From an optimization exercise on the open Yosys and OpenROAD flow, aimed at small area and a short achievable clock period; shortcuts taken in it are not production practice.
RTL that was checked went through simulation tests only; none was proved equivalent to the original.
The series may have gaps, and a smaller design here may also do less where the tests do not look.
Function not checked in runs 2 to 11: the RTL went through the layout flow alone.
No activity file was given, so power comes from the tool's default toggle rates.

[design/flow/constraint.sdc]
create_clock -name core_clock -period 5.0 [get_ports {clk}]
set_input_delay 1.0000 -clock core_clock [delete_from_list [all_inputs] [get_ports {clk}]]
set_output_delay 1.0000 -clock core_clock [all_outputs]
set_load 0.01 [all_outputs]
[design/flow/run.sh]
#!/bin/bash
# synth_recipe.tcl (not shown) runs the flow's synth.tcl, then flattens the netlist and writes it again
# the make line also repeats each setting of config.mk as NAME=value (left out here)
make -C /OpenROAD-flow-scripts/flow DESIGN_CONFIG=/design/flow/config.mk WORK_HOME=/design/flow/orfs CLKGATE_MAP_FILE= SYNTH_SCRIPT=/design/flow/synth_recipe.tcl finish
[design/flow/config.mk]
export PLATFORM = sky130hd
export DESIGN_NAME = alu_stage
export DESIGN_NICKNAME = alu_stage
export VERILOG_FILES = /design/flow/design.v
export SDC_FILE = /design/flow/constraint.sdc
export NUM_CORES = 4
export LEC_CHECK = 0
export CAP_MARGIN = 20
export CORE_MARGIN = 2
export CORE_UTILIZATION = 40
export SLEW_MARGIN = 20
[design/flow/design.v]
package core_package;
typedef enum logic [3:0] {
    fetch, 
    decode,  
    execute,
    memory,
    WB,
    stall,
    flush
} state;
typedef enum logic [6:0] {
        OPCODE_LOAD     = 7'b00000_11,
        OPCODE_MISC_MEM = 7'b00011_11, 
        OPCODE_OP_IMM   = 7'b00100_11,  
        OPCODE_AUIPC    = 7'b00101_11, 
        OPCODE_STORE    = 7'b01000_11, 
        OPCODE_OP       = 7'b01100_11, 
        OPCODE_LUI      = 7'b01101_11, 
        OPCODE_BRANCH   = 7'b11000_11, 
        OPCODE_JALR     = 7'b11001_11, 
        OPCODE_JAL      = 7'b11011_11, 
        OPCODE_SYSTEM   = 7'b11100_11
    } opcode_e;
typedef enum {
        INSTR_TYPE_R,
        INSTR_TYPE_I,
        INSTR_TYPE_S,
        INSTR_TYPE_B,
        INSTR_TYPE_U,
        INSTR_TYPE_J,
        INSTR_TYPE_SYSTEM,
        INSTR_TYPE_UNKNOWN
} instr_type_e;
typedef enum {
        ALU_ADD,
        ALU_SUB,
        ALU_XOR,
        ALU_OR,
        ALU_AND,
        ALU_SLL,
        ALU_SLT,
        ALU_SLTU,
        ALU_SRA,
        ALU_SRL,
        ALU_JALR,
        ALU_EQ,
        ALU_NE,
        ALU_LT,
        ALU_LTU,
        ALU_GE,
        ALU_GEU
    } alu_op_e;
typedef enum logic[2:0] {
    LB  = 3'b000,
    LH  = 3'b001,
    LW  = 3'b010,
    LBU = 3'b100,
    LHU = 3'b101
} load_funct3_e;
typedef enum logic[2:0] {
    FENCE = 3'b000,
    FENCE_I = 3'b001
} misc_mem_funct3_e;
typedef enum logic[2:0] {
    ADDI = 3'b000,
    SLTI = 3'b010,
    SLTIU = 3'b011,
    XORI = 3'b100,
    ORI = 3'b110,
    ANDI = 3'b111,
    SLLI = 3'b001,
    SR_LA_I = 3'b101
} op_imm_funct3_e;
typedef enum logic[2:0] {
    SB = 3'b000,
    SH = 3'b001,
    SW = 3'b010
} store_funct3_e;
typedef enum logic[2:0] {
    ADD_SUB = 3'b000,
    SLL = 3'b001,
    SLT = 3'b010,
    SLTU = 3'b011,
    XOR = 3'b100,
    SR_LA = 3'b101,
    OR = 3'b110,
    AND = 3'b111
} op_funct3_e;
typedef enum logic[2:0] {
    BEQ = 3'b000,
    BNE = 3'b001,
    BLT = 3'b100,
    BGE = 3'b101,
    BLTU = 3'b110,
    BGEU = 3'b111
} branch_funct3_e;
typedef enum logic[2:0] {
    ECALL_EBREAK = 3'b000,
    CSRRW = 3'b001,
    CSRRS = 3'b010,
    CSRRC = 3'b011,
    CSRRWI = 3'b101,
    CSRRSI = 3'b110,
    CSRRCI = 3'b111
} system_funct3_e;
typedef enum logic [2:0] {
    MUL = 3'b000,
    MULH = 3'b001,
    MULHSU = 3'b010,
    MULHU = 3'b011,
    DIV = 3'b100,
    DIVU = 3'b101,
    REM = 3'b110,
    REMU = 3'b111
} md_funct3_e;
typedef enum logic [1:0]{
    u_mode = 2'b00,
    s_mode = 2'b01,
    h_mode = 2'b10,
    m_mode = 2'b11
} machine_mode_e;
typedef enum logic [11:0] {
    cycle = 12'hC00,
    utime = 12'hC01,
    instret = 12'hC02,
    cycleh = 12'hC80,
    timeh = 12'hC81,
    instreth = 12'hC82,
    sstatus = 12'h100,
    sie = 12'h104,
    stvec = 12'h105,
    scounteren = 12'h106,
    senvcfg = 12'h10A,
    sscratch = 12'h140,
    sepc = 12'h141,
    scause = 12'h142,
    stval = 12'h143,
    sip = 12'h144,
    satp = 12'h180,
    scontext = 12'h5A8,
    mvenderid = 12'hF11,
    marchid = 12'hF12,
    mimpid = 12'hF13,
    mhartid = 12'hF14,
    mconfigptr = 12'hF15,
    mstatus = 12'h300,
    misa = 12'h301,
    medeleg = 12'h302,
    mideleg = 12'h303,
    mie = 12'h304,
    mtvec = 12'h305,
    mcounteren = 12'h306,
    mstatush = 12'h310,
    mscratch = 12'h340,
    mepc = 12'h341,
    mcause = 12'h342,
    mtval = 12'h343,
    mip = 12'h344,
    mtinst = 12'h34A,
    mtval2 = 12'h34B,
    menvcfg = 12'h30A,
    menvcfgh = 12'h31A,
    mseccfg = 12'h747,
    mseccfgh = 12'h757,
    pmpcfg_start = 12'h3A0,
    pmpaddr_start = 12'h3B0,
    mcycle = 12'hB00,
    minstret = 12'hB02,
    mcycleh = 12'hB80,
    minstreth = 12'hB81,
    mcountinhibit = 12'h120,
    tselect = 12'h7A0,
    tdata1 = 12'h7A1,
    tdata2 = 12'h7A2,
    tdata3 = 12'h7A3,
    mcontext = 12'h7A8,
    dcsr = 12'h7B0,
    dpc = 12'h7B1,
    dscratch = 12'h7B2,
    dscratch1 = 12'h7B3,
    SM_RET = 12'b000_00010,
    WFI  = 12'b000_00101
} csr_e;
typedef enum logic [1:0] { 
    off = 2'b00,
    nondirty_claen_someOn = 2'b01,
    nonDirty_someClean = 2'b10,
    come_dirty = 2'b11
} csr_mstatus_XS_e;
typedef enum { 
    SD=31,
    TSR=22,
    TW=21,
    TVM=20,
    MXR=19,      
    SUM=18,
    MPRV=17,     
    MPP1=12,     
    MPP0=11,
    SPP=8,       
    MPIE=7,      
    UBE=6,
    SPIE=5,      
    MIE=3,       
    SIE=1        
} mstatus_field_e;
typedef enum { 
    MBE=5,       
    SBE=4        
 } mstatush_field_e;
typedef enum { 
    MEIP = 11,   
    SEIP = 9,    
    MTIP = 7,    
    STIP = 5,    
    MSIP = 3,    
    SSIP = 1     
} mip_field_e;
typedef enum { 
    MEIE = 11,   
    SEIE = 9,    
    MTIE = 7,    
    STIE = 5,    
    MSIE = 3,    
    SSIE = 1     
} mie_field_e;
typedef enum logic [7:0]{
    s_s_interrupt = 1,
    m_s_interrupt = 3,
    s_t_interrupt = 5,
    m_t_interrupt = 7,
    s_e_interrupt = 9,
    m_e_interrupt = 11
} mcause_interrupt_e;
typedef enum logic [7:0] {
    instruction_address_missaligmened = 0,
    instruction_access_fault = 1,
    illegal_instruction = 2,
    breakpoint = 3,
    load_address_misaligned = 4,
    load_access_fault = 5,
    store_address_misaligned = 6,
    store_access_fault = 7,
    environment_call_from_u_mode = 8,
    environment_call_from_s_mode = 9,
    environment_call_from_m_mode = 11,
    instruction_page_fault = 12,
    load_page_fault = 13,
    store_page_fault = 15
} mcause_nonInterrupt_e;
typedef enum logic [1:0] {
    Direct = 0,
    Vectored = 1
} mtvec_mode_e;
typedef enum {
    CY=0,
    TM=1,
    IR=2,
    HPM3=3
} mcounteren_field_e;
typedef enum {
    A=0,
    I=8,
    S=18,
    U=20
} misa_e;
endpackage
import core_package::*;
module ALU (
    input   core_package::alu_op_e      opcode_i,
    input   logic [31:0]                operand_A_i,
    input   logic [31:0]                operand_B_i,
    output  logic [31:0]                result_o
);
    always_comb begin : calculation
        case (opcode_i)
            ALU_ADD:    result_o = operand_A_i + operand_B_i;
            ALU_SUB:    result_o = operand_A_i - operand_B_i;
            ALU_AND:    result_o = operand_A_i & operand_B_i;
            ALU_OR:     result_o = operand_A_i | operand_B_i;
            ALU_XOR:    result_o = operand_A_i ^ operand_B_i;
            ALU_SLT:    result_o = {31'b0, $signed(operand_A_i) < $signed(operand_B_i)};
            ALU_SLTU:   result_o = {31'b0, operand_A_i < operand_B_i};
            ALU_SLL:    result_o = operand_A_i << operand_B_i;
            ALU_SRL:    result_o = operand_A_i >> operand_B_i;
            ALU_SRA:    result_o = $signed(operand_A_i) >>> operand_B_i;
            ALU_JALR:   begin
                            result_o = operand_A_i + operand_B_i;
                            result_o = {{result_o[31:1]}, 1'b0};
                        end
            ALU_EQ:     result_o = {31'b0, operand_A_i == operand_B_i};
            ALU_NE:     result_o = {31'b0, operand_A_i != operand_B_i};
            ALU_LT:     result_o = {31'b0, $signed(operand_A_i) < $signed(operand_B_i)};
            ALU_GE:     result_o = {31'b0, $signed(operand_A_i) >= $signed(operand_B_i)};
            ALU_LTU:    result_o = {31'b0, operand_A_i < operand_B_i};
            ALU_GEU:    result_o = {31'b0, operand_A_i >= operand_B_i};
            default: result_o = 32'h0;
        endcase
    end
endmodule
module alu_stage (
    input   logic           clk,
    input   logic [4:0]     op,
    input   logic [31:0]    a,
    input   logic [31:0]    b,
    output  logic [31:0]    y
);
    logic [4:0]  op_q;
    logic [31:0] a_q, b_q;
    logic [31:0] result;
    always_ff @(posedge clk) begin
        op_q <= op;
        a_q  <= a;
        b_q  <= b;
        y    <= result;
    end
    ALU u_alu (
        .opcode_i    ({27'b0, op_q}),
        .operand_A_i (a_q),
        .operand_B_i (b_q),
        .result_o    (result)
    );
endmodule
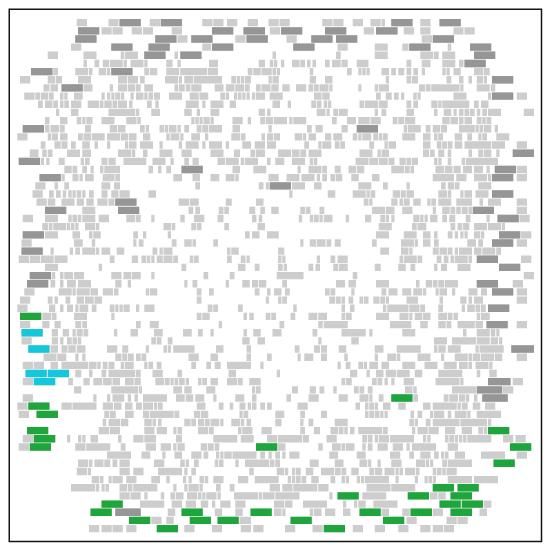
*Where the registers sit, run 1*
Drawn at 3 px/µm. Other sequential cells in the stronger gray, the rest of the logic in the fainter gray.
Key: green = `a_q` [sequential cells 32, where a horizontal strip, bottom]; cyan = `op_q` [sequential cells 5]
Another 64 sequential cells are not colored.

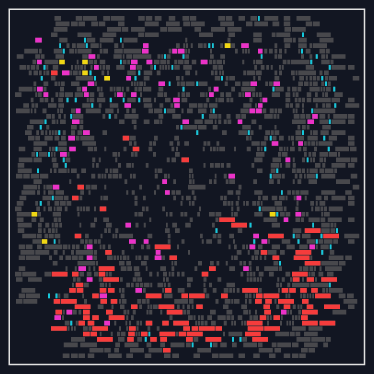
*Logic cells by family, run 1*
Drawn at 2 px/µm.
Key: red = multiplexers [cells 112, most used mux2i_1]; yellow = XOR/XNOR gates [cells 8, most used xnor2_1]; magenta = AND-OR and OR-AND gates [cells 76, most used a21o_1]; cyan = inverters [cells 96, most used inv_1, where widely spread]

==> impl_metrics.env, run 1 <==
export IMPL_status="timing/DRC/antenna clean"
export IMPL_nNonClkBuffers=163
export IMPL_layout_nets=1783
export IMPL_clkCellAreaFrac=0.0222
export IMPL_avgSynthCellArea_um2=7.63
export IMPL_cp_top_family="simple AND/OR/NAND/NOR gates"
export IMPL_multi_input_cells=1244
export IMPL_seq_cells=101
export IMPL_crit_type="reg -> reg"
export IMPL_clock_buffers=13
export IMPL_grt_use_met1=0.481
export IMPL_pre_cts_slack_ns=0.586
export IMPL_crit_path_top_delay_cell="dfxtp_1"
export IMPL_critical_path_startpoint_type="flop"
export IMPL_r2r_slack_ns=0.42
export IMPL_synth_area_mux_share=0.138
export IMPL_grt_pass1_vias=12500
export IMPL_fin_crit_ns=4.58
export IMPL_worst_slew_pin_slew_ns=1.14
export IMPL_p_switching_w=0.00109
export IMPL_synthArstFlopShare=0
export IMPL_comb_power_share=0.395
export IMPL_p_comb_w=0.00112
export IMPL_wl_met1_um=23300
export IMPL_drive_gt1_frac=0.100
export IMPL_r2r_start="a_q[31]"
export IMPL_seq_cell_share=0.149
export IMPL_leakage_nw=5.46
export IMPL_endpoint="y[0]"
export IMPL_antenna_found_initial=1
export IMPL_hold_path_class="reg -> reg"
export IMPL_yosysMostFrequentCell="nor2_1"
export IMPL_hold_path_startpoint="b_q[3]"
export IMPL_fill_cells=2995
export IMPL_antenna_cells=0
export IMPL_fin_skew_ns=0.0136
export IMPL_die_width_um=177
export IMPL_placed_cells=1994
export IMPL_path_buf_inv=1
export IMPL_setup_viol=0
export IMPL_io_pins=102
export IMPL_cpPeakStageDelay_ns=0.79
export IMPL_cts_root_buf="clkbuf_16"
export IMPL_cts_tree="done"
export IMPL_synth_xor_area_frac=0.00586
export IMPL_rr_worst_depth=10
export IMPL_fp_dieArea_um2=31300
export IMPL_dpl_cell_area_um2=13300
export IMPL_critPathRequiredTime_ns=5.24
export IMPL_ctsHoldBuffers=0
export IMPL_synthDistinctLibCells=98
export IMPL_dr_wl_met2_um=24800
export IMPL_rsz0062_at_grt="false"
export IMPL_antenna_left=0
export IMPL_drt_pass1_iterations=6
export IMPL_synth_common_cells="nor2_1, nand2_1, a21oi_1, dfxtp_1, ha_1"
export IMPL_synthSimpleGateAreaFrac=0.183
export IMPL_power_frac_clock=0.272
export IMPL_power_leader="combinational logic"
export IMPL_critPathLaunch="a_q[31]"
export IMPL_finalHoldViolCount=0
export IMPL_taps=390
export IMPL_synth_area_um2=12000
export IMPL_area_delta_synth_final_pct=13.9
export IMPL_p_int_w=0.00173
export IMPL_yosysWarnings=2
export IMPL_cts_setup_buffers=0
export IMPL_ys_ff_latch=101
export IMPL_post_route_period_util=0.915
export IMPL_synth_top_area_frac=0.169
export IMPL_die_y_um=177
export IMPL_met3_usage=0.0722
export IMPL_power_w=0.00282
export IMPL_avgViaCountPerCell=6.72
export IMPL_core_um2=29600
export IMPL_nNonClkInverters=96
export IMPL_stdcell_area_um2=13600
export IMPL_syn_instance_count=1568
export IMPL_multiInputGateArea_um2=8950
export IMPL_cts_resized_gates=0
export IMPL_drc=0
export IMPL_multi_input_area_share=0.657
export IMPL_crit_cells=10
export IMPL_largestClassByArea="multi-input combinational cells"
export IMPL_r2r_end="y[0]"
export IMPL_endpoint_kind="flop"
export IMPL_seqCellArea_um2=2040
export IMPL_synth_adder_area_share=0.104
export IMPL_start_util=0.405
export IMPL_yosys_area_top_type="dfxtp_1"
export IMPL_synth_compound_area_share=0.317
export IMPL_ys_seq_area_frac=0.169
export IMPL_crit_arrival_ns=4.82
export IMPL_fmax_ghz=0.219
export IMPL_clkSinkCount=101
export IMPL_synth_edf_count=0
export IMPL_power_clock_w=0.000769
export IMPL_seq_power_w=0.000941
export IMPL_first_iter_violations=2007
export IMPL_clk_latency_ns=0.39
export IMPL_worstPathMaxFanout=17
export IMPL_synth_top_family_by_area="compound AO/OA/AOI/OAI gates"
export IMPL_timing_hold_ws_ns=0.713
export IMPL_clkTransAtPathRegs_ns=0.07
export IMPL_path_cells="inv_1 > ha_1 > or4_1 > or4_1 > nor4_1 > nand2_1 > nand3_1 > o31ai_1 > a311oi_1 > o2111ai_1"
export IMPL_wl_met3_um=5180
export IMPL_grt_overflow=0
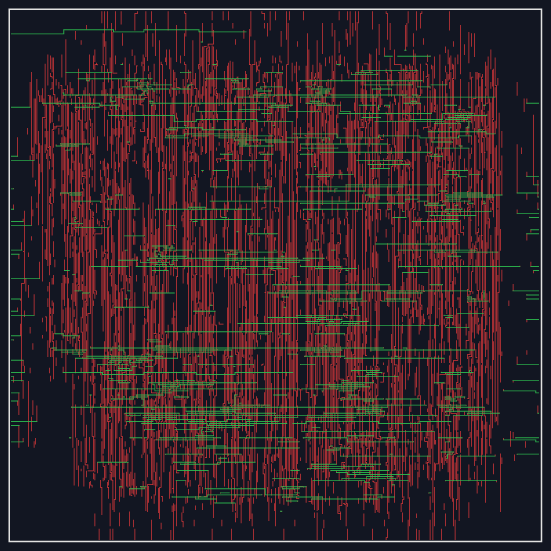
*Metal layers overlaid, run 1*
Drawn at 3 px/µm. Only two layers are drawn.
Key: red = met2 [wire length 24.8 mm]; green = met3 [wire length 5,180 µm]
Post-Route WL: 57,300 µm
via count: 13,500
gr usage total: 0.367
post-DR wirelength/cell: 28.5 µm

### Cells colored by class, run 1

Drawn at 3 px/µm.
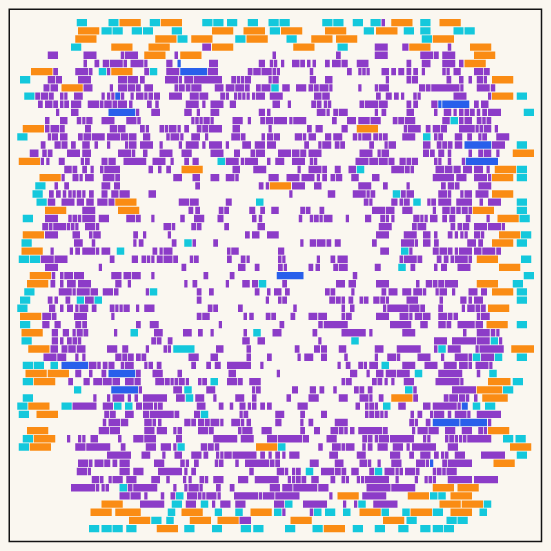

==> inputs of run 2 (changes only) <==
--- a/design/flow/design.v
+++ b/design/flow/design.v
@@ -268,33 +268,97 @@
 import core_package::*;
+module ALU_pre (
+    input   logic [4:0]     op_i,
+    input   logic [31:0]    a_i,
+    input   logic [31:0]    b_i,
+    output  logic [31:0]    p_o,
+    output  logic [31:0]    g_o,
+    output  logic           cmp_o
+);
+    logic is_add, is_jalr, is_sub, is_cmp, is_scmp, is_lt;
+    logic is_xor, is_or, is_and, is_sll, is_srl, is_sra, is_eq, is_ne;
+    logic arith, inv;
+    logic [31:0] x, yv, pp, gg;
+    logic s0, c1;
+    always_comb begin
+        is_add  = op_i == 5'd0;
+        is_sub  = op_i == 5'd1;
+        is_xor  = op_i == 5'd2;
+        is_or   = op_i == 5'd3;
+        is_and  = op_i == 5'd4;
+        is_sll  = op_i == 5'd5;
+        is_sra  = op_i == 5'd8;
+        is_srl  = op_i == 5'd9;
+        is_jalr = op_i == 5'd10;
+        is_eq   = op_i == 5'd11;
+        is_ne   = op_i == 5'd12;
+        is_cmp  = (op_i == 5'd6) | (op_i == 5'd7) | (op_i == 5'd13) |
+                  (op_i == 5'd14) | (op_i == 5'd15) | (op_i == 5'd16);
+        is_scmp = (op_i == 5'd6) | (op_i == 5'd13) | (op_i == 5'd15);
+        is_lt   = (op_i == 5'd6) | (op_i == 5'd7) | (op_i == 5'd13) | (op_i == 5'd14);
+        inv     = is_sub | is_cmp;
+        arith   = is_add | is_jalr | inv;
+    end
+    assign x  = a_i ^ {is_scmp, 31'b0};
+    assign yv = b_i ^ {32{inv}} ^ {is_scmp, 31'b0};
+    assign pp = x ^ yv;
+    assign gg = x & yv;
+    assign s0 = pp[0] ^ inv;
+    assign c1 = gg[0] | (pp[0] & inv);
+    logic [31:0] sh_in, sh_t, sh_r, rev_r;
+    logic        fill, big;
+    always_comb begin
+        for (int i = 0; i < 32; i++) sh_in[i] = is_sll ? a_i[31-i] : a_i[i];
+        fill = is_sra & a_i[31];
+        big  = |b_i[31:5];
+        sh_t = 32'($signed({fill, sh_in}) >>> b_i[4:0]);
+        sh_r = big ? {32{fill}} : sh_t;
+        for (int i = 0; i < 32; i++) rev_r[i] = sh_r[31-i];
+    end
+    logic eq;
+    assign eq = a_i == b_i;
+    always_comb begin
+        if (arith) begin
+            p_o = {pp[31:1], (is_cmp ? is_lt : (s0 & ~is_jalr))};
+            g_o = {gg[31:1], c1};
+        end else begin
+            g_o = 32'b0;
+            p_o = ({32{is_xor}} & (a_i ^ b_i)) |
+                  ({32{is_or}}  & (a_i | b_i)) |
+                  ({32{is_and}} & (a_i & b_i)) |
+                  ({32{is_srl | is_sra}} & sh_r) |
+                  ({32{is_sll}} & rev_r) |
+                  {31'b0, (is_eq & eq) | (is_ne & ~eq)};
+        end
+        cmp_o = is_cmp;
+    end
+endmodule
 module ALU (
-    input   core_package::alu_op_e      opcode_i,
-    input   logic [31:0]                operand_A_i,
-    input   logic [31:0]                operand_B_i,
-    output  logic [31:0]                result_o
+    input   logic [31:0]    p_i,
+    input   logic [31:0]    g_i,
+    input   logic           cmp_i,
+    output  logic [31:0]    result_o
 );
-    always_comb begin : calculation
-        case (opcode_i)
-            ALU_ADD:    result_o = operand_A_i + operand_B_i;
-            ALU_SUB:    result_o = operand_A_i - operand_B_i;
-            ALU_AND:    result_o = operand_A_i & operand_B_i;
-            ALU_OR:     result_o = operand_A_i | operand_B_i;
-            ALU_XOR:    result_o = operand_A_i ^ operand_B_i;
-            ALU_SLT:    result_o = {31'b0, $signed(operand_A_i) < $signed(operand_B_i)};
-            ALU_SLTU:   result_o = {31'b0, operand_A_i < operand_B_i};
-            ALU_SLL:    result_o = operand_A_i << operand_B_i;
-            ALU_SRL:    result_o = operand_A_i >> operand_B_i;
-            ALU_SRA:    result_o = $signed(operand_A_i) >>> operand_B_i;
-            ALU_JALR:   begin
-                            result_o = operand_A_i + operand_B_i;
-                            result_o = {{result_o[31:1]}, 1'b0};
-                        end
-            ALU_EQ:     result_o = {31'b0, operand_A_i == operand_B_i};
-            ALU_NE:     result_o = {31'b0, operand_A_i != operand_B_i};
-            ALU_LT:     result_o = {31'b0, $signed(operand_A_i) < $signed(operand_B_i)};
-            ALU_GE:     result_o = {31'b0, $signed(operand_A_i) >= $signed(operand_B_i)};
-            ALU_LTU:    result_o = {31'b0, operand_A_i < operand_B_i};
-            ALU_GEU:    result_o = {31'b0, operand_A_i >= operand_B_i};
-            default: result_o = 32'h0;
-        endcase
+    logic [31:0] gl [0:5];
+    logic [31:0] pl [0:5];
+    always_comb begin
+        gl[0] = g_i;
+        pl[0] = {p_i[31:1], 1'b0};
+        for (int l = 0; l < 5; l++) begin
+            for (int i = 0; i < 32; i++) begin
+                if (i >= (1 << l)) begin
+                    gl[l+1][i] = gl[l][i] | (pl[l][i] & gl[l][i - (1 << l)]);
+                    pl[l+1][i] = pl[l][i] & pl[l][i - (1 << l)];
+                end else begin
+                    gl[l+1][i] = gl[l][i];
+                    pl[l+1][i] = pl[l][i];
+                end
+            end
+        end
     end
+    logic [31:0] c;   
+    logic        cout;
+    assign c    = {gl[5][30:0], 1'b0};
+    assign cout = gl[5][31];
+    assign result_o[31:1] = (p_i[31:1] ^ c[31:1]) & {31{~cmp_i}};
+    assign result_o[0]    = p_i[0] ^ (cmp_i & cout);
 endmodule
@@ -307,16 +371,24 @@
 );
-    logic [4:0]  op_q;
-    logic [31:0] a_q, b_q;
+    logic [31:0] p_d, g_d, p_q, g_q;
+    logic        cmp_d, cmp_q;
     logic [31:0] result;
+    ALU_pre u_pre (
+        .op_i  (op),
+        .a_i   (a),
+        .b_i   (b),
+        .p_o   (p_d),
+        .g_o   (g_d),
+        .cmp_o (cmp_d)
+    );
     always_ff @(posedge clk) begin
-        op_q <= op;
-        a_q  <= a;
-        b_q  <= b;
-        y    <= result;
+        p_q   <= p_d;
+        g_q   <= g_d;
+        cmp_q <= cmp_d;
+        y     <= result;
     end
     ALU u_alu (
-        .opcode_i    ({27'b0, op_q}),
-        .operand_A_i (a_q),
-        .operand_B_i (b_q),
-        .result_o    (result)
+        .p_i      (p_q),
+        .g_i      (g_q),
+        .cmp_i    (cmp_q),
+        .result_o (result)
     );
--- a/design/flow/config.mk
+++ b/design/flow/config.mk
@@ -10,2 +10,4 @@
 export CORE_UTILIZATION = 40
+export SETUP_SLACK_MARGIN = 2.5
 export SLEW_MARGIN = 20
+export TNS_END_PERCENT = 100
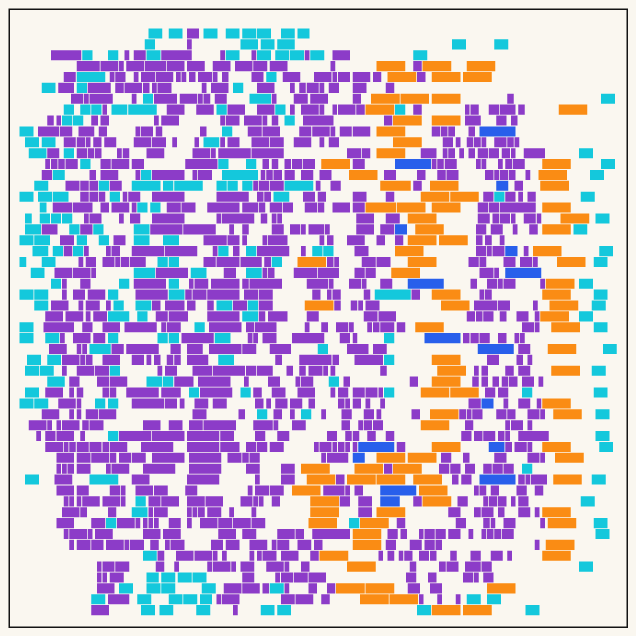
*Cells colored by class, run 2*
Drawn at 4 px/µm.
Key: orange = flip-flops [cells 97, share of their area 17%]; cyan = other buffers and delay cells [cells 208, share of their area 17%]; blue = clock drivers and dummy loads [cells 16, share of their area 2.5%]; purple = all other logic [cells 894, share of their area 63%]

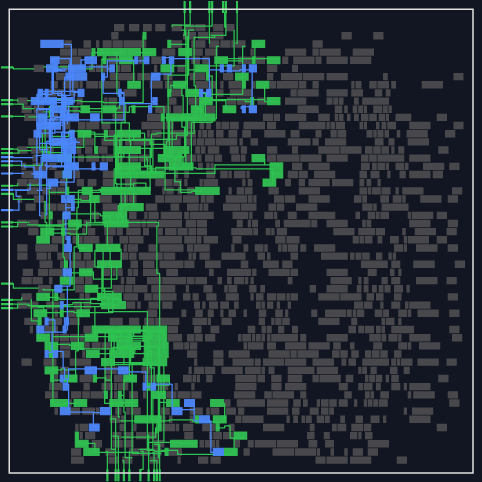
*Port wiring, run 2*
Drawn at 3 px/µm.
Key: blue = `op` [bits 5, direction input, edge west, end cells 92, buffers 17, wire 1,000 µm]; green = `a` [bits 32, direction input, edge 15 west, 10 south, 7 north, end cells 131, buffers 32, wire 3,270 µm]

==> impl_metrics.env, run 2 <==
export IMPL_critPathLaunch="op[1]"
export IMPL_p_switching_w=0.000875
export IMPL_seq_power_w=0.000932
export IMPL_power_frac_clock=0.260
export IMPL_endpoint_kind="flop"
export IMPL_fill_cells=2020
export IMPL_cts_tree="done"
export IMPL_hold_path_startpoint="p_q[0]"
export IMPL_fin_crit_ns=3.36
export IMPL_synth_area_mux_share=0.153
export IMPL_cts_htree_levels=3
export IMPL_cts_root_buf="clkbuf_16"
export IMPL_wl_per_cell_um=21.6
export IMPL_die_y_um=154
export IMPL_endpoint="p_q[13]"
export IMPL_pre_cts_slack_ns=0.798
export IMPL_crit_type="in -> reg"
export IMPL_area_delta_synth_final_pct=32.9
export IMPL_synth_area_um2=9010
export IMPL_seqPwrFrac=0.361
export IMPL_synth_adder_area_share=0.133
export IMPL_multiInputGateArea_um2=7060
export IMPL_placed_cells=1407
export IMPL_die_width_um=154
export IMPL_power_density_nw_per_um2=215
export IMPL_dpl_cell_area_um2=10400
export IMPL_seq_cell_share=0.162
export IMPL_crit_arrival_ns=3.59
export IMPL_r2r_end="y[26]"
export IMPL_drive_gt1_frac=0.222
export IMPL_multi_input_cells=811
export IMPL_rr_worst_depth=9
export IMPL_dp_hpwl_um=24600
export IMPL_cpPeakStageDelay_ns=0.52
export IMPL_setup_viol=0
export IMPL_cts_resized_gates=102
export IMPL_ys_ff_latch=97
export IMPL_synthDistinctLibCells=67
export IMPL_drc=0
export IMPL_wl_met1_um=13900
export IMPL_power_leader="combinational logic"
export IMPL_clkSinkCount=97
export IMPL_synth_top_family_by_area="compound AO/OA/AOI/OAI gates"
export IMPL_timing_hold_ws_ns=0.447
export IMPL_core_um2=22000
export IMPL_wl_met3_um=2740
export IMPL_r2r_start="p_q[1]"
export IMPL_dr_wl_met2_um=14700
export IMPL_antenna_found_initial=0
export IMPL_synthFlopType="dfxtp_1"
export IMPL_portBuffers=101
export IMPL_finalHoldViolCount=0
export IMPL_r2r_slack_ns=2.53
export IMPL_wirelength_um=32300
export IMPL_nNonClkInverters=83
export IMPL_fmax_ghz=0.297
export IMPL_critical_path_startpoint_type="input port"
export IMPL_antenna_left=0
export IMPL_antenna_cells=0
export IMPL_grt_pass1_wl_um=48800
export IMPL_path_cells="buf_6 > or3b_4 > nor2_4 > buf_6 > mux4_2 > buf_6 > mux2i_4 > mux2_4 > o32ai_1 > or3_1 > a221o_1"
export IMPL_drv_cap=0
export IMPL_cp_top_family="simple AND/OR/NAND/NOR gates"
export IMPL_stdcell_area_um2=12000
export IMPL_leakage_nw=5.15
export IMPL_nNonClkBuffers=208
export IMPL_routed_top_layer="met4"
export IMPL_power_clock_w=0.000671
export IMPL_yosysWarnings=5
export IMPL_top_regs="g_q: 32 flops, p_q: 32 flops, y: 32 flops"
export IMPL_ys_seq_area_frac=0.215
export IMPL_clkTransAtPathRegs_ns=0.07
export IMPL_power_w=0.00258
export IMPL_grt_overflow=0
export IMPL_p_int_w=0.00170
export IMPL_multi_input_area_share=0.589
export IMPL_crit_cells=11
export IMPL_crit_path_top_delay_cell="mux4_2"
export IMPL_synthArstFlopShare=0
export IMPL_path_buf_inv=3
export IMPL_vias=8942
export IMPL_peakVddDrop_uv=155
export IMPL_drt_pass1_iterations=7
export IMPL_seqCellArea_um2=1940
export IMPL_synth_common_cells="dfxtp_1, ha_1, nor2_1, inv_1, nand2_1"
export IMPL_grt_use_met1=0.367
export IMPL_worstPathMaxFanout=4
export IMPL_cts_setup_buffers=34
export IMPL_layout_nets=1376
export IMPL_synth_compound_area_share=0.221
export IMPL_syn_num_nets=1219
export IMPL_avgSynthCellArea_um2=8.56
export IMPL_clkCellAreaFrac=0.0245
export IMPL_yosysMostFrequentCell="dfxtp_1"
export IMPL_ctsHoldBuffers=0
export IMPL_post_route_period_util=0.673
export IMPL_first_iter_violations=831
export IMPL_yosys_area_top_type="dfxtp_1"
export IMPL_grt_pass1_vias=8362
export IMPL_syn_instance_count=1053
export IMPL_avgViaCountPerCell=5.98
export IMPL_comb_power_share=0.378
export IMPL_synth_xor_area_frac=0.0554
export IMPL_bufAreaShareNonClock=0.168
export IMPL_start_util=0.410
export IMPL_rsz0062_at_grt="true"
export IMPL_grt_usage=0.264
export IMPL_slew_headroom=0.527
export IMPL_io_pins=102
export IMPL_synthSimpleGateAreaFrac=0.160
export IMPL_synth_edf_count=0
export IMPL_hold_path_class="reg -> reg"
export IMPL_worst_slew_pin_slew_ns=0.706
export IMPL_synth_top_area_frac=0.215
export IMPL_status="timing/DRC/antenna clean"
export IMPL_clk_path_buf_depth=2
export IMPL_largestClassByArea="multi-input combinational cells"
export IMPL_taps=280
export IMPL_layout_commonest_cell="dfxtp_1"
export IMPL_met3_usage=0.0409
export IMPL_p_comb_w=0.000976
export IMPL_critPathRequiredTime_ns=5.23
export IMPL_fp_dieArea_um2=23800
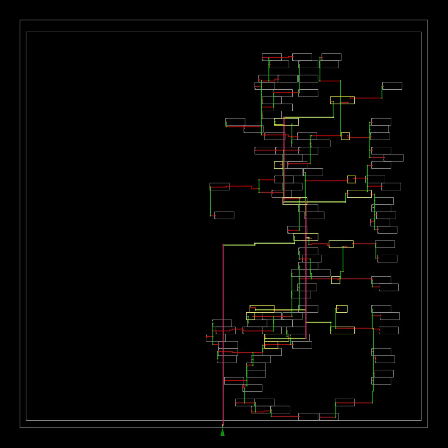
*Clock wiring as the flow saved it, run 2*
clock latency (worst-skew pair): 0.34 ns
Num CTS Buffers: 9
Fin Clk Skew: 0.00828 ns
Clock Buffer Count: 10
flip-flop and latch count: 97

### Logic cells by family, run 2

Drawn at 2 px/µm.
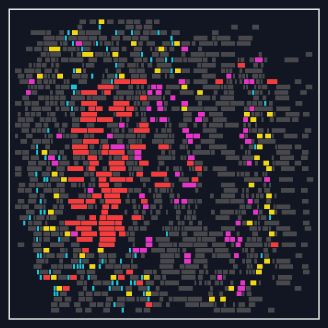

==> inputs of run 3 (changes only) <==
--- a/design/flow/config.mk
+++ b/design/flow/config.mk
@@ -10,4 +10,2 @@
 export CORE_UTILIZATION = 40
-export SETUP_SLACK_MARGIN = 2.5
 export SLEW_MARGIN = 20
-export TNS_END_PERCENT = 100
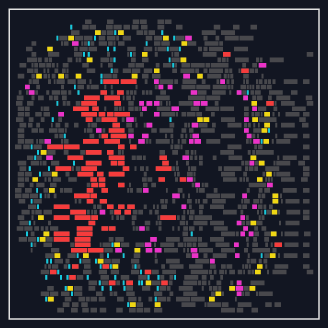
*Logic cells by family, run 3*
Drawn at 2 px/µm.
Key: cyan = inverters [cells 83, most used inv_1]; red = multiplexers [cells 89, most used mux2i_1]; yellow = XOR/XNOR gates [cells 57, most used xnor2_1, where widely spread]; magenta = AND-OR and OR-AND gates [cells 69, most used a21o_1]

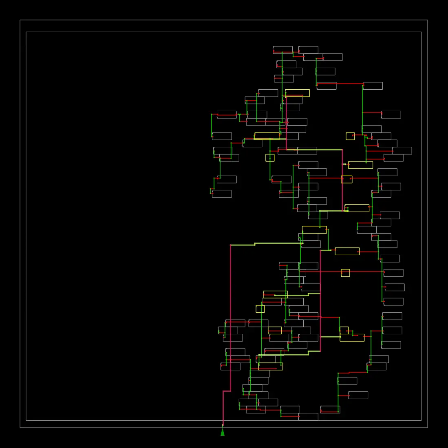
*Clock wiring as the flow saved it, run 3*
clock latency (worst-skew pair): 0.35 ns
CTS Sinks: 97
Fin Clk Skew: 0.00836 ns

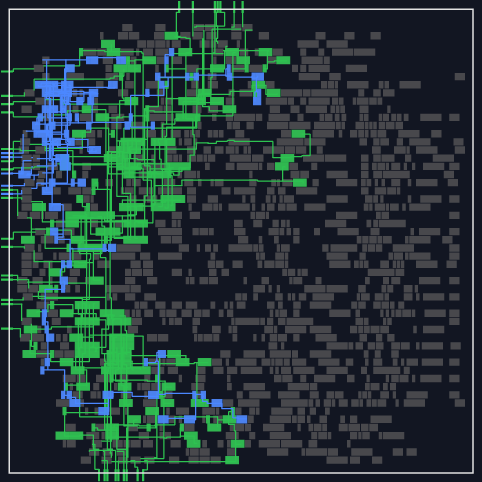
*Port wiring, run 3*
Drawn at 3 px/µm.
Key: green = `a` [bits 32, direction input, edge 16 west, 9 south, 7 north, end cells 131, buffers 32, wire 3,460 µm]; blue = `op` [bits 5, direction input, edge west, end cells 92, buffers 10, wire 944 µm]
PortBufs: 101
# IOs: 102

==> impl_metrics.env, run 3 <==
export IMPL_status="timing/DRC/antenna clean"
export IMPL_multiInputGateArea_um2=6540
export IMPL_grt_pass1_wl_um=48500
export IMPL_slew_headroom=0.343
export IMPL_p_switching_w=0.000829
export IMPL_synthSimpleGateAreaFrac=0.160
export IMPL_synth_top_family_by_area="compound AO/OA/AOI/OAI gates"
export IMPL_cp_top_family="multiplexers"
export IMPL_cts_setup_buffers=0
export IMPL_seqPwrFrac=0.381
export IMPL_numCtsBuffers=9
export IMPL_stdcell_area_um2=10700
export IMPL_nNonClkInverters=83
export IMPL_critPathLaunch="op[2]"
export IMPL_crit_arrival_ns=4.34
export IMPL_power_frac_clock=0.278
export IMPL_synth_adder_area_share=0.133
export IMPL_wl_met1_um=13900
export IMPL_synthFlopType="dfxtp_1"
export IMPL_setup_viol=0
export IMPL_grt_pass1_vias=8210
export IMPL_r2r_end="y[31]"
export IMPL_drv_cap=0
export IMPL_syn_instance_count=1053
export IMPL_hold_path_class="reg -> reg"
export IMPL_p_int_w=0.00162
export IMPL_drt_pass1_iterations=8
export IMPL_cpPeakStageDelay_ns=0.59
export IMPL_grt_usage=0.263
export IMPL_seqCellArea_um2=1940
export IMPL_cts_tree="done"
export IMPL_synth_top_area_frac=0.215
export IMPL_clk_path_buf_depth=2
export IMPL_synth_compound_area_share=0.221
export IMPL_path_buf_inv=1
export IMPL_area_delta_synth_final_pct=18.5
export IMPL_clkCellAreaFrac=0.0275
export IMPL_yosysMostFrequentCell="dfxtp_1"
export IMPL_largestClassByArea="multi-input combinational cells"
export IMPL_ctsHoldBuffers=0
export IMPL_r2r_slack_ns=2.32
export IMPL_wl_met3_um=2350
export IMPL_core_um2=22000
export IMPL_seq_power_w=0.000932
export IMPL_ys_ff_latch=97
export IMPL_pre_cts_slack_ns=0.540
export IMPL_top_regs="g_q: 32 flops, p_q: 32 flops, y: 32 flops"
export IMPL_comb_power_share=0.341
export IMPL_yosysWarnings=5
export IMPL_timing_hold_ws_ns=0.448
export IMPL_cts_htree_levels=3
export IMPL_cts_resized_gates=0
export IMPL_bufAreaShareNonClock=0.117
export IMPL_fp_dieArea_um2=23800
export IMPL_fmax_ghz=0.244
export IMPL_seq_cells=97
export IMPL_clkTransAtPathRegs_ns=0.07
export IMPL_worstPathMaxFanout=12
export IMPL_endpoint_kind="flop"
export IMPL_antenna_found_initial=0
export IMPL_nNonClkBuffers=133
export IMPL_grt_use_met1=0.373
export IMPL_layout_nets=1300
export IMPL_fill_cells=2141
export IMPL_clock_buffers=10
export IMPL_synth_common_cells="dfxtp_1, ha_1, nor2_1, inv_1, nand2_1"
export IMPL_synth_xor_area_frac=0.0554
export IMPL_vias=8582
export IMPL_endpoint="p_q[25]"
export IMPL_hold_path_startpoint="p_q[0]"
export IMPL_path_cells="clkdlybuf4s50_1 > or3b_4 > or2_1 > mux4_2 > mux4_2 > and2_1 > a311oi_1 > o21ai_1 > a221o_1"
export IMPL_power_clock_w=0.000678
export IMPL_leakage_nw=4.59
export IMPL_ys_seq_area_frac=0.215
### Cells colored by class, run 3

Drawn at 4 px/µm.
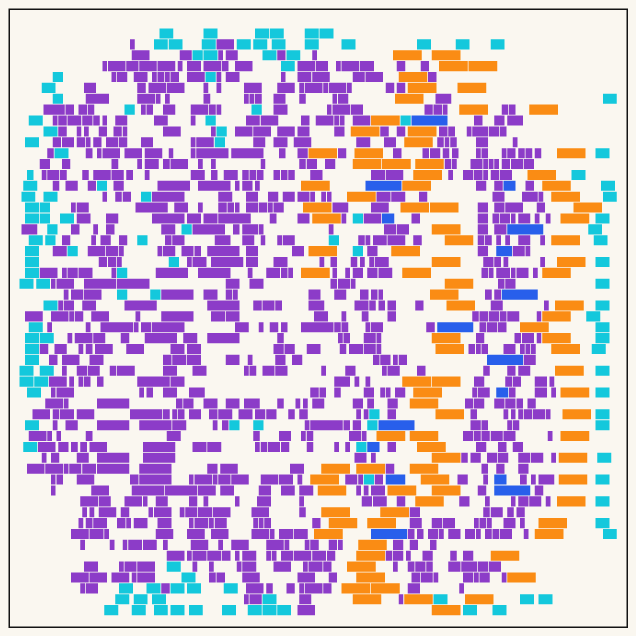

==> inputs of run 4 (changes only) <==
--- a/design/flow/design.v
+++ b/design/flow/design.v
@@ -274,9 +274,6 @@
     output  logic [31:0]    g_o,
-    output  logic           cmp_o
+    output  logic [3:0]     sel_o
 );
-    logic is_add, is_jalr, is_sub, is_cmp, is_scmp, is_lt;
-    logic is_xor, is_or, is_and, is_sll, is_srl, is_sra, is_eq, is_ne;
-    logic arith, inv;
-    logic [31:0] x, yv, pp, gg;
-    logic s0, c1;
+    logic is_add, is_sub, is_xor, is_or, is_and, is_sll, is_sra, is_srl;
+    logic is_jalr, is_eq, is_ne, is_cmp, is_scmp, is_lt, is_shr;
     always_comb begin
@@ -297,20 +294,19 @@
         is_lt   = (op_i == 5'd6) | (op_i == 5'd7) | (op_i == 5'd13) | (op_i == 5'd14);
-        inv     = is_sub | is_cmp;
-        arith   = is_add | is_jalr | inv;
+        is_shr  = is_sra | is_srl;
     end
-    assign x  = a_i ^ {is_scmp, 31'b0};
-    assign yv = b_i ^ {32{inv}} ^ {is_scmp, 31'b0};
-    assign pp = x ^ yv;
-    assign gg = x & yv;
-    assign s0 = pp[0] ^ inv;
-    assign c1 = gg[0] | (pp[0] & inv);
-    logic [31:0] sh_in, sh_t, sh_r, rev_r;
-    logic        fill, big;
-    always_comb begin
-        for (int i = 0; i < 32; i++) sh_in[i] = is_sll ? a_i[31-i] : a_i[i];
-        fill = is_sra & a_i[31];
-        big  = |b_i[31:5];
-        sh_t = 32'($signed({fill, sh_in}) >>> b_i[4:0]);
-        sh_r = big ? {32{fill}} : sh_t;
-        for (int i = 0; i < 32; i++) rev_r[i] = sh_r[31-i];
+    logic pos, neg;             
+    assign pos = is_add | is_jalr;
+    assign neg = is_sub | is_cmp;
+    logic [31:0] axb, anb, aob, anbn;
+    assign axb  = a_i ^ b_i;
+    assign anb  = a_i & b_i;
+    assign aob  = a_i | b_i;
+    assign anbn = a_i & ~b_i;
+    logic        big, fill;
+    logic [31:0] a_rev, sh_op;
+    always_comb begin
+        for (int i = 0; i < 32; i++) a_rev[i] = a_i[31-i];
+        big   = |b_i[31:5];
+        fill  = is_sra & a_i[31];
+        sh_op = big ? {32{fill}} : (is_sll ? a_rev : a_i);
     end
@@ -319,15 +315,18 @@
     always_comb begin
-        if (arith) begin
-            p_o = {pp[31:1], (is_cmp ? is_lt : (s0 & ~is_jalr))};
-            g_o = {gg[31:1], c1};
-        end else begin
-            g_o = 32'b0;
-            p_o = ({32{is_xor}} & (a_i ^ b_i)) |
-                  ({32{is_or}}  & (a_i | b_i)) |
-                  ({32{is_and}} & (a_i & b_i)) |
-                  ({32{is_srl | is_sra}} & sh_r) |
-                  ({32{is_sll}} & rev_r) |
-                  {31'b0, (is_eq & eq) | (is_ne & ~eq)};
-        end
-        cmp_o = is_cmp;
+        p_o = ({32{pos | is_xor}} & axb) |
+              ({32{neg}}          & ~axb) |
+              ({32{is_or}}        & aob) |
+              ({32{is_and}}       & anb) |
+              ({32{is_sll | is_shr}} & sh_op);
+        g_o = ({32{pos}} & anb) |
+              ({32{neg}} & anbn);
+        if (is_scmp) g_o[31] = ~a_i[31] & b_i[31];
+        if (is_jalr) p_o[0] = 1'b0;
+        if (is_sub)  p_o[0] = axb[0];
+        if (is_cmp)  p_o[0] = is_lt;
+        if (is_eq)   p_o[0] = eq;
+        if (is_ne)   p_o[0] = ~eq;
+        if (neg)     g_o[0] = a_i[0] | ~b_i[0];
+        if (is_sll | is_shr) g_o = {26'b0, is_sra, big ? 5'b0 : b_i[4:0]};
+        sel_o = {is_sll, is_shr, is_cmp, ~(is_sll | is_shr | is_cmp)};
     end
@@ -337,3 +336,3 @@
     input   logic [31:0]    g_i,
-    input   logic           cmp_i,
+    input   logic [3:0]     sel_i,
     output  logic [31:0]    result_o
@@ -357,8 +356,21 @@
     end
-    logic [31:0] c;   
+    logic [31:0] sum;
     logic        cout;
-    assign c    = {gl[5][30:0], 1'b0};
+    assign sum  = p_i ^ {gl[5][30:0], 1'b0};
     assign cout = gl[5][31];
-    assign result_o[31:1] = (p_i[31:1] ^ c[31:1]) & {31{~cmp_i}};
-    assign result_o[0]    = p_i[0] ^ (cmp_i & cout);
+    logic [31:0] sr, sr_rev;
+    logic        fill;
+    always_comb begin
+        fill = g_i[5] & p_i[31];
+        sr   = 32'($signed({fill, p_i}) >>> g_i[4:0]);
+        for (int i = 0; i < 32; i++) sr_rev[i] = sr[31-i];
+    end
+    logic sel_sll, sel_shr, sel_cmp, sel_add;
+    assign {sel_sll, sel_shr, sel_cmp, sel_add} = sel_i;
+    always_comb begin
+        result_o = ({32{sel_add}} & sum) |
+                   ({32{sel_shr}} & sr) |
+                   ({32{sel_sll}} & sr_rev);
+        result_o[0] = result_o[0] | (sel_cmp & (p_i[0] ^ cout));
+    end
 endmodule
@@ -372,3 +384,3 @@
     logic [31:0] p_d, g_d, p_q, g_q;
-    logic        cmp_d, cmp_q;
+    logic [3:0]  sel_d, sel_q;
     logic [31:0] result;
@@ -380,3 +392,3 @@
         .g_o   (g_d),
-        .cmp_o (cmp_d)
+        .sel_o (sel_d)
     );
@@ -385,3 +397,3 @@
         g_q   <= g_d;
-        cmp_q <= cmp_d;
+        sel_q <= sel_d;
         y     <= result;
@@ -391,3 +403,3 @@
         .g_i      (g_q),
-        .cmp_i    (cmp_q),
+        .sel_i    (sel_q),
         .result_o (result)
--- a/design/flow/config.mk
+++ b/design/flow/config.mk
@@ -10,2 +10,4 @@
 export CORE_UTILIZATION = 40
+export SETUP_SLACK_MARGIN = 2.5
 export SLEW_MARGIN = 20
+export TNS_END_PERCENT = 100
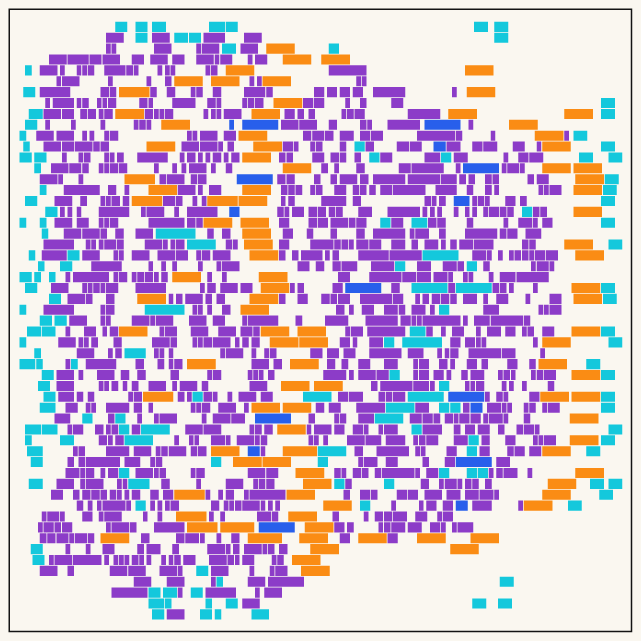
*Cells colored by class, run 4*
Drawn at 4 px/µm.
Key: purple = all other logic [cells 1,007, share of their area 66%]; orange = flip-flops [cells 100, share of their area 18%]; blue = clock drivers and dummy loads [cells 16, share of their area 2.5%]; cyan = other buffers and delay cells [cells 150, share of their area 13%]

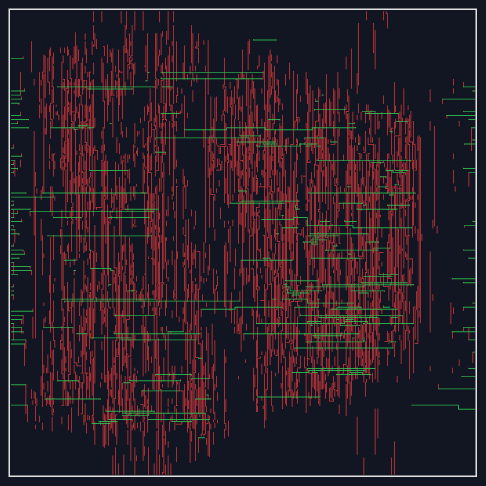
*Metal layers overlaid, run 4*
Drawn at 3 px/µm. Only two layers are drawn.
Key: green = met3 [wire length 2,020 µm]; red = met2 [wire length 13,700 µm]

==> impl_metrics.env, run 4 <==
export IMPL_ys_seq_area_frac=0.219
export IMPL_seq_cells=100
export IMPL_synth_top_area_frac=0.219
export IMPL_status="timing/DRC/antenna clean"
export IMPL_synthFlopType="dfxtp_1"
export IMPL_hold_path_class="reg -> reg"
export IMPL_leakage_nw=5.12
export IMPL_fp_dieArea_um2=24100
export IMPL_die_width_um=155
export IMPL_r2r_slack_ns=2.48
export IMPL_p_int_w=0.00176
export IMPL_critPathRequiredTime_ns=5.30
export IMPL_dp_hpwl_um=21700
export IMPL_wl_met3_um=2020
export IMPL_antenna_left=0
export IMPL_area_delta_synth_final_pct=25.6
export IMPL_critical_path_startpoint_type="input port"
export IMPL_yosysWarnings=5
export IMPL_crit_cells=11
export IMPL_path_buf_inv=3
export IMPL_seqCellArea_um2=2020
export IMPL_power_density_nw_per_um2=248
export IMPL_routed_top_layer="met4"
export IMPL_nNonClkInverters=94
export IMPL_cp_top_family="simple AND/OR/NAND/NOR gates"
export IMPL_grt_pass1_wl_um=47000
export IMPL_core_um2=22600
export IMPL_r2r_start="g_q[0]"
export IMPL_cpPeakStageDelay_ns=0.34
export IMPL_largestClassByArea="multi-input combinational cells"
export IMPL_cts_setup_buffers=5
export IMPL_drive_gt1_frac=0.174
export IMPL_dpl_cell_area_um2=10200
export IMPL_path_cells="buf_2 > nor4_4 > nand4_1 > nor2_4 > o21a_1 > o21ai_4 > buf_12 > buf_16 > a31oi_2 > o32ai_2 > a21oi_1"
export IMPL_setup_viol=0
export IMPL_synth_common_cells="nand2_1, dfxtp_1, ha_1, inv_1, o21ai_0"
export IMPL_clock_buffers=10
export IMPL_r2r_end="y[29]"
export IMPL_timing_hold_ws_ns=0.544
export IMPL_post_route_period_util=0.507
export IMPL_pre_cts_slack_ns=1.36
export IMPL_syn_instance_count=1197
export IMPL_synth_compound_area_share=0.245
export IMPL_antenna_cells=0
export IMPL_wl_per_cell_um=19.7
export IMPL_portBuffers=101
export IMPL_grt_use_met1=0.356
export IMPL_endpoint_kind="flop"
export IMPL_wl_met1_um=14000
export IMPL_peakVddDrop_uv=138
export IMPL_clk_path_buf_depth=2
export IMPL_nNonClkBuffers=150
export IMPL_clkSinkCount=100
export IMPL_cts_htree_levels=3
export IMPL_p_switching_w=0.00108
export IMPL_ctsHoldBuffers=0
export IMPL_vias=9143
export IMPL_rsz0062_at_grt="true"
export IMPL_multiInputGateArea_um2=6970
export IMPL_yosys_area_top_type="dfxtp_1"
export IMPL_comb_power_share=0.378
export IMPL_drc=0
export IMPL_bufAreaShareNonClock=0.129
export IMPL_synth_area_um2=9140
export IMPL_grt_overflow=0
export IMPL_first_iter_violations=879
export IMPL_layout_nets=1436
export IMPL_top_regs="g_q: 32 flops, p_q: 32 flops, y: 32 flops"
export IMPL_power_frac_clock=0.249
export IMPL_avgSynthCellArea_um2=7.64
export IMPL_power_w=0.00285
export IMPL_grt_pass1_vias=8310
export IMPL_drv_cap=0
export IMPL_antenna_found_initial=0
export IMPL_synthArstFlopShare=0
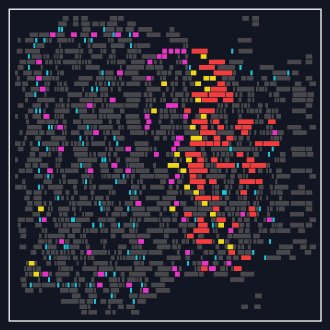
*Logic cells by family, run 4*
Drawn at 2 px/µm.
Key: red = multiplexers [cells 66, most used mux2i_1]; magenta = AND-OR and OR-AND gates [cells 62, most used a22o_1]; yellow = XOR/XNOR gates [cells 27, most used xor2_1]; cyan = inverters [cells 94, most used inv_1, where widely spread]
most common cell after layout, fill and taps aside: nand2_1
multi-input combinational area share: 0.608

### Where the registers sit, run 4

Drawn at 3 px/µm. Other sequential cells in the stronger gray, the rest of the logic in the fainter gray.
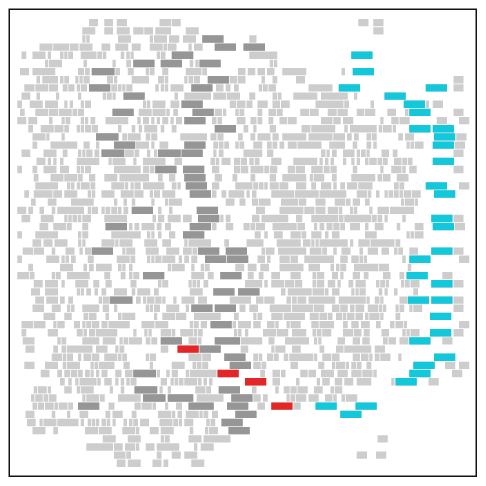

==> inputs of run 5 (changes only) <==
--- a/design/flow/config.mk
+++ b/design/flow/config.mk
@@ -10,3 +10,3 @@
 export CORE_UTILIZATION = 40
-export SETUP_SLACK_MARGIN = 2.5
+export SETUP_SLACK_MARGIN = 3.0
 export SLEW_MARGIN = 20
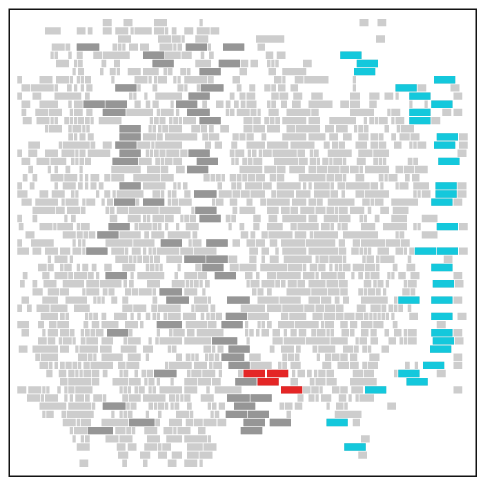
*Where the registers sit, run 5*
Drawn at 3 px/µm. Other sequential cells in the stronger gray, the rest of the logic in the fainter gray.
Key: red = `sel_q` [sequential cells 4, where south]; cyan = `y` [sequential cells 32, where a column on the right]
Another 64 sequential cells are not colored.
register fraction of the total cell area: 0.161
Final Util: 0.562
Sequential cell area: 2040 µm²

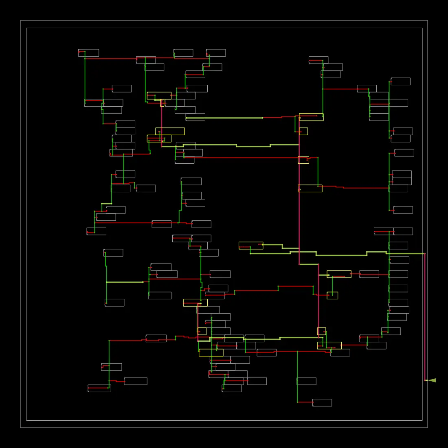
*Clock wiring as the flow saved it, run 5*
clock latency (worst-skew pair): 0.37 ns
flip-flop and latch count: 100
CTS Sinks: 100

==> impl_metrics.env, run 5 <==
export IMPL_status="timing/DRC/antenna clean"
export IMPL_slew_viol_final=0
export IMPL_die_width_um=155
export IMPL_antenna_left=0
export IMPL_setup_ws_ns=2.44
export IMPL_clkCellAreaFrac=0.0243
export IMPL_layout_nets=1487
export IMPL_multi_input_area_share=0.597
export IMPL_synth_top_family_by_area="compound AO/OA/AOI/OAI gates"
export IMPL_synth_xor_area_frac=0.0259
export IMPL_crit_type="reg -> reg"
export IMPL_crit_top_cell="buf_12"
export IMPL_crit_arrival_ns=2.80
export IMPL_grt_max_degree=33
export IMPL_gp_congestion=0.895
export IMPL_hold_path_startpoint="sel_q[1]"
export IMPL_clock_buffers=10
export IMPL_power_density_nw_per_um2=240
export IMPL_clk_path_buf_depth=2
export IMPL_endpoint="y[29]"
export IMPL_core_um2=22600
export IMPL_drc=0
export IMPL_first_iter_violations=1020
export IMPL_seq_power_w=0.00106
export IMPL_p_switching_w=0.00116
export IMPL_wl_met3_um=1950
export IMPL_dpl_cell_area_um2=10400
export IMPL_ctsHoldBuffers=0
export IMPL_synth_common_cells="nand2_1, dfxtp_1, ha_1, inv_1, o21ai_0"
export IMPL_antenna_found_initial=0
export IMPL_critPathLaunch="g_q[0]"
export IMPL_p_comb_w=0.00121
export IMPL_fin_crit_ns=2.56
export IMPL_drv_cap=0
export IMPL_synth_compound_area_share=0.245
export IMPL_yosysMostFrequentCell="nand2_1"
export IMPL_placed_cells=1510
export IMPL_rsz0062_at_grt="true"
export IMPL_cts_root_buf="clkbuf_16"
export IMPL_yosys_area_top_type="dfxtp_1"
export IMPL_switching_share=0.382
export IMPL_top_usage_layer="met2"
export IMPL_path_buf_inv=2
export IMPL_multiInputGateArea_um2=7570
export IMPL_timing_hold_ws_ns=0.540
export IMPL_synth_area_leaders="dfxtp_1, ha_1, nand2_1"
export IMPL_dr_wl_met2_um=15300
export IMPL_r2r_end="y[29]"
export IMPL_vias=9532
export IMPL_area_delta_synth_final_pct=38.7
export IMPL_synth_area_mux_share=0.109
export IMPL_clkTransAtPathRegs_ns=0.08
export IMPL_die_y_um=155
export IMPL_portBuffers=101
export IMPL_critPathRequiredTime_ns=5.24
export IMPL_drt_pass1_iterations=6
export IMPL_layout_commonest_cell="nand2_1"
export IMPL_fin_skew_ns=0.0141
export IMPL_synthFlopType="dfxtp_1"
export IMPL_yosysWarnings=5
export IMPL_final_cell_count_no_fill=1609
export IMPL_seqPwrFrac=0.350
export IMPL_nNonClkBuffers=200
export IMPL_peakVddDrop_uv=166
export IMPL_worstPathMaxFanout=8
export IMPL_power_clock_w=0.000766
export IMPL_pre_cts_slack_ns=1.34
export IMPL_drive_gt1_frac=0.274
export IMPL_use_met2=0.412
export IMPL_grt_pass1_wl_um=48800
export IMPL_cpPeakStageDelay_ns=0.54
export IMPL_r2r_start="g_q[0]"
export IMPL_syn_num_nets=1365
export IMPL_hold_path_depth=1
export IMPL_path_cells="buf_12 > buf_12 > mux4_2 > mux2_4 > nor2_2 > a31oi_1 > nor2_1 > a21oi_1 > a222oi_1 > o21ai_1"
export IMPL_layout_common_cells="nand2_1, inv_1, ha_1"
export IMPL_hold_path_class="reg -> reg"
export IMPL_placementRows=55
export IMPL_synth_top_area_frac=0.219
export IMPL_synthDistinctLibCells=62
export IMPL_r2r_slack_ns=2.44
export IMPL_wl_per_cell_um=20.5
export IMPL_endpoint_kind="flop"
export IMPL_start_util=0.405
export IMPL_synth_edf_count=0
export IMPL_p_int_w=0.00188
export IMPL_numCtsBuffers=9
export IMPL_power_w=0.00304
export IMPL_leakage_nw=5.62
export IMPL_antenna_cells=0
export IMPL_taps=285
export IMPL_worst_slew_pin_slew_ns=0.962
export IMPL_largestClassByArea="multi-input combinational cells"
export IMPL_comb_power_share=0.399
export IMPL_bufAreaShareNonClock=0.162
export IMPL_post_route_period_util=0.513
export IMPL_nNonClkInverters=93
export IMPL_crit_path_top_delay_cell="mux4_2"
export IMPL_syn_instance_count=1197
export IMPL_multi_input_cells=915
export IMPL_rr_worst_depth=10
export IMPL_grt_use_met1=0.362
export IMPL_stdcell_area_um2=12700
export IMPL_cts_setup_buffers=43
export IMPL_cts_tree="done"
export IMPL_fill_cells=2040
export IMPL_synth_adder_area_share=0.134
export IMPL_power_leader="combinational logic"
export IMPL_synthArstFlopShare=0
export IMPL_dp_hpwl_um=21800
export IMPL_synth_area_um2=9140
export IMPL_crit_cells=10
export IMPL_routed_top_layer="met4"
export IMPL_finalHoldViolCount=0
export IMPL_slew_headroom=0.358
export IMPL_synthSimpleGateAreaFrac=0.184
export IMPL_wl_met1_um=14700
export IMPL_grt_overflow=0
export IMPL_avgSynthCellArea_um2=7.64
export IMPL_cp_top_family="multiplexers"
export IMPL_fp_dieArea_um2=24100
export IMPL_top_regs="g_q: 32 flops, p_q: 32 flops, y: 32 flops"
export IMPL_power_frac_clock=0.252
export IMPL_ys_ff_latch=100
export IMPL_fin_setup_tns_ns=0
export IMPL_setup_viol=0
export IMPL_io_pins=102
export IMPL_wirelength_um=32900
export IMPL_hold_end="y[0]"
export IMPL_fmax_ghz=0.390
export IMPL_cts_htree_levels=3
export IMPL_ys_seq_area_frac=0.219
export IMPL_critical_path_startpoint_type="flop"
export IMPL_met3_usage=0.0306
export IMPL_grt_usage=0.258
export IMPL_cts_resized_gates=333
export IMPL_grt_pass1_vias=8699
export IMPL_avgViaCountPerCell=5.92
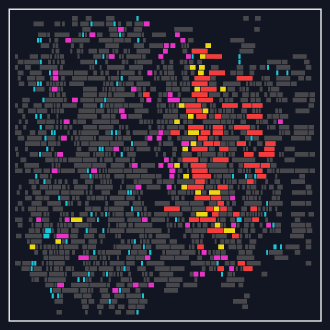
*Logic cells by family, run 5*
Drawn at 2 px/µm.
Key: magenta = AND-OR and OR-AND gates [cells 62, most used a22o_1]; red = multiplexers [cells 66, most used mux4_2]; yellow = XOR/XNOR gates [cells 27, most used xor2_1]; cyan = inverters [cells 93, most used inv_1, where widely spread]

### Cells colored by class, run 5

Drawn at 4 px/µm.
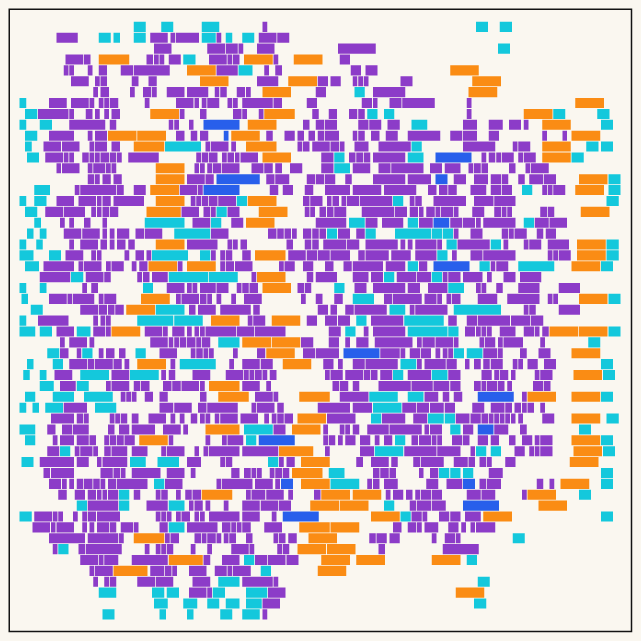

==> inputs of run 6 (changes only) <==
--- a/design/flow/design.v
+++ b/design/flow/design.v
@@ -274,6 +274,6 @@
     output  logic [31:0]    g_o,
-    output  logic [3:0]     sel_o
+    output  logic [4:0]     sel_o
 );
     logic is_add, is_sub, is_xor, is_or, is_and, is_sll, is_sra, is_srl;
-    logic is_jalr, is_eq, is_ne, is_cmp, is_scmp, is_lt, is_shr;
+    logic is_jalr, is_eq, is_ne, is_cmp, is_scmp, is_lt, is_shr, is_sh;
     always_comb begin
@@ -295,2 +295,3 @@
         is_shr  = is_sra | is_srl;
+        is_sh   = is_shr | is_sll;
     end
@@ -299,3 +300,3 @@
     assign neg = is_sub | is_cmp;
-    logic [31:0] axb, anb, aob, anbn;
+    logic [31:0] axb, anb, aob, anbn, a_rev;
     assign axb  = a_i ^ b_i;
@@ -304,12 +305,6 @@
     assign anbn = a_i & ~b_i;
-    logic        big, fill;
-    logic [31:0] a_rev, sh_op;
-    always_comb begin
-        for (int i = 0; i < 32; i++) a_rev[i] = a_i[31-i];
-        big   = |b_i[31:5];
-        fill  = is_sra & a_i[31];
-        sh_op = big ? {32{fill}} : (is_sll ? a_rev : a_i);
-    end
-    logic eq;
-    assign eq = a_i == b_i;
+    always_comb for (int i = 0; i < 32; i++) a_rev[i] = a_i[31-i];
+    logic big, eq;
+    assign big = |b_i[31:5];
+    assign eq  = a_i == b_i;
     always_comb begin
@@ -319,3 +314,4 @@
               ({32{is_and}}       & anb) |
-              ({32{is_sll | is_shr}} & sh_op);
+              ({32{is_shr}}       & a_i) |
+              ({32{is_sll}}       & a_rev);
         g_o = ({32{pos}} & anb) |
@@ -329,4 +325,5 @@
         if (neg)     g_o[0] = a_i[0] | ~b_i[0];
-        if (is_sll | is_shr) g_o = {26'b0, is_sra, big ? 5'b0 : b_i[4:0]};
-        sel_o = {is_sll, is_shr, is_cmp, ~(is_sll | is_shr | is_cmp)};
+        if (is_sh)   g_o = {26'b0, is_sra, b_i[4:0]};
+        sel_o = {is_sra & big & a_i[31], is_sll & ~big, is_shr & ~big, is_cmp,
+                 ~(is_sh | is_cmp)};
     end
@@ -336,3 +333,3 @@
     input   logic [31:0]    g_i,
-    input   logic [3:0]     sel_i,
+    input   logic [4:0]     sel_i,
     output  logic [31:0]    result_o
@@ -356,5 +353,5 @@
     end
-    logic [31:0] sum;
+    logic [31:0] c;             
     logic        cout;
-    assign sum  = p_i ^ {gl[5][30:0], 1'b0};
+    assign c    = {gl[5][30:0], 1'b0};
     assign cout = gl[5][31];
@@ -367,9 +364,12 @@
     end
-    logic sel_sll, sel_shr, sel_cmp, sel_add;
-    assign {sel_sll, sel_shr, sel_cmp, sel_add} = sel_i;
-    always_comb begin
-        result_o = ({32{sel_add}} & sum) |
-                   ({32{sel_shr}} & sr) |
-                   ({32{sel_sll}} & sr_rev);
-        result_o[0] = result_o[0] | (sel_cmp & (p_i[0] ^ cout));
+    logic sel_ones, sel_sll, sel_shr, sel_cmp, sel_add;
+    assign {sel_ones, sel_sll, sel_shr, sel_cmp, sel_add} = sel_i;
+    logic [31:0] other, r0, r1;
+    always_comb begin
+        other = ({32{sel_shr}} & sr) | ({32{sel_sll}} & sr_rev) | {32{sel_ones}};
+        r0 = other | ({32{sel_add}} & p_i);
+        r1 = other | ({32{sel_add}} & ~p_i);
+        r0[0] = other[0] | ((sel_add | sel_cmp) & p_i[0]);
+        r1[0] = other[0] | (sel_add & p_i[0]) | (sel_cmp & ~p_i[0]);
+        for (int i = 0; i < 32; i++) result_o[i] = ((i == 0) ? cout : c[i]) ? r1[i] : r0[i];
     end
@@ -384,3 +384,3 @@
     logic [31:0] p_d, g_d, p_q, g_q;
-    logic [3:0]  sel_d, sel_q;
+    logic [4:0]  sel_d, sel_q;
     logic [31:0] result;
--- a/design/flow/config.mk
+++ b/design/flow/config.mk
@@ -10,3 +10,3 @@
 export CORE_UTILIZATION = 40
-export SETUP_SLACK_MARGIN = 3.0
+export SETUP_SLACK_MARGIN = 2.5
 export SLEW_MARGIN = 20
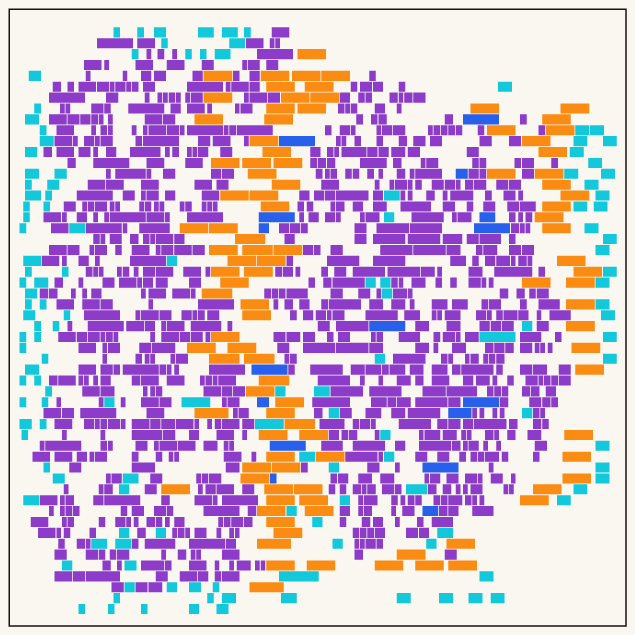
*Cells colored by class, run 6*
Drawn at 4 px/µm.
Key: orange = flip-flops [cells 101, share of their area 19%]; blue = clock drivers and dummy loads [cells 16, share of their area 2.7%]; cyan = other buffers and delay cells [cells 138, share of their area 11%]; purple = all other logic [cells 882, share of their area 67%]
Final Util: 0.503
fin area: 11,100 µm²
core area: 22,000 µm²
register fraction of the total cell area: 0.185

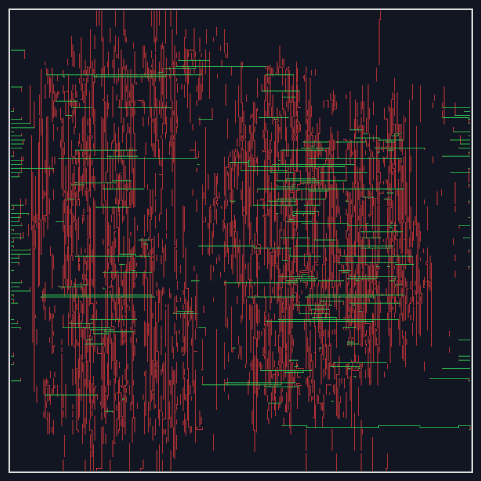
*Metal layers overlaid, run 6*
Drawn at 3 px/µm. Only two layers are drawn.
via count: 8,635
post-DR wirelength/cell: 20.8 µm
gr usage total: 0.241
Post-Route WL: 29,400 µm

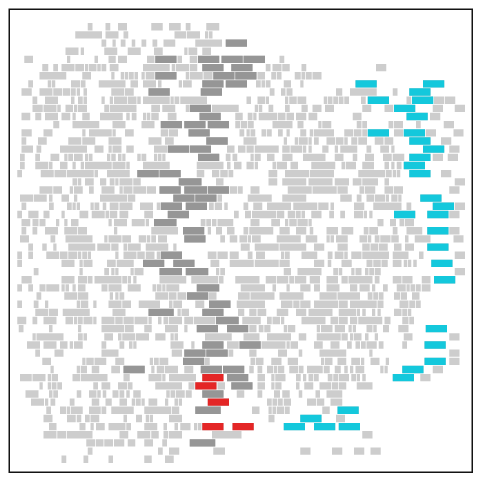
*Where the registers sit, run 6*
Drawn at 3 px/µm. Other sequential cells in the stronger gray, the rest of the logic in the fainter gray.
Key: cyan = `y` [sequential cells 32, where a column on the right]; red = `sel_q` [sequential cells 5, where south]
Another 64 sequential cells are not colored.

==> impl_metrics.env, run 6 <==
export IMPL_dr_wl_met2_um=12900
export IMPL_drc=0
export IMPL_gp_congestion=0.897
export IMPL_syn_num_nets=1245
export IMPL_drv_cap=0
export IMPL_synth_xor_area_frac=0.0215
export IMPL_multi_input_area_share=0.623
export IMPL_seqPwrFrac=0.362
export IMPL_path_buf_inv=2
export IMPL_pre_cts_slack_ns=1.31
export IMPL_io_pins=102
export IMPL_yosysMostFrequentCell="nand2_1"
export IMPL_seqCellArea_um2=2040
export IMPL_synth_top_area_frac=0.225
export IMPL_r2r_start="g_q[0]"
export IMPL_rsz0062_at_grt="true"
export IMPL_antenna_left=0
export IMPL_drive_gt1_frac=0.227
export IMPL_setup_ws_ns=2.48
export IMPL_leakage_nw=4.49
export IMPL_hold_end="y[0]"
export IMPL_avgViaCountPerCell=6.09
export IMPL_timing_hold_ws_ns=0.553
export IMPL_start_util=0.409
export IMPL_bufAreaShareNonClock=0.106
export IMPL_status="timing/DRC/antenna clean"
export IMPL_dpl_cell_area_um2=10200
export IMPL_cts_root_buf="clkbuf_16"
export IMPL_largestClassByArea="multi-input combinational cells"
export IMPL_ys_ff_latch=101
export IMPL_cts_tree="done"
export IMPL_hold_path_depth=3
export IMPL_endpoint_kind="flop"
export IMPL_grt_overflow=0
export IMPL_post_route_period_util=0.504
export IMPL_comb_power_share=0.398
export IMPL_fill_cells=2059
export IMPL_cts_resized_gates=163
export IMPL_grt_pass1_vias=8023
export IMPL_clkCellAreaFrac=0.0266
export IMPL_top_usage_layer="met2"
export IMPL_routed_top_layer="met4"
export IMPL_hold_path_class="reg -> reg"
export IMPL_cpPeakStageDelay_ns=0.40
export IMPL_die_width_um=154
export IMPL_fmax_ghz=0.397
export IMPL_power_clock_w=0.000710
export IMPL_first_iter_violations=873
export IMPL_critPathLaunch="g_q[0]"
export IMPL_layout_nets=1299
export IMPL_multiInputGateArea_um2=6880
export IMPL_layout_common_cells="nand2_1, dfxtp_1, ha_1"
export IMPL_synth_area_mux_share=0.119
export IMPL_p_switching_w=0.00113
export IMPL_avgSynthCellArea_um2=8.33
export IMPL_critPathRequiredTime_ns=5.26
export IMPL_synth_adder_area_share=0.135
export IMPL_fin_crit_ns=2.52
export IMPL_clkTransAtPathRegs_ns=0.08
export IMPL_dp_hpwl_um=21100
export IMPL_nNonClkInverters=83
export IMPL_final_cell_count_no_fill=1417
export IMPL_power_w=0.00295
export IMPL_power_leader="combinational logic"
export IMPL_synthArstFlopShare=0
export IMPL_synthFlopType="dfxtp_1"
export IMPL_synth_common_cells="nand2_1, dfxtp_1, ha_1, inv_1, o21ai_0"
export IMPL_cp_top_family="compound AO/OA/AOI/OAI gates"
export IMPL_synth_top_family_by_area="compound AO/OA/AOI/OAI gates"
export IMPL_p_comb_w=0.00117
export IMPL_seq_cells=101
export IMPL_finalHoldViolCount=0
export IMPL_synth_area_um2=8980
export IMPL_taps=280
export IMPL_area_delta_synth_final_pct=23.1
export IMPL_drt_pass1_iterations=17
export IMPL_switching_share=0.382
export IMPL_multi_input_cells=799
export IMPL_yosys_area_top_type="dfxtp_1"
export IMPL_yosysWarnings=5
export IMPL_fin_skew_ns=0.0105
export IMPL_clk_latency_ns=0.36
export IMPL_met3_usage=0.0327
export IMPL_nNonClkBuffers=138
export IMPL_rr_worst_depth=9
export IMPL_fin_setup_tns_ns=0
export IMPL_r2r_end="y[0]"
export IMPL_synthDistinctLibCells=73
export IMPL_antenna_cells=0
export IMPL_use_met2=0.363
export IMPL_power_frac_clock=0.241
export IMPL_r2r_slack_ns=2.48
export IMPL_fp_dieArea_um2=23700
export IMPL_top_regs="g_q: 32 flops, p_q: 32 flops, y: 32 flops"
export IMPL_clkSinkCount=101
export IMPL_wl_met3_um=1930
### Logic cells by family, run 6

Drawn at 2 px/µm.
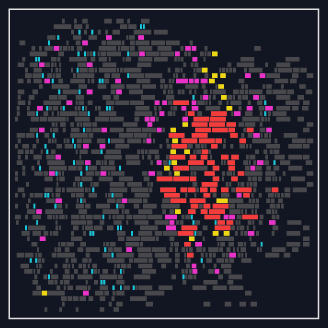

==> inputs of run 7 (changes only) <==
--- a/design/flow/config.mk
+++ b/design/flow/config.mk
@@ -10,3 +10,3 @@
 export CORE_UTILIZATION = 40
-export SETUP_SLACK_MARGIN = 2.5
+export SETUP_SLACK_MARGIN = 3.0
 export SLEW_MARGIN = 20
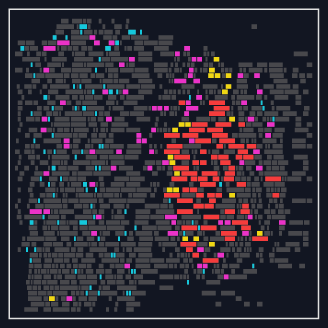
*Logic cells by family, run 7*
Drawn at 2 px/µm.
Key: red = multiplexers [cells 69, most used mux4_2]; magenta = AND-OR and OR-AND gates [cells 73, most used a22o_1]; yellow = XOR/XNOR gates [cells 22, most used xnor2_1]; cyan = inverters [cells 83, most used inv_2]

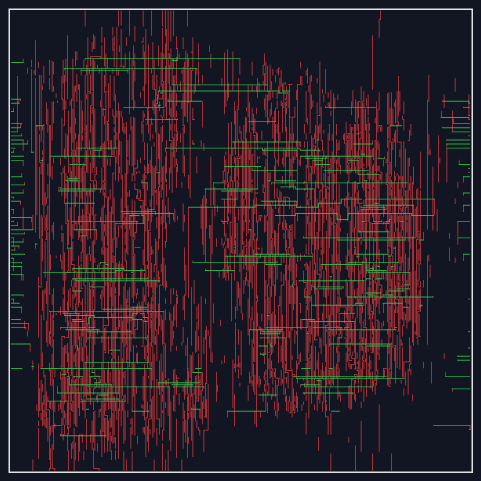
*Metal layers overlaid, run 7*
Drawn at 3 px/µm. Only two layers are drawn.
Key: green = met3 [wire length 2,310 µm]; red = met2 [wire length 15,600 µm]
post-DR wirelength/cell: 22.3 µm
via count: 9,388

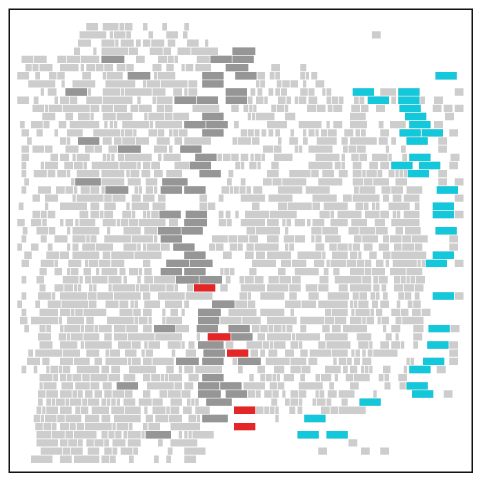
*Where the registers sit, run 7*
Drawn at 3 px/µm. Other sequential cells in the stronger gray, the rest of the logic in the fainter gray.
Final Util: 0.594
register fraction of the total cell area: 0.159
Sequential cell area: 2070 µm²

==> impl_metrics.env, run 7 <==
export IMPL_status="timing/DRC/antenna clean"
export IMPL_wirelength_um=33700
export IMPL_synth_xor_area_frac=0.0215
export IMPL_layout_common_cells="nand2_1, buf_4, dfxtp_1"
export IMPL_synth_edf_count=0
export IMPL_pre_cts_slack_ns=1.29
export IMPL_cts_tree="done"
export IMPL_synth_area_leaders="dfxtp_1, ha_1, mux4_2"
export IMPL_rsz0062_at_grt="true"
export IMPL_r2r_start="g_q[0]"
export IMPL_top_usage_layer="met2"
export IMPL_post_route_period_util=0.494
export IMPL_path_buf_inv=2
export IMPL_io_pins=102
export IMPL_dp_hpwl_um=21700
export IMPL_use_met2=0.424
export IMPL_dr_wl_met2_um=15600
export IMPL_routed_top_layer="met4"
export IMPL_dpl_cell_area_um2=10400
export IMPL_placed_cells=1379
export IMPL_synthFlopType="dfxtp_1"
export IMPL_crit_path_top_delay_cell="o41ai_2"
export IMPL_crit_type="in -> reg"
export IMPL_fp_dieArea_um2=23700
export IMPL_stdcell_area_um2=13000
export IMPL_setup_ws_ns=2.53
export IMPL_nNonClkInverters=83
export IMPL_ctsHoldBuffers=0
export IMPL_comb_power_share=0.455
export IMPL_fin_setup_tns_ns=0
export IMPL_path_cells="buf_2 > inv_1 > ha_4 > nor4_4 > nand4_1 > o41ai_2 > a32oi_1 > or2_4 > a21oi_2"
export IMPL_core_um2=22000
export IMPL_p_comb_w=0.00150
export IMPL_placementRows=54
export IMPL_timing_hold_ws_ns=0.582
export IMPL_top_regs="g_q: 32 flops, p_q: 32 flops, y: 32 flops"
export IMPL_switching_share=0.383
export IMPL_synth_adder_area_share=0.135
export IMPL_multiInputGateArea_um2=7680
export IMPL_p_int_w=0.00203
export IMPL_hold_path_startpoint="sel_q[1]"
export IMPL_syn_num_nets=1245
export IMPL_worst_slew_pin_slew_ns=0.826
export IMPL_leakage_nw=5.44
export IMPL_endpoint="p_q[0]"
export IMPL_fill_cells=1835
export IMPL_avgViaCountPerCell=6.20
export IMPL_synthSimpleGateAreaFrac=0.135
export IMPL_r2r_slack_ns=2.54
export IMPL_synthArstFlopShare=0
export IMPL_seqPwrFrac=0.327
export IMPL_multi_input_area_share=0.590
export IMPL_nNonClkBuffers=233
export IMPL_grt_use_met1=0.374
export IMPL_synth_top_family_by_area="compound AO/OA/AOI/OAI gates"
export IMPL_critPathLaunch="a[2]"
export IMPL_seq_cells=101
export IMPL_antenna_found_initial=0
export IMPL_wl_met1_um=14700
export IMPL_portBuffers=101
export IMPL_bufAreaShareNonClock=0.174
export IMPL_cts_resized_gates=461
export IMPL_layout_nets=1395
export IMPL_fin_crit_ns=2.47
export IMPL_yosysMostFrequentCell="nand2_1"
export IMPL_syn_instance_count=1078
export IMPL_clk_path_buf_depth=2
export IMPL_largestClassByArea="multi-input combinational cells"
export IMPL_power_w=0.00330
export IMPL_slew_headroom=0.449
export IMPL_avgSynthCellArea_um2=8.33
export IMPL_grt_pass1_vias=8558
export IMPL_hold_path_depth=3
export IMPL_clock_buffers=11
export IMPL_clk_latency_ns=0.36
export IMPL_rr_worst_depth=9
export IMPL_area_delta_synth_final_pct=45.1
export IMPL_die_y_um=154
export IMPL_synth_area_um2=8980
export IMPL_power_density_nw_per_um2=253
export IMPL_layout_commonest_cell="nand2_1"
export IMPL_final_cell_count_no_fill=1513
export IMPL_worstPathMaxFanout=5
export IMPL_power_leader="combinational logic"
export IMPL_first_iter_violations=925
export IMPL_endpoint_kind="flop"
export IMPL_r2r_end="y[23]"
export IMPL_clkSinkCount=101
export IMPL_numCtsBuffers=9
export IMPL_cpPeakStageDelay_ns=0.35
export IMPL_taps=280
export IMPL_power_frac_clock=0.218
export IMPL_cts_root_buf="clkbuf_16"
export IMPL_power_clock_w=0.000717
export IMPL_met3_usage=0.0324
export IMPL_clkCellAreaFrac=0.0226
export IMPL_cts_htree_levels=3
export IMPL_finalHoldViolCount=0
export IMPL_fin_skew_ns=0.0103
export IMPL_drc=0
### Clock wiring as the flow saved it, run 7

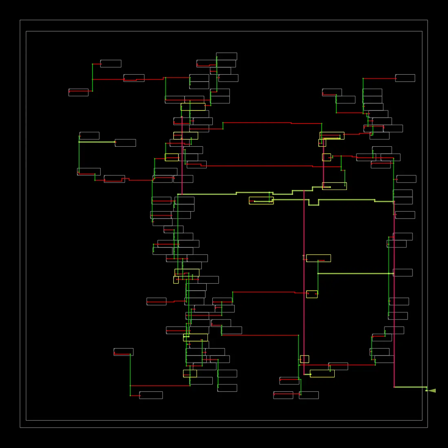

==> inputs of run 8 (changes only) <==
--- a/design/flow/config.mk
+++ b/design/flow/config.mk
@@ -7,2 +7,3 @@
 export LEC_CHECK = 0
+export ABC_AREA = 1
 export CAP_MARGIN = 20
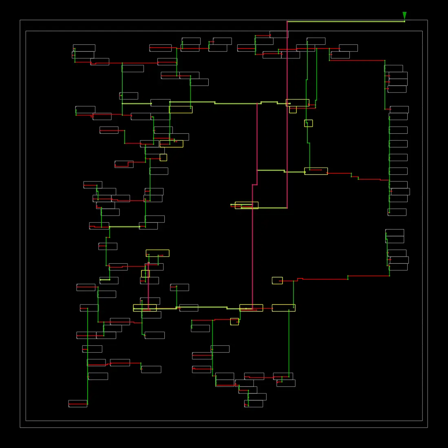
*Clock wiring as the flow saved it, run 8*
Fin Clk Skew: 0.00927 ns
Clk power: 0.000703 W
Clock Buffer Count: 9

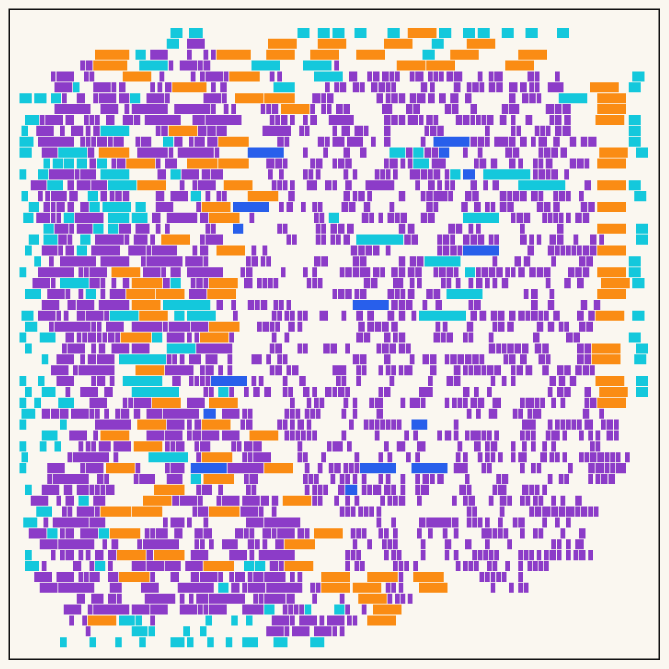
*Cells colored by class, run 8*
Drawn at 4 px/µm.
Key: blue = clock drivers and dummy loads [cells 15, share of their area 2.2%]; purple = all other logic [cells 1,500, share of their area 67%]; cyan = other buffers and delay cells [cells 172, share of their area 14%]; orange = flip-flops [cells 101, share of their area 16%]

==> impl_metrics.env, run 8 <==
export IMPL_p_comb_w=0.00109
export IMPL_drive_gt1_frac=0.201
export IMPL_multi_input_cells=1262
export IMPL_seqPwrFrac=0.365
export IMPL_synth_area_um2=10000
export IMPL_synth_top_area_frac=0.202
export IMPL_yosys_area_top_type="dfxtp_1"
export IMPL_seqCellArea_um2=2070
export IMPL_slew_headroom=0.359
export IMPL_wl_per_cell_um=20.6
export IMPL_timing_hold_ws_ns=0.661
export IMPL_post_route_period_util=0.396
export IMPL_wirelength_um=43500
export IMPL_synth_edf_count=0
export IMPL_grt_use_met1=0.426
export IMPL_placed_cells=2031
export IMPL_drv_cap=0
export IMPL_rsz0062_at_grt="true"
export IMPL_routed_top_layer="met4"
export IMPL_synth_compound_area_share=0.125
export IMPL_grt_usage=0.329
export IMPL_path_cells="buf_4 > nor2_4 > buf_4 > nand3_4 > buf_12 > buf_4 > o22ai_2 > nor2_1 > o211ai_1"
export IMPL_layout_nets=1951
export IMPL_antenna_cells=0
export IMPL_cpPeakStageDelay_ns=0.19
export IMPL_synthArstFlopShare=0
export IMPL_multiInputGateArea_um2=7480
export IMPL_clkTransAtPathRegs_ns=0.08
export IMPL_grt_overflow=0
export IMPL_pre_cts_slack_ns=1.54
export IMPL_slew_viol_final=0
export IMPL_antenna_found_initial=0
export IMPL_synth_adder_area_share=0.121
export IMPL_clk_latency_ns=0.37
export IMPL_clkCellAreaFrac=0.0214
export IMPL_worstPathMaxFanout=7
export IMPL_seq_cells=101
export IMPL_synth_xor_area_frac=0
export IMPL_setup_ws_ns=3.02
export IMPL_start_util=0.409
export IMPL_placementRows=57
export IMPL_yosysMostFrequentCell="nand2_1"
export IMPL_endpoint_kind="flop"
export IMPL_hold_path_class="reg -> reg"
export IMPL_largestClassByArea="multi-input combinational cells"
export IMPL_die_y_um=162
export IMPL_io_pins=102
export IMPL_portBuffers=101
export IMPL_grt_pass1_vias=11400
export IMPL_dr_wl_met2_um=19100
export IMPL_wl_met1_um=17800
export IMPL_p_int_w=0.00166
export IMPL_cp_top_family="buffers and inverters"
export IMPL_p_switching_w=0.00116
export IMPL_cts_tree="done"
export IMPL_power_density_nw_per_um2=218
export IMPL_grt_pass1_wl_um=66100
export IMPL_antenna_left=0
export IMPL_use_met2=0.526
export IMPL_power_leader="combinational logic"
export IMPL_layout_common_cells="nand2_1, nand3_1, inv_1"
export IMPL_first_iter_violations=1350
export IMPL_r2r_start="g_q[4]"
export IMPL_r2r_slack_ns=3.06
export IMPL_grt_max_degree=35
export IMPL_critPathLaunch="op[2]"
export IMPL_synth_area_leaders="dfxtp_1, nand2_1, nand3_1"
export IMPL_status="timing/DRC/antenna clean"
export IMPL_gp_congestion=0.995
export IMPL_hold_end="y[25]"
export IMPL_drc=0
export IMPL_top_usage_layer="met2"
export IMPL_endpoint="p_q[5]"
export IMPL_crit_path_top_delay_cell="buf_12"
export IMPL_synth_area_mux_share=0
export IMPL_avgSynthCellArea_um2=6.01
export IMPL_crit_cells=9
export IMPL_peakVddDrop_uv=157
export IMPL_ys_ff_latch=101
export IMPL_numCtsBuffers=9
export IMPL_clk_path_buf_depth=2
export IMPL_synthFlopType="dfxtp_1"
export IMPL_drt_pass1_iterations=5
export IMPL_fin_crit_ns=1.98
export IMPL_die_width_um=162
export IMPL_stdcell_area_um2=13000
export IMPL_cts_setup_buffers=33
export IMPL_setup_viol=0
export IMPL_power_w=0.00283
export IMPL_comb_power_share=0.386
export IMPL_syn_instance_count=1664
export IMPL_fp_dieArea_um2=26300
export IMPL_cts_resized_gates=349
export IMPL_hold_path_startpoint="p_q[25]"
export IMPL_syn_num_nets=1831
export IMPL_critPathRequiredTime_ns=5.28
export IMPL_yosysWarnings=5
export IMPL_fill_cells=2421
export IMPL_worst_slew_pin_slew_ns=0.960
export IMPL_taps=324
export IMPL_area_delta_synth_final_pct=29.5
export IMPL_met3_usage=0.0511
export IMPL_cts_htree_levels=3
export IMPL_avgViaCountPerCell=5.76
export IMPL_nNonClkInverters=238
export IMPL_switching_share=0.411
export IMPL_fmax_ghz=0.505
export IMPL_synth_top_family_by_area="simple AND/OR/NAND/NOR gates"
export IMPL_top_regs="g_q: 32 flops, p_q: 32 flops, y: 32 flops"
export IMPL_leakage_nw=6.37
export IMPL_vias=12200
export IMPL_path_buf_inv=4
export IMPL_synthDistinctLibCells=41
export IMPL_finalHoldViolCount=0
export IMPL_synth_common_cells="nand2_1, nand3_1, inv_1, dfxtp_1, ha_1"
export IMPL_dpl_cell_area_um2=11200
export IMPL_ys_seq_area_frac=0.202
export IMPL_rr_worst_depth=10
export IMPL_synthSimpleGateAreaFrac=0.425
export IMPL_layout_commonest_cell="nand2_1"
export IMPL_dp_hpwl_um=30000
export IMPL_cts_root_buf="clkbuf_16"
export IMPL_ctsHoldBuffers=0
export IMPL_crit_type="in -> reg"
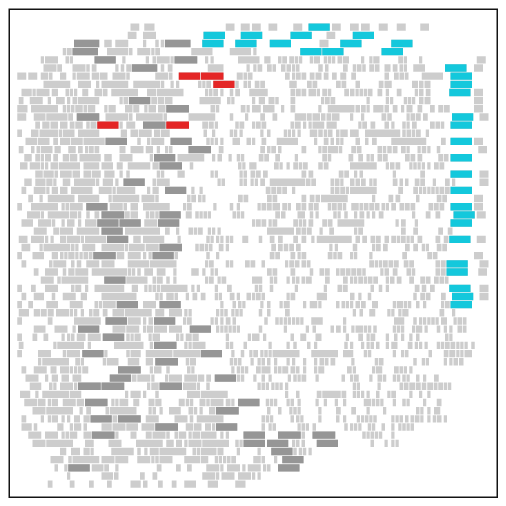
*Where the registers sit, run 8*
Drawn at 3 px/µm. Other sequential cells in the stronger gray, the rest of the logic in the fainter gray.
Key: red = `sel_q` [sequential cells 5]; cyan = `y` [sequential cells 32]
Another 64 sequential cells are not colored.
seq pwr: 0.00103 W
register fraction of the total cell area: 0.160
Final Util: 0.530

### Metal layers overlaid, run 8

Drawn at 3 px/µm. Only two layers are drawn.
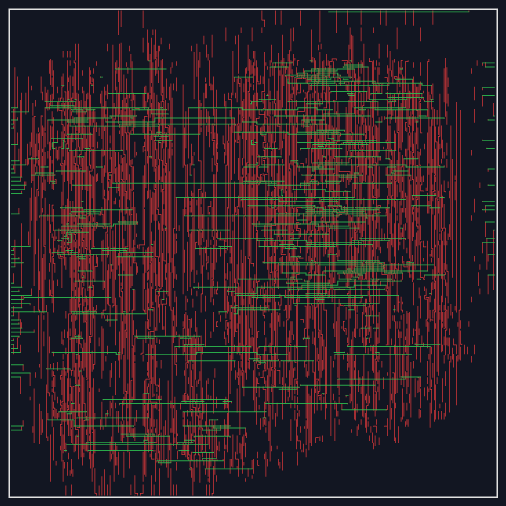

==> inputs of run 9 (changes only) <==
--- a/design/flow/config.mk
+++ b/design/flow/config.mk
@@ -11,3 +11,3 @@
 export CORE_UTILIZATION = 40
-export SETUP_SLACK_MARGIN = 3.0
+export SETUP_SLACK_MARGIN = 3.3
 export SLEW_MARGIN = 20
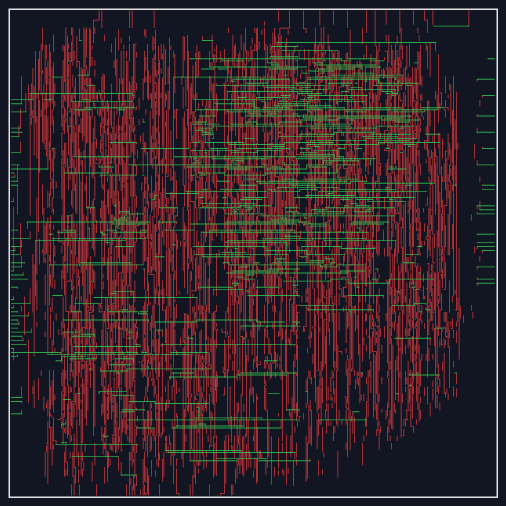
*Metal layers overlaid, run 9*
Drawn at 3 px/µm. Only two layers are drawn.
Key: red = met2 [wire length 21.8 mm]; green = met3 [wire length 4,760 µm]

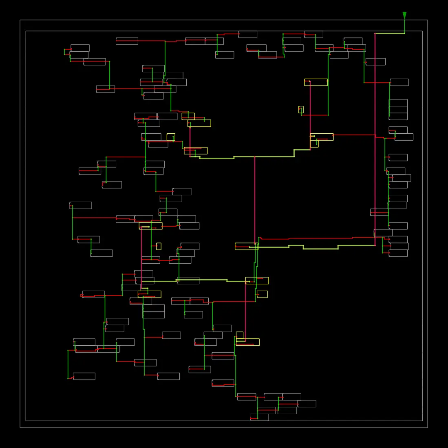
*Clock wiring as the flow saved it, run 9*
Clock Buffer Count: 10
Clk power: 0.000718 W
flip-flop and latch count: 101
Fin Clk Skew: 0.0156 ns

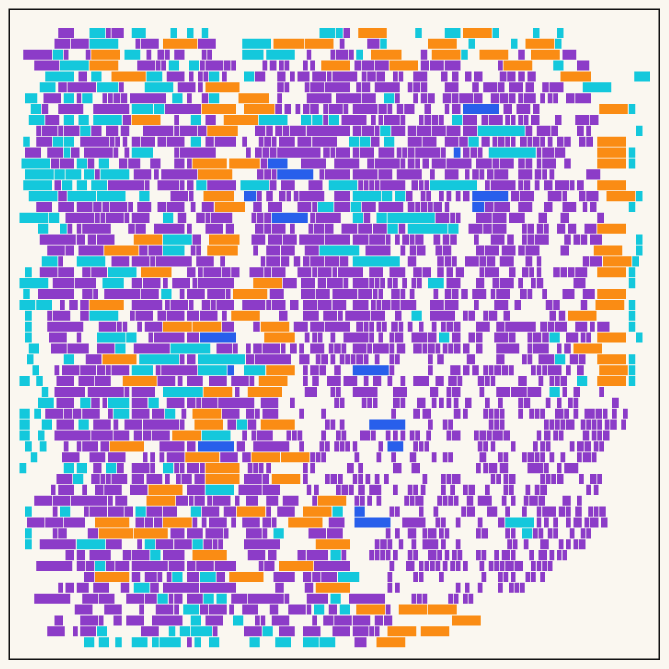
*Cells colored by class, run 9*
Drawn at 4 px/µm.
Key: orange = flip-flops [cells 101, share of their area 14%]; purple = all other logic [cells 1,502, share of their area 68%]; blue = clock drivers and dummy loads [cells 16, share of their area 1.8%]; cyan = other buffers and delay cells [cells 238, share of their area 16%]
register fraction of the total cell area: 0.136
Final Util: 0.647

==> impl_metrics.env, run 9 <==
export IMPL_worstPathMaxFanout=7
export IMPL_r2r_start="g_q[0]"
export IMPL_antenna_left=0
export IMPL_crit_arrival_ns=2.22
export IMPL_wirelength_um=49000
export IMPL_first_iter_violations=1384
export IMPL_bufAreaShareNonClock=0.156
export IMPL_use_met2=0.571
export IMPL_p_int_w=0.00184
export IMPL_taps=324
export IMPL_synth_edf_count=0
export IMPL_drt_pass1_iterations=7
export IMPL_layout_common_cells="nand2_1, nand3_1, inv_1"
export IMPL_seq_power_w=0.00104
export IMPL_power_leader="combinational logic"
export IMPL_power_density_nw_per_um2=204
export IMPL_fp_dieArea_um2=26300
export IMPL_core_um2=24500
export IMPL_crit_path_top_delay_cell="nor2_4"
export IMPL_timing_hold_ws_ns=0.645
export IMPL_clkTransAtPathRegs_ns=0.08
export IMPL_cts_root_buf="clkbuf_16"
export IMPL_nNonClkInverters=241
export IMPL_start_util=0.409
export IMPL_nNonClkBuffers=238
export IMPL_largestClassByArea="multi-input combinational cells"
export IMPL_seqPwrFrac=0.323
export IMPL_area_delta_synth_final_pct=58.3
export IMPL_cts_tree="done"
export IMPL_grt_usage=0.353
export IMPL_path_cells="buf_12 > nor2_4 > nand3_2 > nand3_4 > nor2_4 > buf_12 > buf_12 > buf_12 > o211ai_1"
export IMPL_avgSynthCellArea_um2=6.01
export IMPL_dr_wl_met2_um=21800
export IMPL_grt_pass1_vias=12100
export IMPL_syn_instance_count=1664
export IMPL_slew_viol_final=0
export IMPL_grt_max_degree=36
export IMPL_post_route_period_util=0.388
export IMPL_setup_viol=0
export IMPL_ys_ff_latch=101
export IMPL_hold_path_startpoint="sel_q[1]"
export IMPL_fill_cells=2087
export IMPL_die_width_um=162
export IMPL_synth_area_mux_share=0
export IMPL_vias=13000
export IMPL_cpPeakStageDelay_ns=0.20
export IMPL_routed_top_layer="met4"
export IMPL_synth_area_leaders="dfxtp_1, nand2_1, nand3_1"
export IMPL_portBuffers=101
export IMPL_power_w=0.00323
export IMPL_critical_path_startpoint_type="input port"
export IMPL_top_usage_layer="met2"
export IMPL_wl_per_cell_um=22.5
export IMPL_cp_top_family="buffers and inverters"
export IMPL_synth_common_cells="nand2_1, nand3_1, inv_1, dfxtp_1, ha_1"
export IMPL_clk_path_buf_depth=2
export IMPL_p_comb_w=0.00147
export IMPL_grt_overflow=0
export IMPL_comb_power_share=0.454
export IMPL_status="timing/DRC/antenna clean"
export IMPL_syn_num_nets=1831
export IMPL_layout_commonest_cell="nand2_1"
export IMPL_numCtsBuffers=9
export IMPL_yosys_area_top_type="dfxtp_1"
export IMPL_peakVddDrop_uv=155
export IMPL_seqCellArea_um2=2150
export IMPL_hold_path_depth=4
export IMPL_wl_met1_um=18600
export IMPL_switching_share=0.429
export IMPL_grt_use_met1=0.438
export IMPL_power_frac_clock=0.222
export IMPL_multi_input_cells=1261
export IMPL_layout_nets=2019
export IMPL_met3_usage=0.0613
export IMPL_synth_compound_area_share=0.125
export IMPL_ys_seq_area_frac=0.202
export IMPL_cts_htree_levels=3
export IMPL_leakage_nw=7.59
export IMPL_stdcell_area_um2=15800
export IMPL_cts_resized_gates=827
export IMPL_placed_cells=2032
export IMPL_clkCellAreaFrac=0.0180
export IMPL_dp_hpwl_um=29900
export IMPL_critPathLaunch="op[2]"
export IMPL_setup_ws_ns=3.06
export IMPL_path_buf_inv=4
export IMPL_finalHoldViolCount=0
export IMPL_clk_latency_ns=0.37
export IMPL_gp_congestion=0.931
export IMPL_antenna_found_initial=2
export IMPL_synthFlopType="dfxtp_1"
export IMPL_p_switching_w=0.00139
export IMPL_clkSinkCount=101
export IMPL_ctsHoldBuffers=0
export IMPL_final_cell_count_no_fill=2181
export IMPL_avgViaCountPerCell=5.95
export IMPL_endpoint_kind="flop"
export IMPL_synthSimpleGateAreaFrac=0.425
export IMPL_synth_top_family_by_area="simple AND/OR/NAND/NOR gates"
export IMPL_r2r_end="y[30]"
export IMPL_antenna_cells=0
export IMPL_critPathRequiredTime_ns=5.28
export IMPL_synth_top_area_frac=0.202
export IMPL_io_pins=102
export IMPL_synthDistinctLibCells=41
export IMPL_fmax_ghz=0.515
export IMPL_crit_cells=9
export IMPL_hold_path_class="reg -> reg"
export IMPL_slew_headroom=0.461
export IMPL_multiInputGateArea_um2=9390
export IMPL_crit_top_cell="buf_12"
export IMPL_drc=0
export IMPL_crit_type="in -> reg"
export IMPL_wl_met3_um=4760
export IMPL_placementRows=57
export IMPL_rr_worst_depth=13
export IMPL_fin_crit_ns=1.94
export IMPL_synth_adder_area_share=0.121
export IMPL_cts_setup_buffers=84
export IMPL_yosysMostFrequentCell="nand2_1"
export IMPL_multi_input_area_share=0.593
export IMPL_synth_xor_area_frac=0
export IMPL_synth_area_um2=10000
export IMPL_worst_slew_pin_slew_ns=0.808
export IMPL_drive_gt1_frac=0.458
export IMPL_hold_end="y[0]"
export IMPL_r2r_slack_ns=3.21
export IMPL_synthArstFlopShare=0
export IMPL_endpoint="p_q[15]"
export IMPL_fin_setup_tns_ns=0
export IMPL_pre_cts_slack_ns=1.67
export IMPL_top_regs="g_q: 32 flops, p_q: 32 flops, y: 32 flops"
export IMPL_yosysWarnings=5
export IMPL_dpl_cell_area_um2=11600
export IMPL_die_y_um=162
export IMPL_drv_cap=0
export IMPL_rsz0062_at_grt="true"
export IMPL_grt_pass1_wl_um=70500
### Where the registers sit, run 9

Drawn at 3 px/µm. Other sequential cells in the stronger gray, the rest of the logic in the fainter gray.
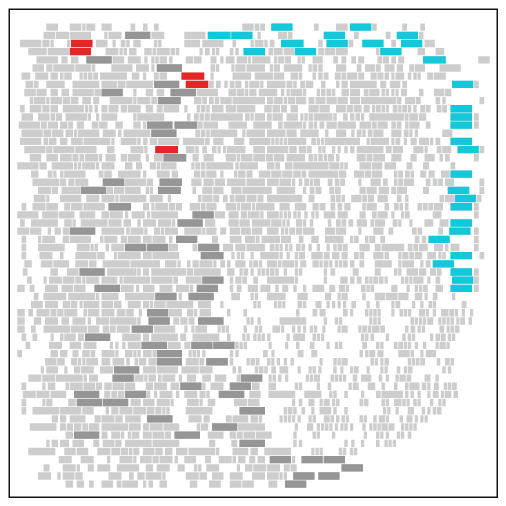

==> inputs of run 10 (changes only) <==
--- a/design/flow/design.v
+++ b/design/flow/design.v
@@ -274,3 +274,3 @@
     output  logic [31:0]    g_o,
-    output  logic [4:0]     sel_o
+    output  logic [3:0]     sel_o
 );
@@ -278,2 +278,3 @@
     logic is_jalr, is_eq, is_ne, is_cmp, is_scmp, is_lt, is_shr, is_sh;
+    logic neg, arith, kx, kn;
     always_comb begin
@@ -296,11 +297,11 @@
         is_sh   = is_shr | is_sll;
+        neg     = is_sub | is_cmp | is_eq | is_ne;
+        arith   = is_add | is_jalr | is_sub | is_cmp;
+        kx      = arith | is_xor | is_or;
+        kn      = is_or | is_and;
     end
-    logic pos, neg;             
-    assign pos = is_add | is_jalr;
-    assign neg = is_sub | is_cmp;
-    logic [31:0] axb, anb, aob, anbn, a_rev;
-    assign axb  = a_i ^ b_i;
-    assign anb  = a_i & b_i;
-    assign aob  = a_i | b_i;
-    assign anbn = a_i & ~b_i;
+    logic [31:0] bb, x, n, a_rev;
+    assign bb = b_i ^ {32{neg}};
+    assign x  = a_i ^ bb;
+    assign n  = a_i & bb;
     always_comb for (int i = 0; i < 32; i++) a_rev[i] = a_i[31-i];
@@ -308,15 +309,12 @@
     assign big = |b_i[31:5];
-    assign eq  = a_i == b_i;
+    assign eq  = &x;            
     always_comb begin
-        p_o = ({32{pos | is_xor}} & axb) |
-              ({32{neg}}          & ~axb) |
-              ({32{is_or}}        & aob) |
-              ({32{is_and}}       & anb) |
-              ({32{is_shr}}       & a_i) |
-              ({32{is_sll}}       & a_rev);
-        g_o = ({32{pos}} & anb) |
-              ({32{neg}} & anbn);
-        if (is_scmp) g_o[31] = ~a_i[31] & b_i[31];
+        p_o = ({32{kx}}     & x) |
+              ({32{kn}}     & n) |
+              ({32{is_shr}} & a_i) |
+              ({32{is_sll}} & a_rev);
+        g_o = {32{arith}} & n;
+        if (is_scmp) g_o[31] = ~(a_i[31] | bb[31]);
         if (is_jalr) p_o[0] = 1'b0;
-        if (is_sub)  p_o[0] = axb[0];
+        if (is_sub)  p_o[0] = ~x[0];
         if (is_cmp)  p_o[0] = is_lt;
@@ -324,5 +322,5 @@
         if (is_ne)   p_o[0] = ~eq;
-        if (neg)     g_o[0] = a_i[0] | ~b_i[0];
-        if (is_sh)   g_o = {26'b0, is_sra, b_i[4:0]};
-        sel_o = {is_sra & big & a_i[31], is_sll & ~big, is_shr & ~big, is_cmp,
+        if (is_sub | is_cmp) g_o[0] = n[0] | x[0];
+        if (is_sh)   g_o = {26'b0, is_sra, b_i[4:0] | {5{big}}};
+        sel_o = {is_sll & ~big, is_sra | (is_srl & ~big), is_cmp,
                  ~(is_sh | is_cmp)};
@@ -333,5 +331,51 @@
     input   logic [31:0]    g_i,
-    input   logic [4:0]     sel_i,
+    input   logic [3:0]     sel_i,
     output  logic [31:0]    result_o
 );
+    logic [31:0] c;             
+    ALU_carry u_carry (
+        .p_i (p_i),
+        .g_i (g_i),
+        .c_o (c)
+    );
+    logic [31:0] sr;
+    ALU_shift u_shift (
+        .a_i    (p_i),
+        .amt_i  (g_i[4:0]),
+        .fill_i (g_i[5] & p_i[31]),
+        .r_o    (sr)
+    );
+    ALU_select u_select (
+        .p_i      (p_i),
+        .c_i      (c),
+        .sr_i     (sr),
+        .sel_i    (sel_i),
+        .result_o (result_o)
+    );
+endmodule
+module ALU_select (
+    input   logic [31:0]    p_i,
+    input   logic [31:0]    c_i,
+    input   logic [31:0]    sr_i,
+    input   logic [3:0]     sel_i,
+    output  logic [31:0]    result_o
+);
+    logic sel_sll, sel_shr, sel_cmp, sel_add;
+    assign {sel_sll, sel_shr, sel_cmp, sel_add} = sel_i;
+    logic [31:0] other, r0, r1;
+    always_comb begin
+        for (int i = 0; i < 32; i++)
+            other[i] = (sel_shr & sr_i[i]) | (sel_sll & sr_i[31-i]);
+        r0 = other | ({32{sel_add}} & p_i);
+        r1 = other | ({32{sel_add}} & ~p_i);
+        r0[0] = other[0] | ((sel_add | sel_cmp) & p_i[0]);
+        r1[0] = other[0] | (sel_add & p_i[0]) | (sel_cmp & ~p_i[0]);
+        for (int i = 0; i < 32; i++) result_o[i] = c_i[i] ? r1[i] : r0[i];
+    end
+endmodule
+module ALU_carry (
+    input   logic [31:0]    p_i,
+    input   logic [31:0]    g_i,
+    output  logic [31:0]    c_o
+);
     logic [31:0] gl [0:5];
@@ -352,25 +396,12 @@
         end
+        c_o = {gl[5][30:0], gl[5][31]};
     end
-    logic [31:0] c;             
-    logic        cout;
-    assign c    = {gl[5][30:0], 1'b0};
-    assign cout = gl[5][31];
-    logic [31:0] sr, sr_rev;
-    logic        fill;
-    always_comb begin
-        fill = g_i[5] & p_i[31];
-        sr   = 32'($signed({fill, p_i}) >>> g_i[4:0]);
-        for (int i = 0; i < 32; i++) sr_rev[i] = sr[31-i];
-    end
-    logic sel_ones, sel_sll, sel_shr, sel_cmp, sel_add;
-    assign {sel_ones, sel_sll, sel_shr, sel_cmp, sel_add} = sel_i;
-    logic [31:0] other, r0, r1;
-    always_comb begin
-        other = ({32{sel_shr}} & sr) | ({32{sel_sll}} & sr_rev) | {32{sel_ones}};
-        r0 = other | ({32{sel_add}} & p_i);
-        r1 = other | ({32{sel_add}} & ~p_i);
-        r0[0] = other[0] | ((sel_add | sel_cmp) & p_i[0]);
-        r1[0] = other[0] | (sel_add & p_i[0]) | (sel_cmp & ~p_i[0]);
-        for (int i = 0; i < 32; i++) result_o[i] = ((i == 0) ? cout : c[i]) ? r1[i] : r0[i];
-    end
+endmodule
+module ALU_shift (
+    input   logic [31:0]    a_i,
+    input   logic [4:0]     amt_i,
+    input   logic           fill_i,
+    output  logic [31:0]    r_o
+);
+    assign r_o = 32'($signed({fill_i, a_i}) >>> amt_i);
 endmodule
@@ -384,3 +415,3 @@
     logic [31:0] p_d, g_d, p_q, g_q;
-    logic [4:0]  sel_d, sel_q;
+    logic [3:0]  sel_d, sel_q;
     logic [31:0] result;
==> design/flow/flow/run.sh (new file) <==
#!/bin/bash
# Standard layout, with plain buffers (instead of the delay cells that
# buffer_ports picks by default) on the input and output ports.
set -euo pipefail
bash standard.sh BUFFER_PORTS_ARGS="-buffer_cell sky130_fd_sc_hd__buf_2" finish > standard_make.log 2>&1
==> design/flow/standard.sh (new file) <==
#!/bin/bash
# synth_recipe.tcl (not shown) runs the flow's synth.tcl, then flattens the netlist and writes it again
# the make line also repeats each setting of config.mk as NAME=value (left out here)
make -C /OpenROAD-flow-scripts/flow DESIGN_CONFIG=/design/flow/config.mk WORK_HOME=/design/flow/orfs CLKGATE_MAP_FILE= SYNTH_SCRIPT=/design/flow/synth_recipe.tcl "${@:-finish}"
--- a/design/flow/config.mk
+++ b/design/flow/config.mk
@@ -11,4 +11,5 @@
 export CORE_UTILIZATION = 40
-export SETUP_SLACK_MARGIN = 3.3
+export SETUP_SLACK_MARGIN = 3.0
 export SLEW_MARGIN = 20
+export SYNTH_HIERARCHICAL = 1
 export TNS_END_PERCENT = 100
removed: design/flow/run.sh
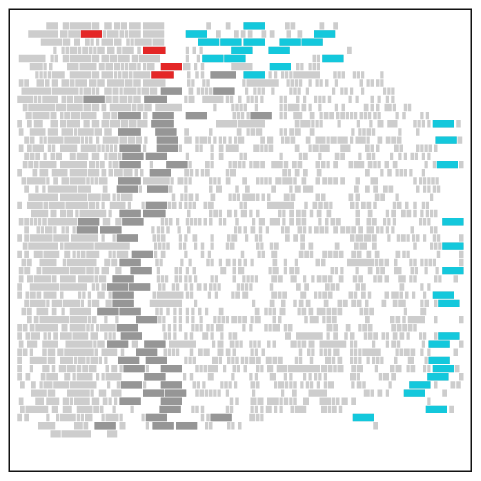
*Where the registers sit, run 10*
Drawn at 3 px/µm. Other sequential cells in the stronger gray, the rest of the logic in the fainter gray.
register fraction of the total cell area: 0.173
Sequential cell area: 2020 µm²
Final Util: 0.532

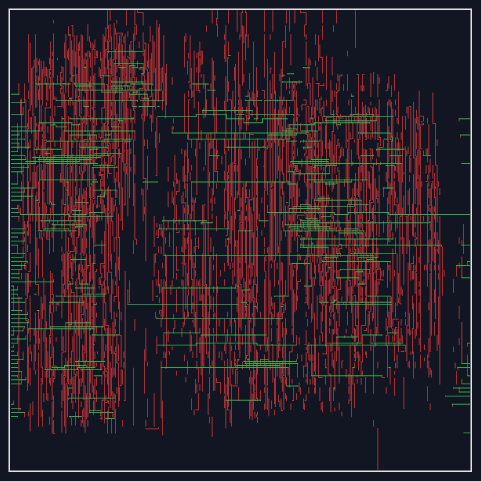
*Metal layers overlaid, run 10*
Drawn at 3 px/µm. Only two layers are drawn.
Key: green = met3 [wire length 2,570 µm]; red = met2 [wire length 15,200 µm]
post-DR wirelength/cell: 17.1 µm
gr usage total: 0.273
via count: 10,400
Post-Route WL: 33,600 µm

==> impl_metrics.env, run 10 <==
export IMPL_ys_ff_latch=100
export IMPL_gp_congestion=0.935
export IMPL_post_route_period_util=0.664
export IMPL_layout_nets=1784
export IMPL_clk_latency_ns=0.36
export IMPL_p_int_w=0.00190
export IMPL_synthDistinctLibCells=43
export IMPL_seq_power_w=0.00103
export IMPL_area_delta_synth_final_pct=30.2
export IMPL_synthArstFlopShare=0
export IMPL_comb_power_share=0.409
export IMPL_stdcell_area_um2=11600
export IMPL_r2r_slack_ns=3.10
export IMPL_crit_top_cell="nand2_1"
export IMPL_synth_area_um2=8940
export IMPL_nNonClkInverters=198
export IMPL_cts_resized_gates=118
export IMPL_avgSynthCellArea_um2=5.78
export IMPL_crit_cells=18
export IMPL_avgViaCountPerCell=5.28
export IMPL_drt_pass1_iterations=6
export IMPL_synth_area_leaders="nand2_1, dfxtp_1, nand3_1"
export IMPL_crit_type="in -> reg"
export IMPL_clkTransAtPathRegs_ns=0.08
export IMPL_grt_pass1_wl_um=51300
export IMPL_largestClassByArea="multi-input combinational cells"
export IMPL_hold_path_class="reg -> reg"
export IMPL_synthFlopType="dfxtp_1"
export IMPL_met3_usage=0.0327
export IMPL_numCtsBuffers=9
export IMPL_final_cell_count_no_fill=1964
export IMPL_switching_share=0.396
export IMPL_yosysWarnings=12
export IMPL_synth_adder_area_share=0.0476
export IMPL_antenna_found_initial=0
export IMPL_antenna_cells=0
export IMPL_layout_commonest_cell="nand2_1"
export IMPL_r2r_end="y[0]"
export IMPL_critPathLaunch="op[4]"
export IMPL_seq_cells=100
export IMPL_clkCellAreaFrac=0.0289
export IMPL_endpoint_kind="flop"
export IMPL_drc=0
export IMPL_clock_buffers=10
export IMPL_dp_hpwl_um=23600
export IMPL_portBuffers=101
export IMPL_multiInputGateArea_um2=6730
export IMPL_endpoint="p_q[0]"
export IMPL_setup_viol=0
export IMPL_nNonClkBuffers=176
export IMPL_grt_pass1_vias=9526
export IMPL_cts_tree="done"
export IMPL_placed_cells=1878
export IMPL_multi_input_area_share=0.578
export IMPL_drv_cap=0
export IMPL_critical_path_startpoint_type="input port"
export IMPL_layout_common_cells="nand2_1, nand3_1, inv_1"
export IMPL_cp_top_family="simple AND/OR/NAND/NOR gates"
export IMPL_multi_input_cells=1195
export IMPL_fin_skew_ns=0.0136
export IMPL_power_w=0.00314
export IMPL_status="timing/DRC/antenna clean"
export IMPL_grt_use_met1=0.362
export IMPL_worstPathMaxFanout=6
export IMPL_fill_cells=2190
export IMPL_wl_met1_um=14000
export IMPL_dpl_cell_area_um2=9570
export IMPL_synth_xor_area_frac=0.0313
export IMPL_slew_headroom=0.597
export IMPL_dr_wl_met2_um=15200
export IMPL_cts_htree_levels=3
export IMPL_start_util=0.409
export IMPL_die_width_um=154
export IMPL_use_met2=0.434
export IMPL_setup_ws_ns=1.68
export IMPL_rr_worst_depth=13
export IMPL_io_pins=102
export IMPL_grt_max_degree=40
export IMPL_clkSinkCount=100
export IMPL_peakVddDrop_uv=185
export IMPL_finalHoldViolCount=0
export IMPL_cpPeakStageDelay_ns=0.35
export IMPL_power_density_nw_per_um2=270
export IMPL_r2r_start="g_q[1]"
export IMPL_first_iter_violations=935
export IMPL_syn_num_nets=1651
export IMPL_routed_top_layer="met4"
export IMPL_p_switching_w=0.00124
export IMPL_fmax_ghz=0.301
export IMPL_top_usage_layer="met2"
export IMPL_synth_top_family_by_area="simple AND/OR/NAND/NOR gates"
export IMPL_synth_area_mux_share=0
export IMPL_syn_instance_count=1547
export IMPL_yosys_area_top_type="nand2_1"
export IMPL_ys_seq_area_frac=0.224
export IMPL_seqPwrFrac=0.330
export IMPL_synthSimpleGateAreaFrac=0.518
export IMPL_hold_end="y[0]"
export IMPL_power_clock_w=0.000823
export IMPL_antenna_left=0
export IMPL_fin_setup_tns_ns=0
export IMPL_worst_slew_pin_slew_ns=0.604
export IMPL_hold_path_depth=2
export IMPL_power_leader="combinational logic"
export IMPL_pre_cts_slack_ns=0.964
export IMPL_crit_arrival_ns=3.55
export IMPL_clk_path_buf_depth=2
export IMPL_path_buf_inv=5
export IMPL_ctsHoldBuffers=0
export IMPL_critPathRequiredTime_ns=5.23
export IMPL_placementRows=54
export IMPL_cts_setup_buffers=51
export IMPL_synth_common_cells="nand2_1, nand3_1, inv_1, dfxtp_1, nor2_1"
export IMPL_yosysMostFrequentCell="nand2_1"
export IMPL_fin_crit_ns=3.32
export IMPL_taps=280
export IMPL_rsz0062_at_grt="true"
export IMPL_hold_path_startpoint="p_q[0]"
export IMPL_drive_gt1_frac=0.271
export IMPL_core_um2=21900
export IMPL_fp_dieArea_um2=23600
export IMPL_wl_met3_um=2570
export IMPL_leakage_nw=5.90
export IMPL_synth_edf_count=0
export IMPL_slew_viol_final=0
export IMPL_path_cells="buf_12 > inv_8 > nand4_1 > nand2_2 > nor2_4 > inv_2 > a21oi_4 > nand2_4 > buf_12 > buf_4 > xor2_1 > ha_2 > nand2_1 > nor4_4 > nor3b_2 > nand2_1 > nand2_1 > nand4_1"
export IMPL_top_regs="g_q: 32 flops, p_q: 32 flops, y: 32 flops"
export IMPL_p_comb_w=0.00128
export IMPL_synth_top_area_frac=0.255
export IMPL_synth_compound_area_share=0.0529
export IMPL_timing_hold_ws_ns=0.546
export IMPL_grt_overflow=0
export IMPL_crit_path_top_delay_cell="nor4_4"
export IMPL_die_y_um=154
export IMPL_bufAreaShareNonClock=0.119
export IMPL_cts_root_buf="clkbuf_16"
export IMPL_power_frac_clock=0.262
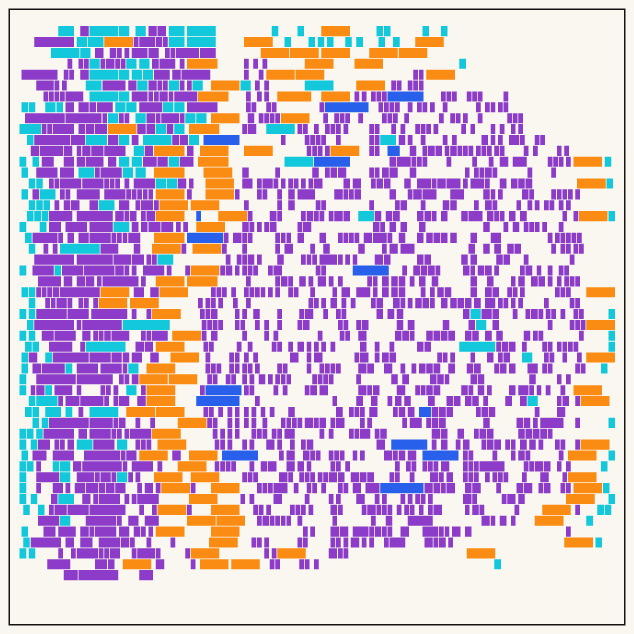
*Cells colored by class, run 10*
Drawn at 4 px/µm.
Key: purple = all other logic [cells 1,393, share of their area 67%]; blue = clock drivers and dummy loads [cells 15, share of their area 3.0%]; cyan = other buffers and delay cells [cells 176, share of their area 12%]; orange = flip-flops [cells 100, share of their area 18%]

### Clock wiring as the flow saved it, run 10

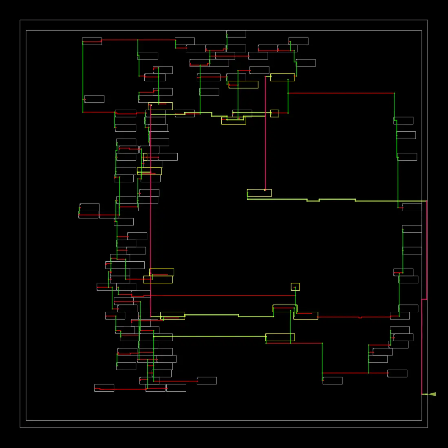

==> inputs of run 11 (changes only) <==
==> design/flow/run.sh (new file) <==
#!/bin/bash
# synth_recipe.tcl (not shown) runs the flow's synth.tcl, then flattens the netlist and writes it again
# the make line also repeats each setting of config.mk as NAME=value (left out here)
make -C /OpenROAD-flow-scripts/flow DESIGN_CONFIG=/design/flow/config.mk WORK_HOME=/design/flow/orfs CLKGATE_MAP_FILE= SYNTH_SCRIPT=/design/flow/synth_recipe.tcl finish
removed: design/flow/flow/run.sh
removed: design/flow/standard.sh
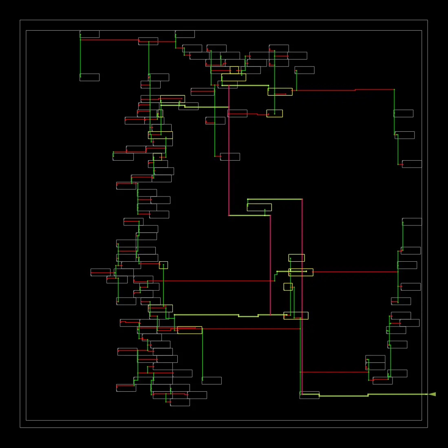
*Clock wiring as the flow saved it, run 11*
flip-flop and latch count: 100
Clk power: 0.000710 W
Clock Buffer Count: 9
Fin Clk Skew: 0.0163 ns

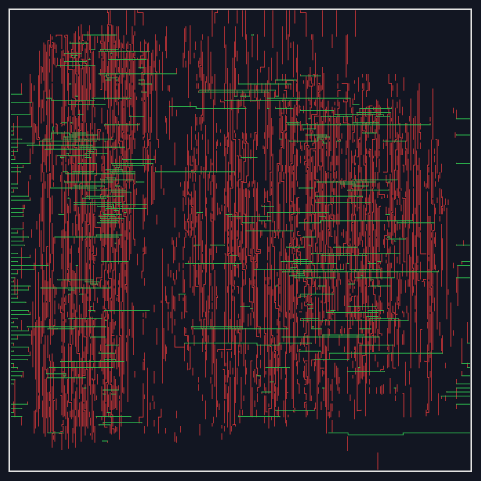
*Metal layers overlaid, run 11*
Drawn at 3 px/µm. Only two layers are drawn.
Key: red = met2 [wire length 15,600 µm]; green = met3 [wire length 2,450 µm]
Post-Route WL: 34,500 µm
gr usage total: 0.267
via count: 10,500
post-DR wirelength/cell: 17.6 µm

==> impl_metrics.env, run 11 <==
export IMPL_crit_path_top_delay_cell="nor4_2"
export IMPL_fin_setup_tns_ns=0
export IMPL_antenna_cells=0
export IMPL_layout_commonest_cell="nand2_1"
export IMPL_yosysMostFrequentCell="nand2_1"
export IMPL_worstPathMaxFanout=6
export IMPL_antenna_found_initial=0
export IMPL_met3_usage=0.0318
export IMPL_power_frac_clock=0.229
export IMPL_placed_cells=1879
export IMPL_endpoint_kind="flop"
export IMPL_yosysWarnings=12
export IMPL_die_y_um=154
export IMPL_r2r_end="y[23]"
export IMPL_synthSimpleGateAreaFrac=0.518
export IMPL_path_buf_inv=5
export IMPL_cts_tree="done"
export IMPL_critPathLaunch="op[4]"
export IMPL_grt_pass1_wl_um=50200
export IMPL_routed_top_layer="met4"
export IMPL_hold_path_depth=2
export IMPL_grt_overflow=0
export IMPL_synth_area_um2=8940
export IMPL_leakage_nw=6.21
export IMPL_first_iter_violations=900
export IMPL_cts_root_buf="clkbuf_16"
export IMPL_grt_max_degree=40
export IMPL_peakVddDrop_uv=141
export IMPL_p_comb_w=0.00135
export IMPL_power_density_nw_per_um2=252
export IMPL_avgViaCountPerCell=5.36
export IMPL_synthFlopType="dfxtp_1"
export IMPL_portBuffers=101
export IMPL_use_met2=0.434
export IMPL_avgSynthCellArea_um2=5.78
export IMPL_dp_hpwl_um=23700
export IMPL_timing_hold_ws_ns=0.547
export IMPL_power_leader="combinational logic"
export IMPL_top_regs="g_q: 32 flops, p_q: 32 flops, y: 32 flops"
export IMPL_layout_common_cells="nand2_1, nand3_1, inv_1"
export IMPL_worst_slew_pin_slew_ns=1.04
export IMPL_rsz0062_at_grt="true"
export IMPL_taps=280
export IMPL_ctsHoldBuffers=0
export IMPL_layout_nets=1781
export IMPL_critical_path_startpoint_type="input port"
export IMPL_grt_pass1_vias=9477
export IMPL_status="timing/DRC/antenna clean"
export IMPL_hold_end="y[0]"
export IMPL_start_util=0.409
export IMPL_path_cells="buf_12 > inv_6 > nand4_1 > nand2_2 > nor2_4 > inv_2 > a21oi_4 > buf_12 > nand2_8 > buf_4 > xor2_1 > ha_1 > nand4_1 > nor4_2 > nand2_1 > nand2_1 > nand4_1"
export IMPL_hold_path_startpoint="p_q[0]"
export IMPL_fin_crit_ns=3.25
export IMPL_dpl_cell_area_um2=10100
export IMPL_synth_adder_area_share=0.0476
export IMPL_crit_cells=17
export IMPL_clkCellAreaFrac=0.0243
export IMPL_largestClassByArea="multi-input combinational cells"
export IMPL_numCtsBuffers=9
export IMPL_cp_top_family="simple AND/OR/NAND/NOR gates"
export IMPL_synth_common_cells="nand2_1, nand3_1, inv_1, dfxtp_1, nor2_1"
export IMPL_multiInputGateArea_um2=6940
export IMPL_clkTransAtPathRegs_ns=0.08
export IMPL_synth_top_area_frac=0.255
export IMPL_clk_path_buf_depth=2
export IMPL_p_int_w=0.00180
export IMPL_nNonClkInverters=197
export IMPL_r2r_slack_ns=3.11
export IMPL_synth_area_leaders="nand2_1, dfxtp_1, nand3_1"
export IMPL_io_pins=102
export IMPL_critPathRequiredTime_ns=5.23
export IMPL_clk_latency_ns=0.37
export IMPL_slew_headroom=0.308
export IMPL_yosys_area_top_type="nand2_1"
export IMPL_endpoint="p_q[0]"
export IMPL_synthDistinctLibCells=43
export IMPL_synth_top_family_by_area="simple AND/OR/NAND/NOR gates"
export IMPL_cts_setup_buffers=35
export IMPL_seqPwrFrac=0.334
export IMPL_antenna_left=0
export IMPL_final_cell_count_no_fill=1962
export IMPL_finalHoldViolCount=0
export IMPL_r2r_start="p_q[2]"
export IMPL_hold_path_class="reg -> reg"
export IMPL_comb_power_share=0.437
export IMPL_multi_input_area_share=0.566
export IMPL_synth_compound_area_share=0.0529
export IMPL_crit_type="in -> reg"
export IMPL_switching_share=0.418
export IMPL_crit_top_cell="nand4_1"
export IMPL_fill_cells=2105
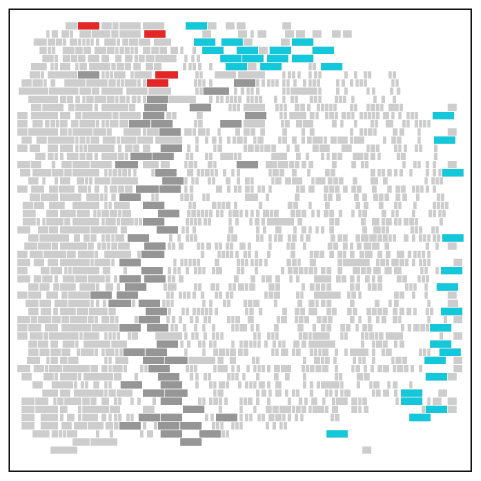
*Where the registers sit, run 11*
Drawn at 3 px/µm. Other sequential cells in the stronger gray, the rest of the logic in the fainter gray.
Key: cyan = `y` [sequential cells 32]; red = `sel_q` [sequential cells 4]
Another 64 sequential cells are not colored.
register fraction of the total cell area: 0.164
Final Util: 0.560

### Logic cells by family, run 11

Drawn at 2 px/µm.
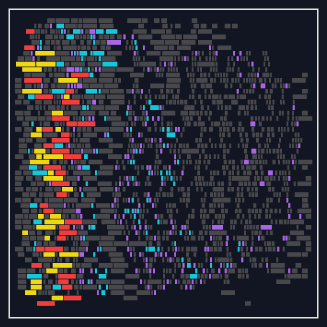

==> inputs of run 12 (changes only) <==
--- a/design/flow/design.v
+++ b/design/flow/design.v
@@ -299,15 +299,14 @@
         arith   = is_add | is_jalr | is_sub | is_cmp;
-        kx      = arith | is_xor | is_or;
+        kx      = arith | is_xor | is_or | is_eq | is_ne;
         kn      = is_or | is_and;
     end
-    logic [31:0] bb, x, n, a_rev;
-    assign bb = b_i ^ {32{neg}};
-    assign x  = a_i ^ bb;
-    assign n  = a_i & bb;
+    logic [31:0] x, n, m, a_rev;
+    assign x = a_i ^ b_i;
+    assign n = a_i & b_i;
+    assign m = a_i & ~b_i;
     always_comb for (int i = 0; i < 32; i++) a_rev[i] = a_i[31-i];
-    logic big, eq;
+    logic big;
     assign big = |b_i[31:5];
-    assign eq  = &x;            
     always_comb begin
-        p_o = ({32{kx}}     & x) |
+        p_o = ({32{kx}}     & (x ^ {32{neg}})) |
               ({32{kn}}     & n) |
@@ -315,13 +314,15 @@
               ({32{is_sll}} & a_rev);
-        g_o = {32{arith}} & n;
-        if (is_scmp) g_o[31] = ~(a_i[31] | bb[31]);
+        g_o = ({32{is_add | is_jalr}} & n) |
+              ({32{is_sub | is_cmp}}  & m);
+        if (is_scmp) g_o[31] = ~a_i[31] & b_i[31];
         if (is_jalr) p_o[0] = 1'b0;
-        if (is_sub)  p_o[0] = ~x[0];
+        if (is_sub)  p_o[0] = x[0];
         if (is_cmp)  p_o[0] = is_lt;
-        if (is_eq)   p_o[0] = eq;
-        if (is_ne)   p_o[0] = ~eq;
-        if (is_sub | is_cmp) g_o[0] = n[0] | x[0];
+        if (is_eq)   p_o[0] = 1'b0;
+        if (is_ne)   p_o[0] = 1'b1;
+        if (is_sub | is_cmp) g_o[0] = a_i[0] | ~b_i[0];
+        if (is_eq | is_ne)   g_o[0] = ~x[0];
         if (is_sh)   g_o = {26'b0, is_sra, b_i[4:0] | {5{big}}};
-        sel_o = {is_sll & ~big, is_sra | (is_srl & ~big), is_cmp,
-                 ~(is_sh | is_cmp)};
+        sel_o = {is_sll & ~big, is_sra | (is_srl & ~big), is_cmp | is_eq | is_ne,
+                 ~(is_sh | is_cmp | is_eq | is_ne)};
     end
==> design/flow/flow/run.sh (new file) <==
#!/bin/bash
# Standard layout, with plain buffers (instead of the delay cells that
# buffer_ports picks by default) on the input and output ports.
set -euo pipefail
bash standard.sh BUFFER_PORTS_ARGS="-buffer_cell sky130_fd_sc_hd__buf_2" finish > standard_make.log 2>&1
==> design/flow/standard.sh (new file) <==
#!/bin/bash
# synth_recipe.tcl (not shown) runs the flow's synth.tcl, then flattens the netlist and writes it again
# the make line also repeats each setting of config.mk as NAME=value (left out here)
make -C /OpenROAD-flow-scripts/flow DESIGN_CONFIG=/design/flow/config.mk WORK_HOME=/design/flow/orfs CLKGATE_MAP_FILE= SYNTH_SCRIPT=/design/flow/synth_recipe.tcl "${@:-finish}"
--- a/design/flow/config.mk
+++ b/design/flow/config.mk
@@ -7,3 +7,3 @@
 export LEC_CHECK = 0
-export ABC_AREA = 1
+export ABC_AREA = 0
 export CAP_MARGIN = 20
removed: design/flow/run.sh
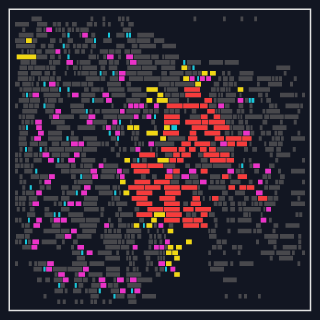
*Logic cells by family, run 12*
Drawn at 2 px/µm.
Key: red = multiplexers [cells 80, most used mux4_2]; magenta = AND-OR and OR-AND gates [cells 101, most used a221o_1, where widely spread]; yellow = XOR/XNOR gates [cells 34, most used xnor2_1]; cyan = inverters [cells 52, most used inv_1]
multi-input combinational area share: 0.611
final non-filler cell total: 1,309

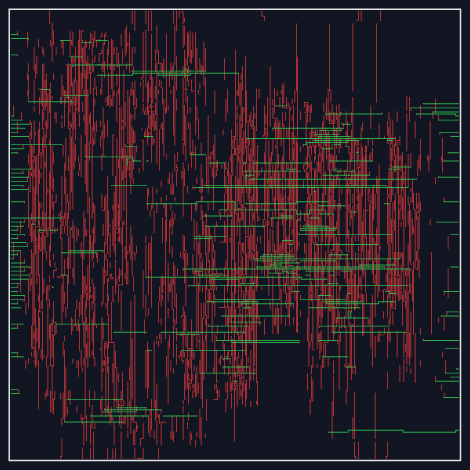
*Metal layers overlaid, run 12*
Drawn at 3 px/µm. Only two layers are drawn.
via count: 8,169
Post-Route WL: 28,500 µm
post-DR wirelength/cell: 21.8 µm

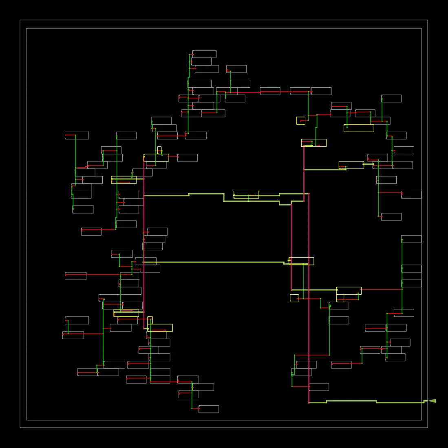
*Clock wiring as the flow saved it, run 12*
clock latency (worst-skew pair): 0.36 ns
Clk power: 0.000704 W
Clock Buffer Count: 10
Fin Clk Skew: 0.0105 ns

==> impl_metrics.env, run 12 <==
export IMPL_dpl_cell_area_um2=9060
export IMPL_hold_path_startpoint="sel_q[1]"
export IMPL_synth_area_mux_share=0.141
export IMPL_seq_power_w=0.00103
export IMPL_die_width_um=150
export IMPL_power_density_nw_per_um2=267
export IMPL_cts_setup_buffers=30
export IMPL_bufAreaShareNonClock=0.116
export IMPL_layout_nets=1165
export IMPL_first_iter_violations=623
export IMPL_placementRows=53
export IMPL_finalHoldViolCount=0
export IMPL_endpoint="y[26]"
export IMPL_top_usage_layer="met2"
export IMPL_crit_cells=7
export IMPL_seqCellArea_um2=2050
export IMPL_worstPathMaxFanout=5
export IMPL_status="timing/DRC/antenna clean"
export IMPL_start_util=0.406
export IMPL_yosys_area_top_type="dfxtp_1"
export IMPL_r2r_start="g_q[1]"
export IMPL_endpoint_kind="flop"
export IMPL_seqPwrFrac=0.365
export IMPL_r2r_end="y[26]"
export IMPL_p_comb_w=0.00109
export IMPL_dr_wl_met2_um=12700
export IMPL_nNonClkBuffers=160
export IMPL_fp_dieArea_um2=22500
export IMPL_drt_pass1_iterations=5
export IMPL_drive_gt1_frac=0.337
export IMPL_cts_tree="done"
export IMPL_cp_top_family="compound AO/OA/AOI/OAI gates"
export IMPL_fin_setup_tns_ns=0
export IMPL_grt_pass1_wl_um=43000
export IMPL_numCtsBuffers=9
export IMPL_gp_congestion=0.958
export IMPL_seq_cells=100
export IMPL_worst_slew_pin_slew_ns=0.858
export IMPL_clkSinkCount=100
export IMPL_seq_cell_share=0.194
export IMPL_fmax_ghz=0.415
export IMPL_hold_path_class="reg -> reg"
export IMPL_setup_viol=0
export IMPL_multiInputGateArea_um2=6470
export IMPL_cts_root_buf="clkbuf_16"
export IMPL_ys_seq_area_frac=0.235
export IMPL_synth_area_um2=8520
export IMPL_critPathRequiredTime_ns=5.21
export IMPL_slew_headroom=0.427
export IMPL_leakage_nw=4.27
export IMPL_critPathLaunch="g_q[1]"
export IMPL_setup_ws_ns=2.59
export IMPL_rsz0062_at_grt="true"
export IMPL_synthDistinctLibCells=85
export IMPL_clkCellAreaFrac=0.0273
export IMPL_path_cells="buf_12 > mux4_2 > mux2_4 > a222oi_1 > o211ai_1 > a22oi_1 > o21ai_1"
export IMPL_grt_use_met1=0.340
export IMPL_met3_usage=0.0637
export IMPL_yosysMostFrequentCell="dfxtp_1"
export IMPL_synthSimpleGateAreaFrac=0.0965
export IMPL_grt_max_degree=33
export IMPL_top_regs="g_q: 32 flops, p_q: 32 flops, y: 32 flops"
export IMPL_path_buf_inv=1
export IMPL_r2r_slack_ns=2.59

[port drivers added, routing unchanged]
The results above use ideal ports. As a check the final layouts listed here were re-extracted and re-timed, cells and wires unchanged. Step 1, drivers: a clkbuf_16 drives clk and a buf_2 each remaining input, both assumed. Step 2, shift: input delay + t, output delay - t, t = (earliest + latest rising clock arrival at the registers) / 2. This alone moves slack from input paths to output paths. Slacks: ideal / step 1 / step 2; pairs: ideal / step 1.
run | t, ns | setup WS [ns]
run 1 | 0.438 | 0.423 / 0.423 / 0.423
run 2 | 0.380 | 1.637 / 1.647 / 1.267
run 3 | 0.385 | 0.894 / 0.912 / 0.527
run 4 | 0.408 | 2.466 / 2.476 / 2.086
run 5 | 0.411 | 2.436 / 2.436 / 2.091
run 6 | 0.404 | 2.479 / 2.479 / 2.102
run 7 | 0.403 | 2.530 / 2.542 / 2.142
run 8 | 0.410 | 3.019 / 2.998 / 2.631
run 9 | 0.417 | 3.059 / 3.063 / 2.646
run 10 | 0.400 | 1.682 / 1.662 / 1.262
run 11 | 0.405 | 1.748 / 1.731 / 1.326
run 12 | 0.404 | 2.590 / 2.590 / 2.564
After both steps setup and hold are still met in every run listed.
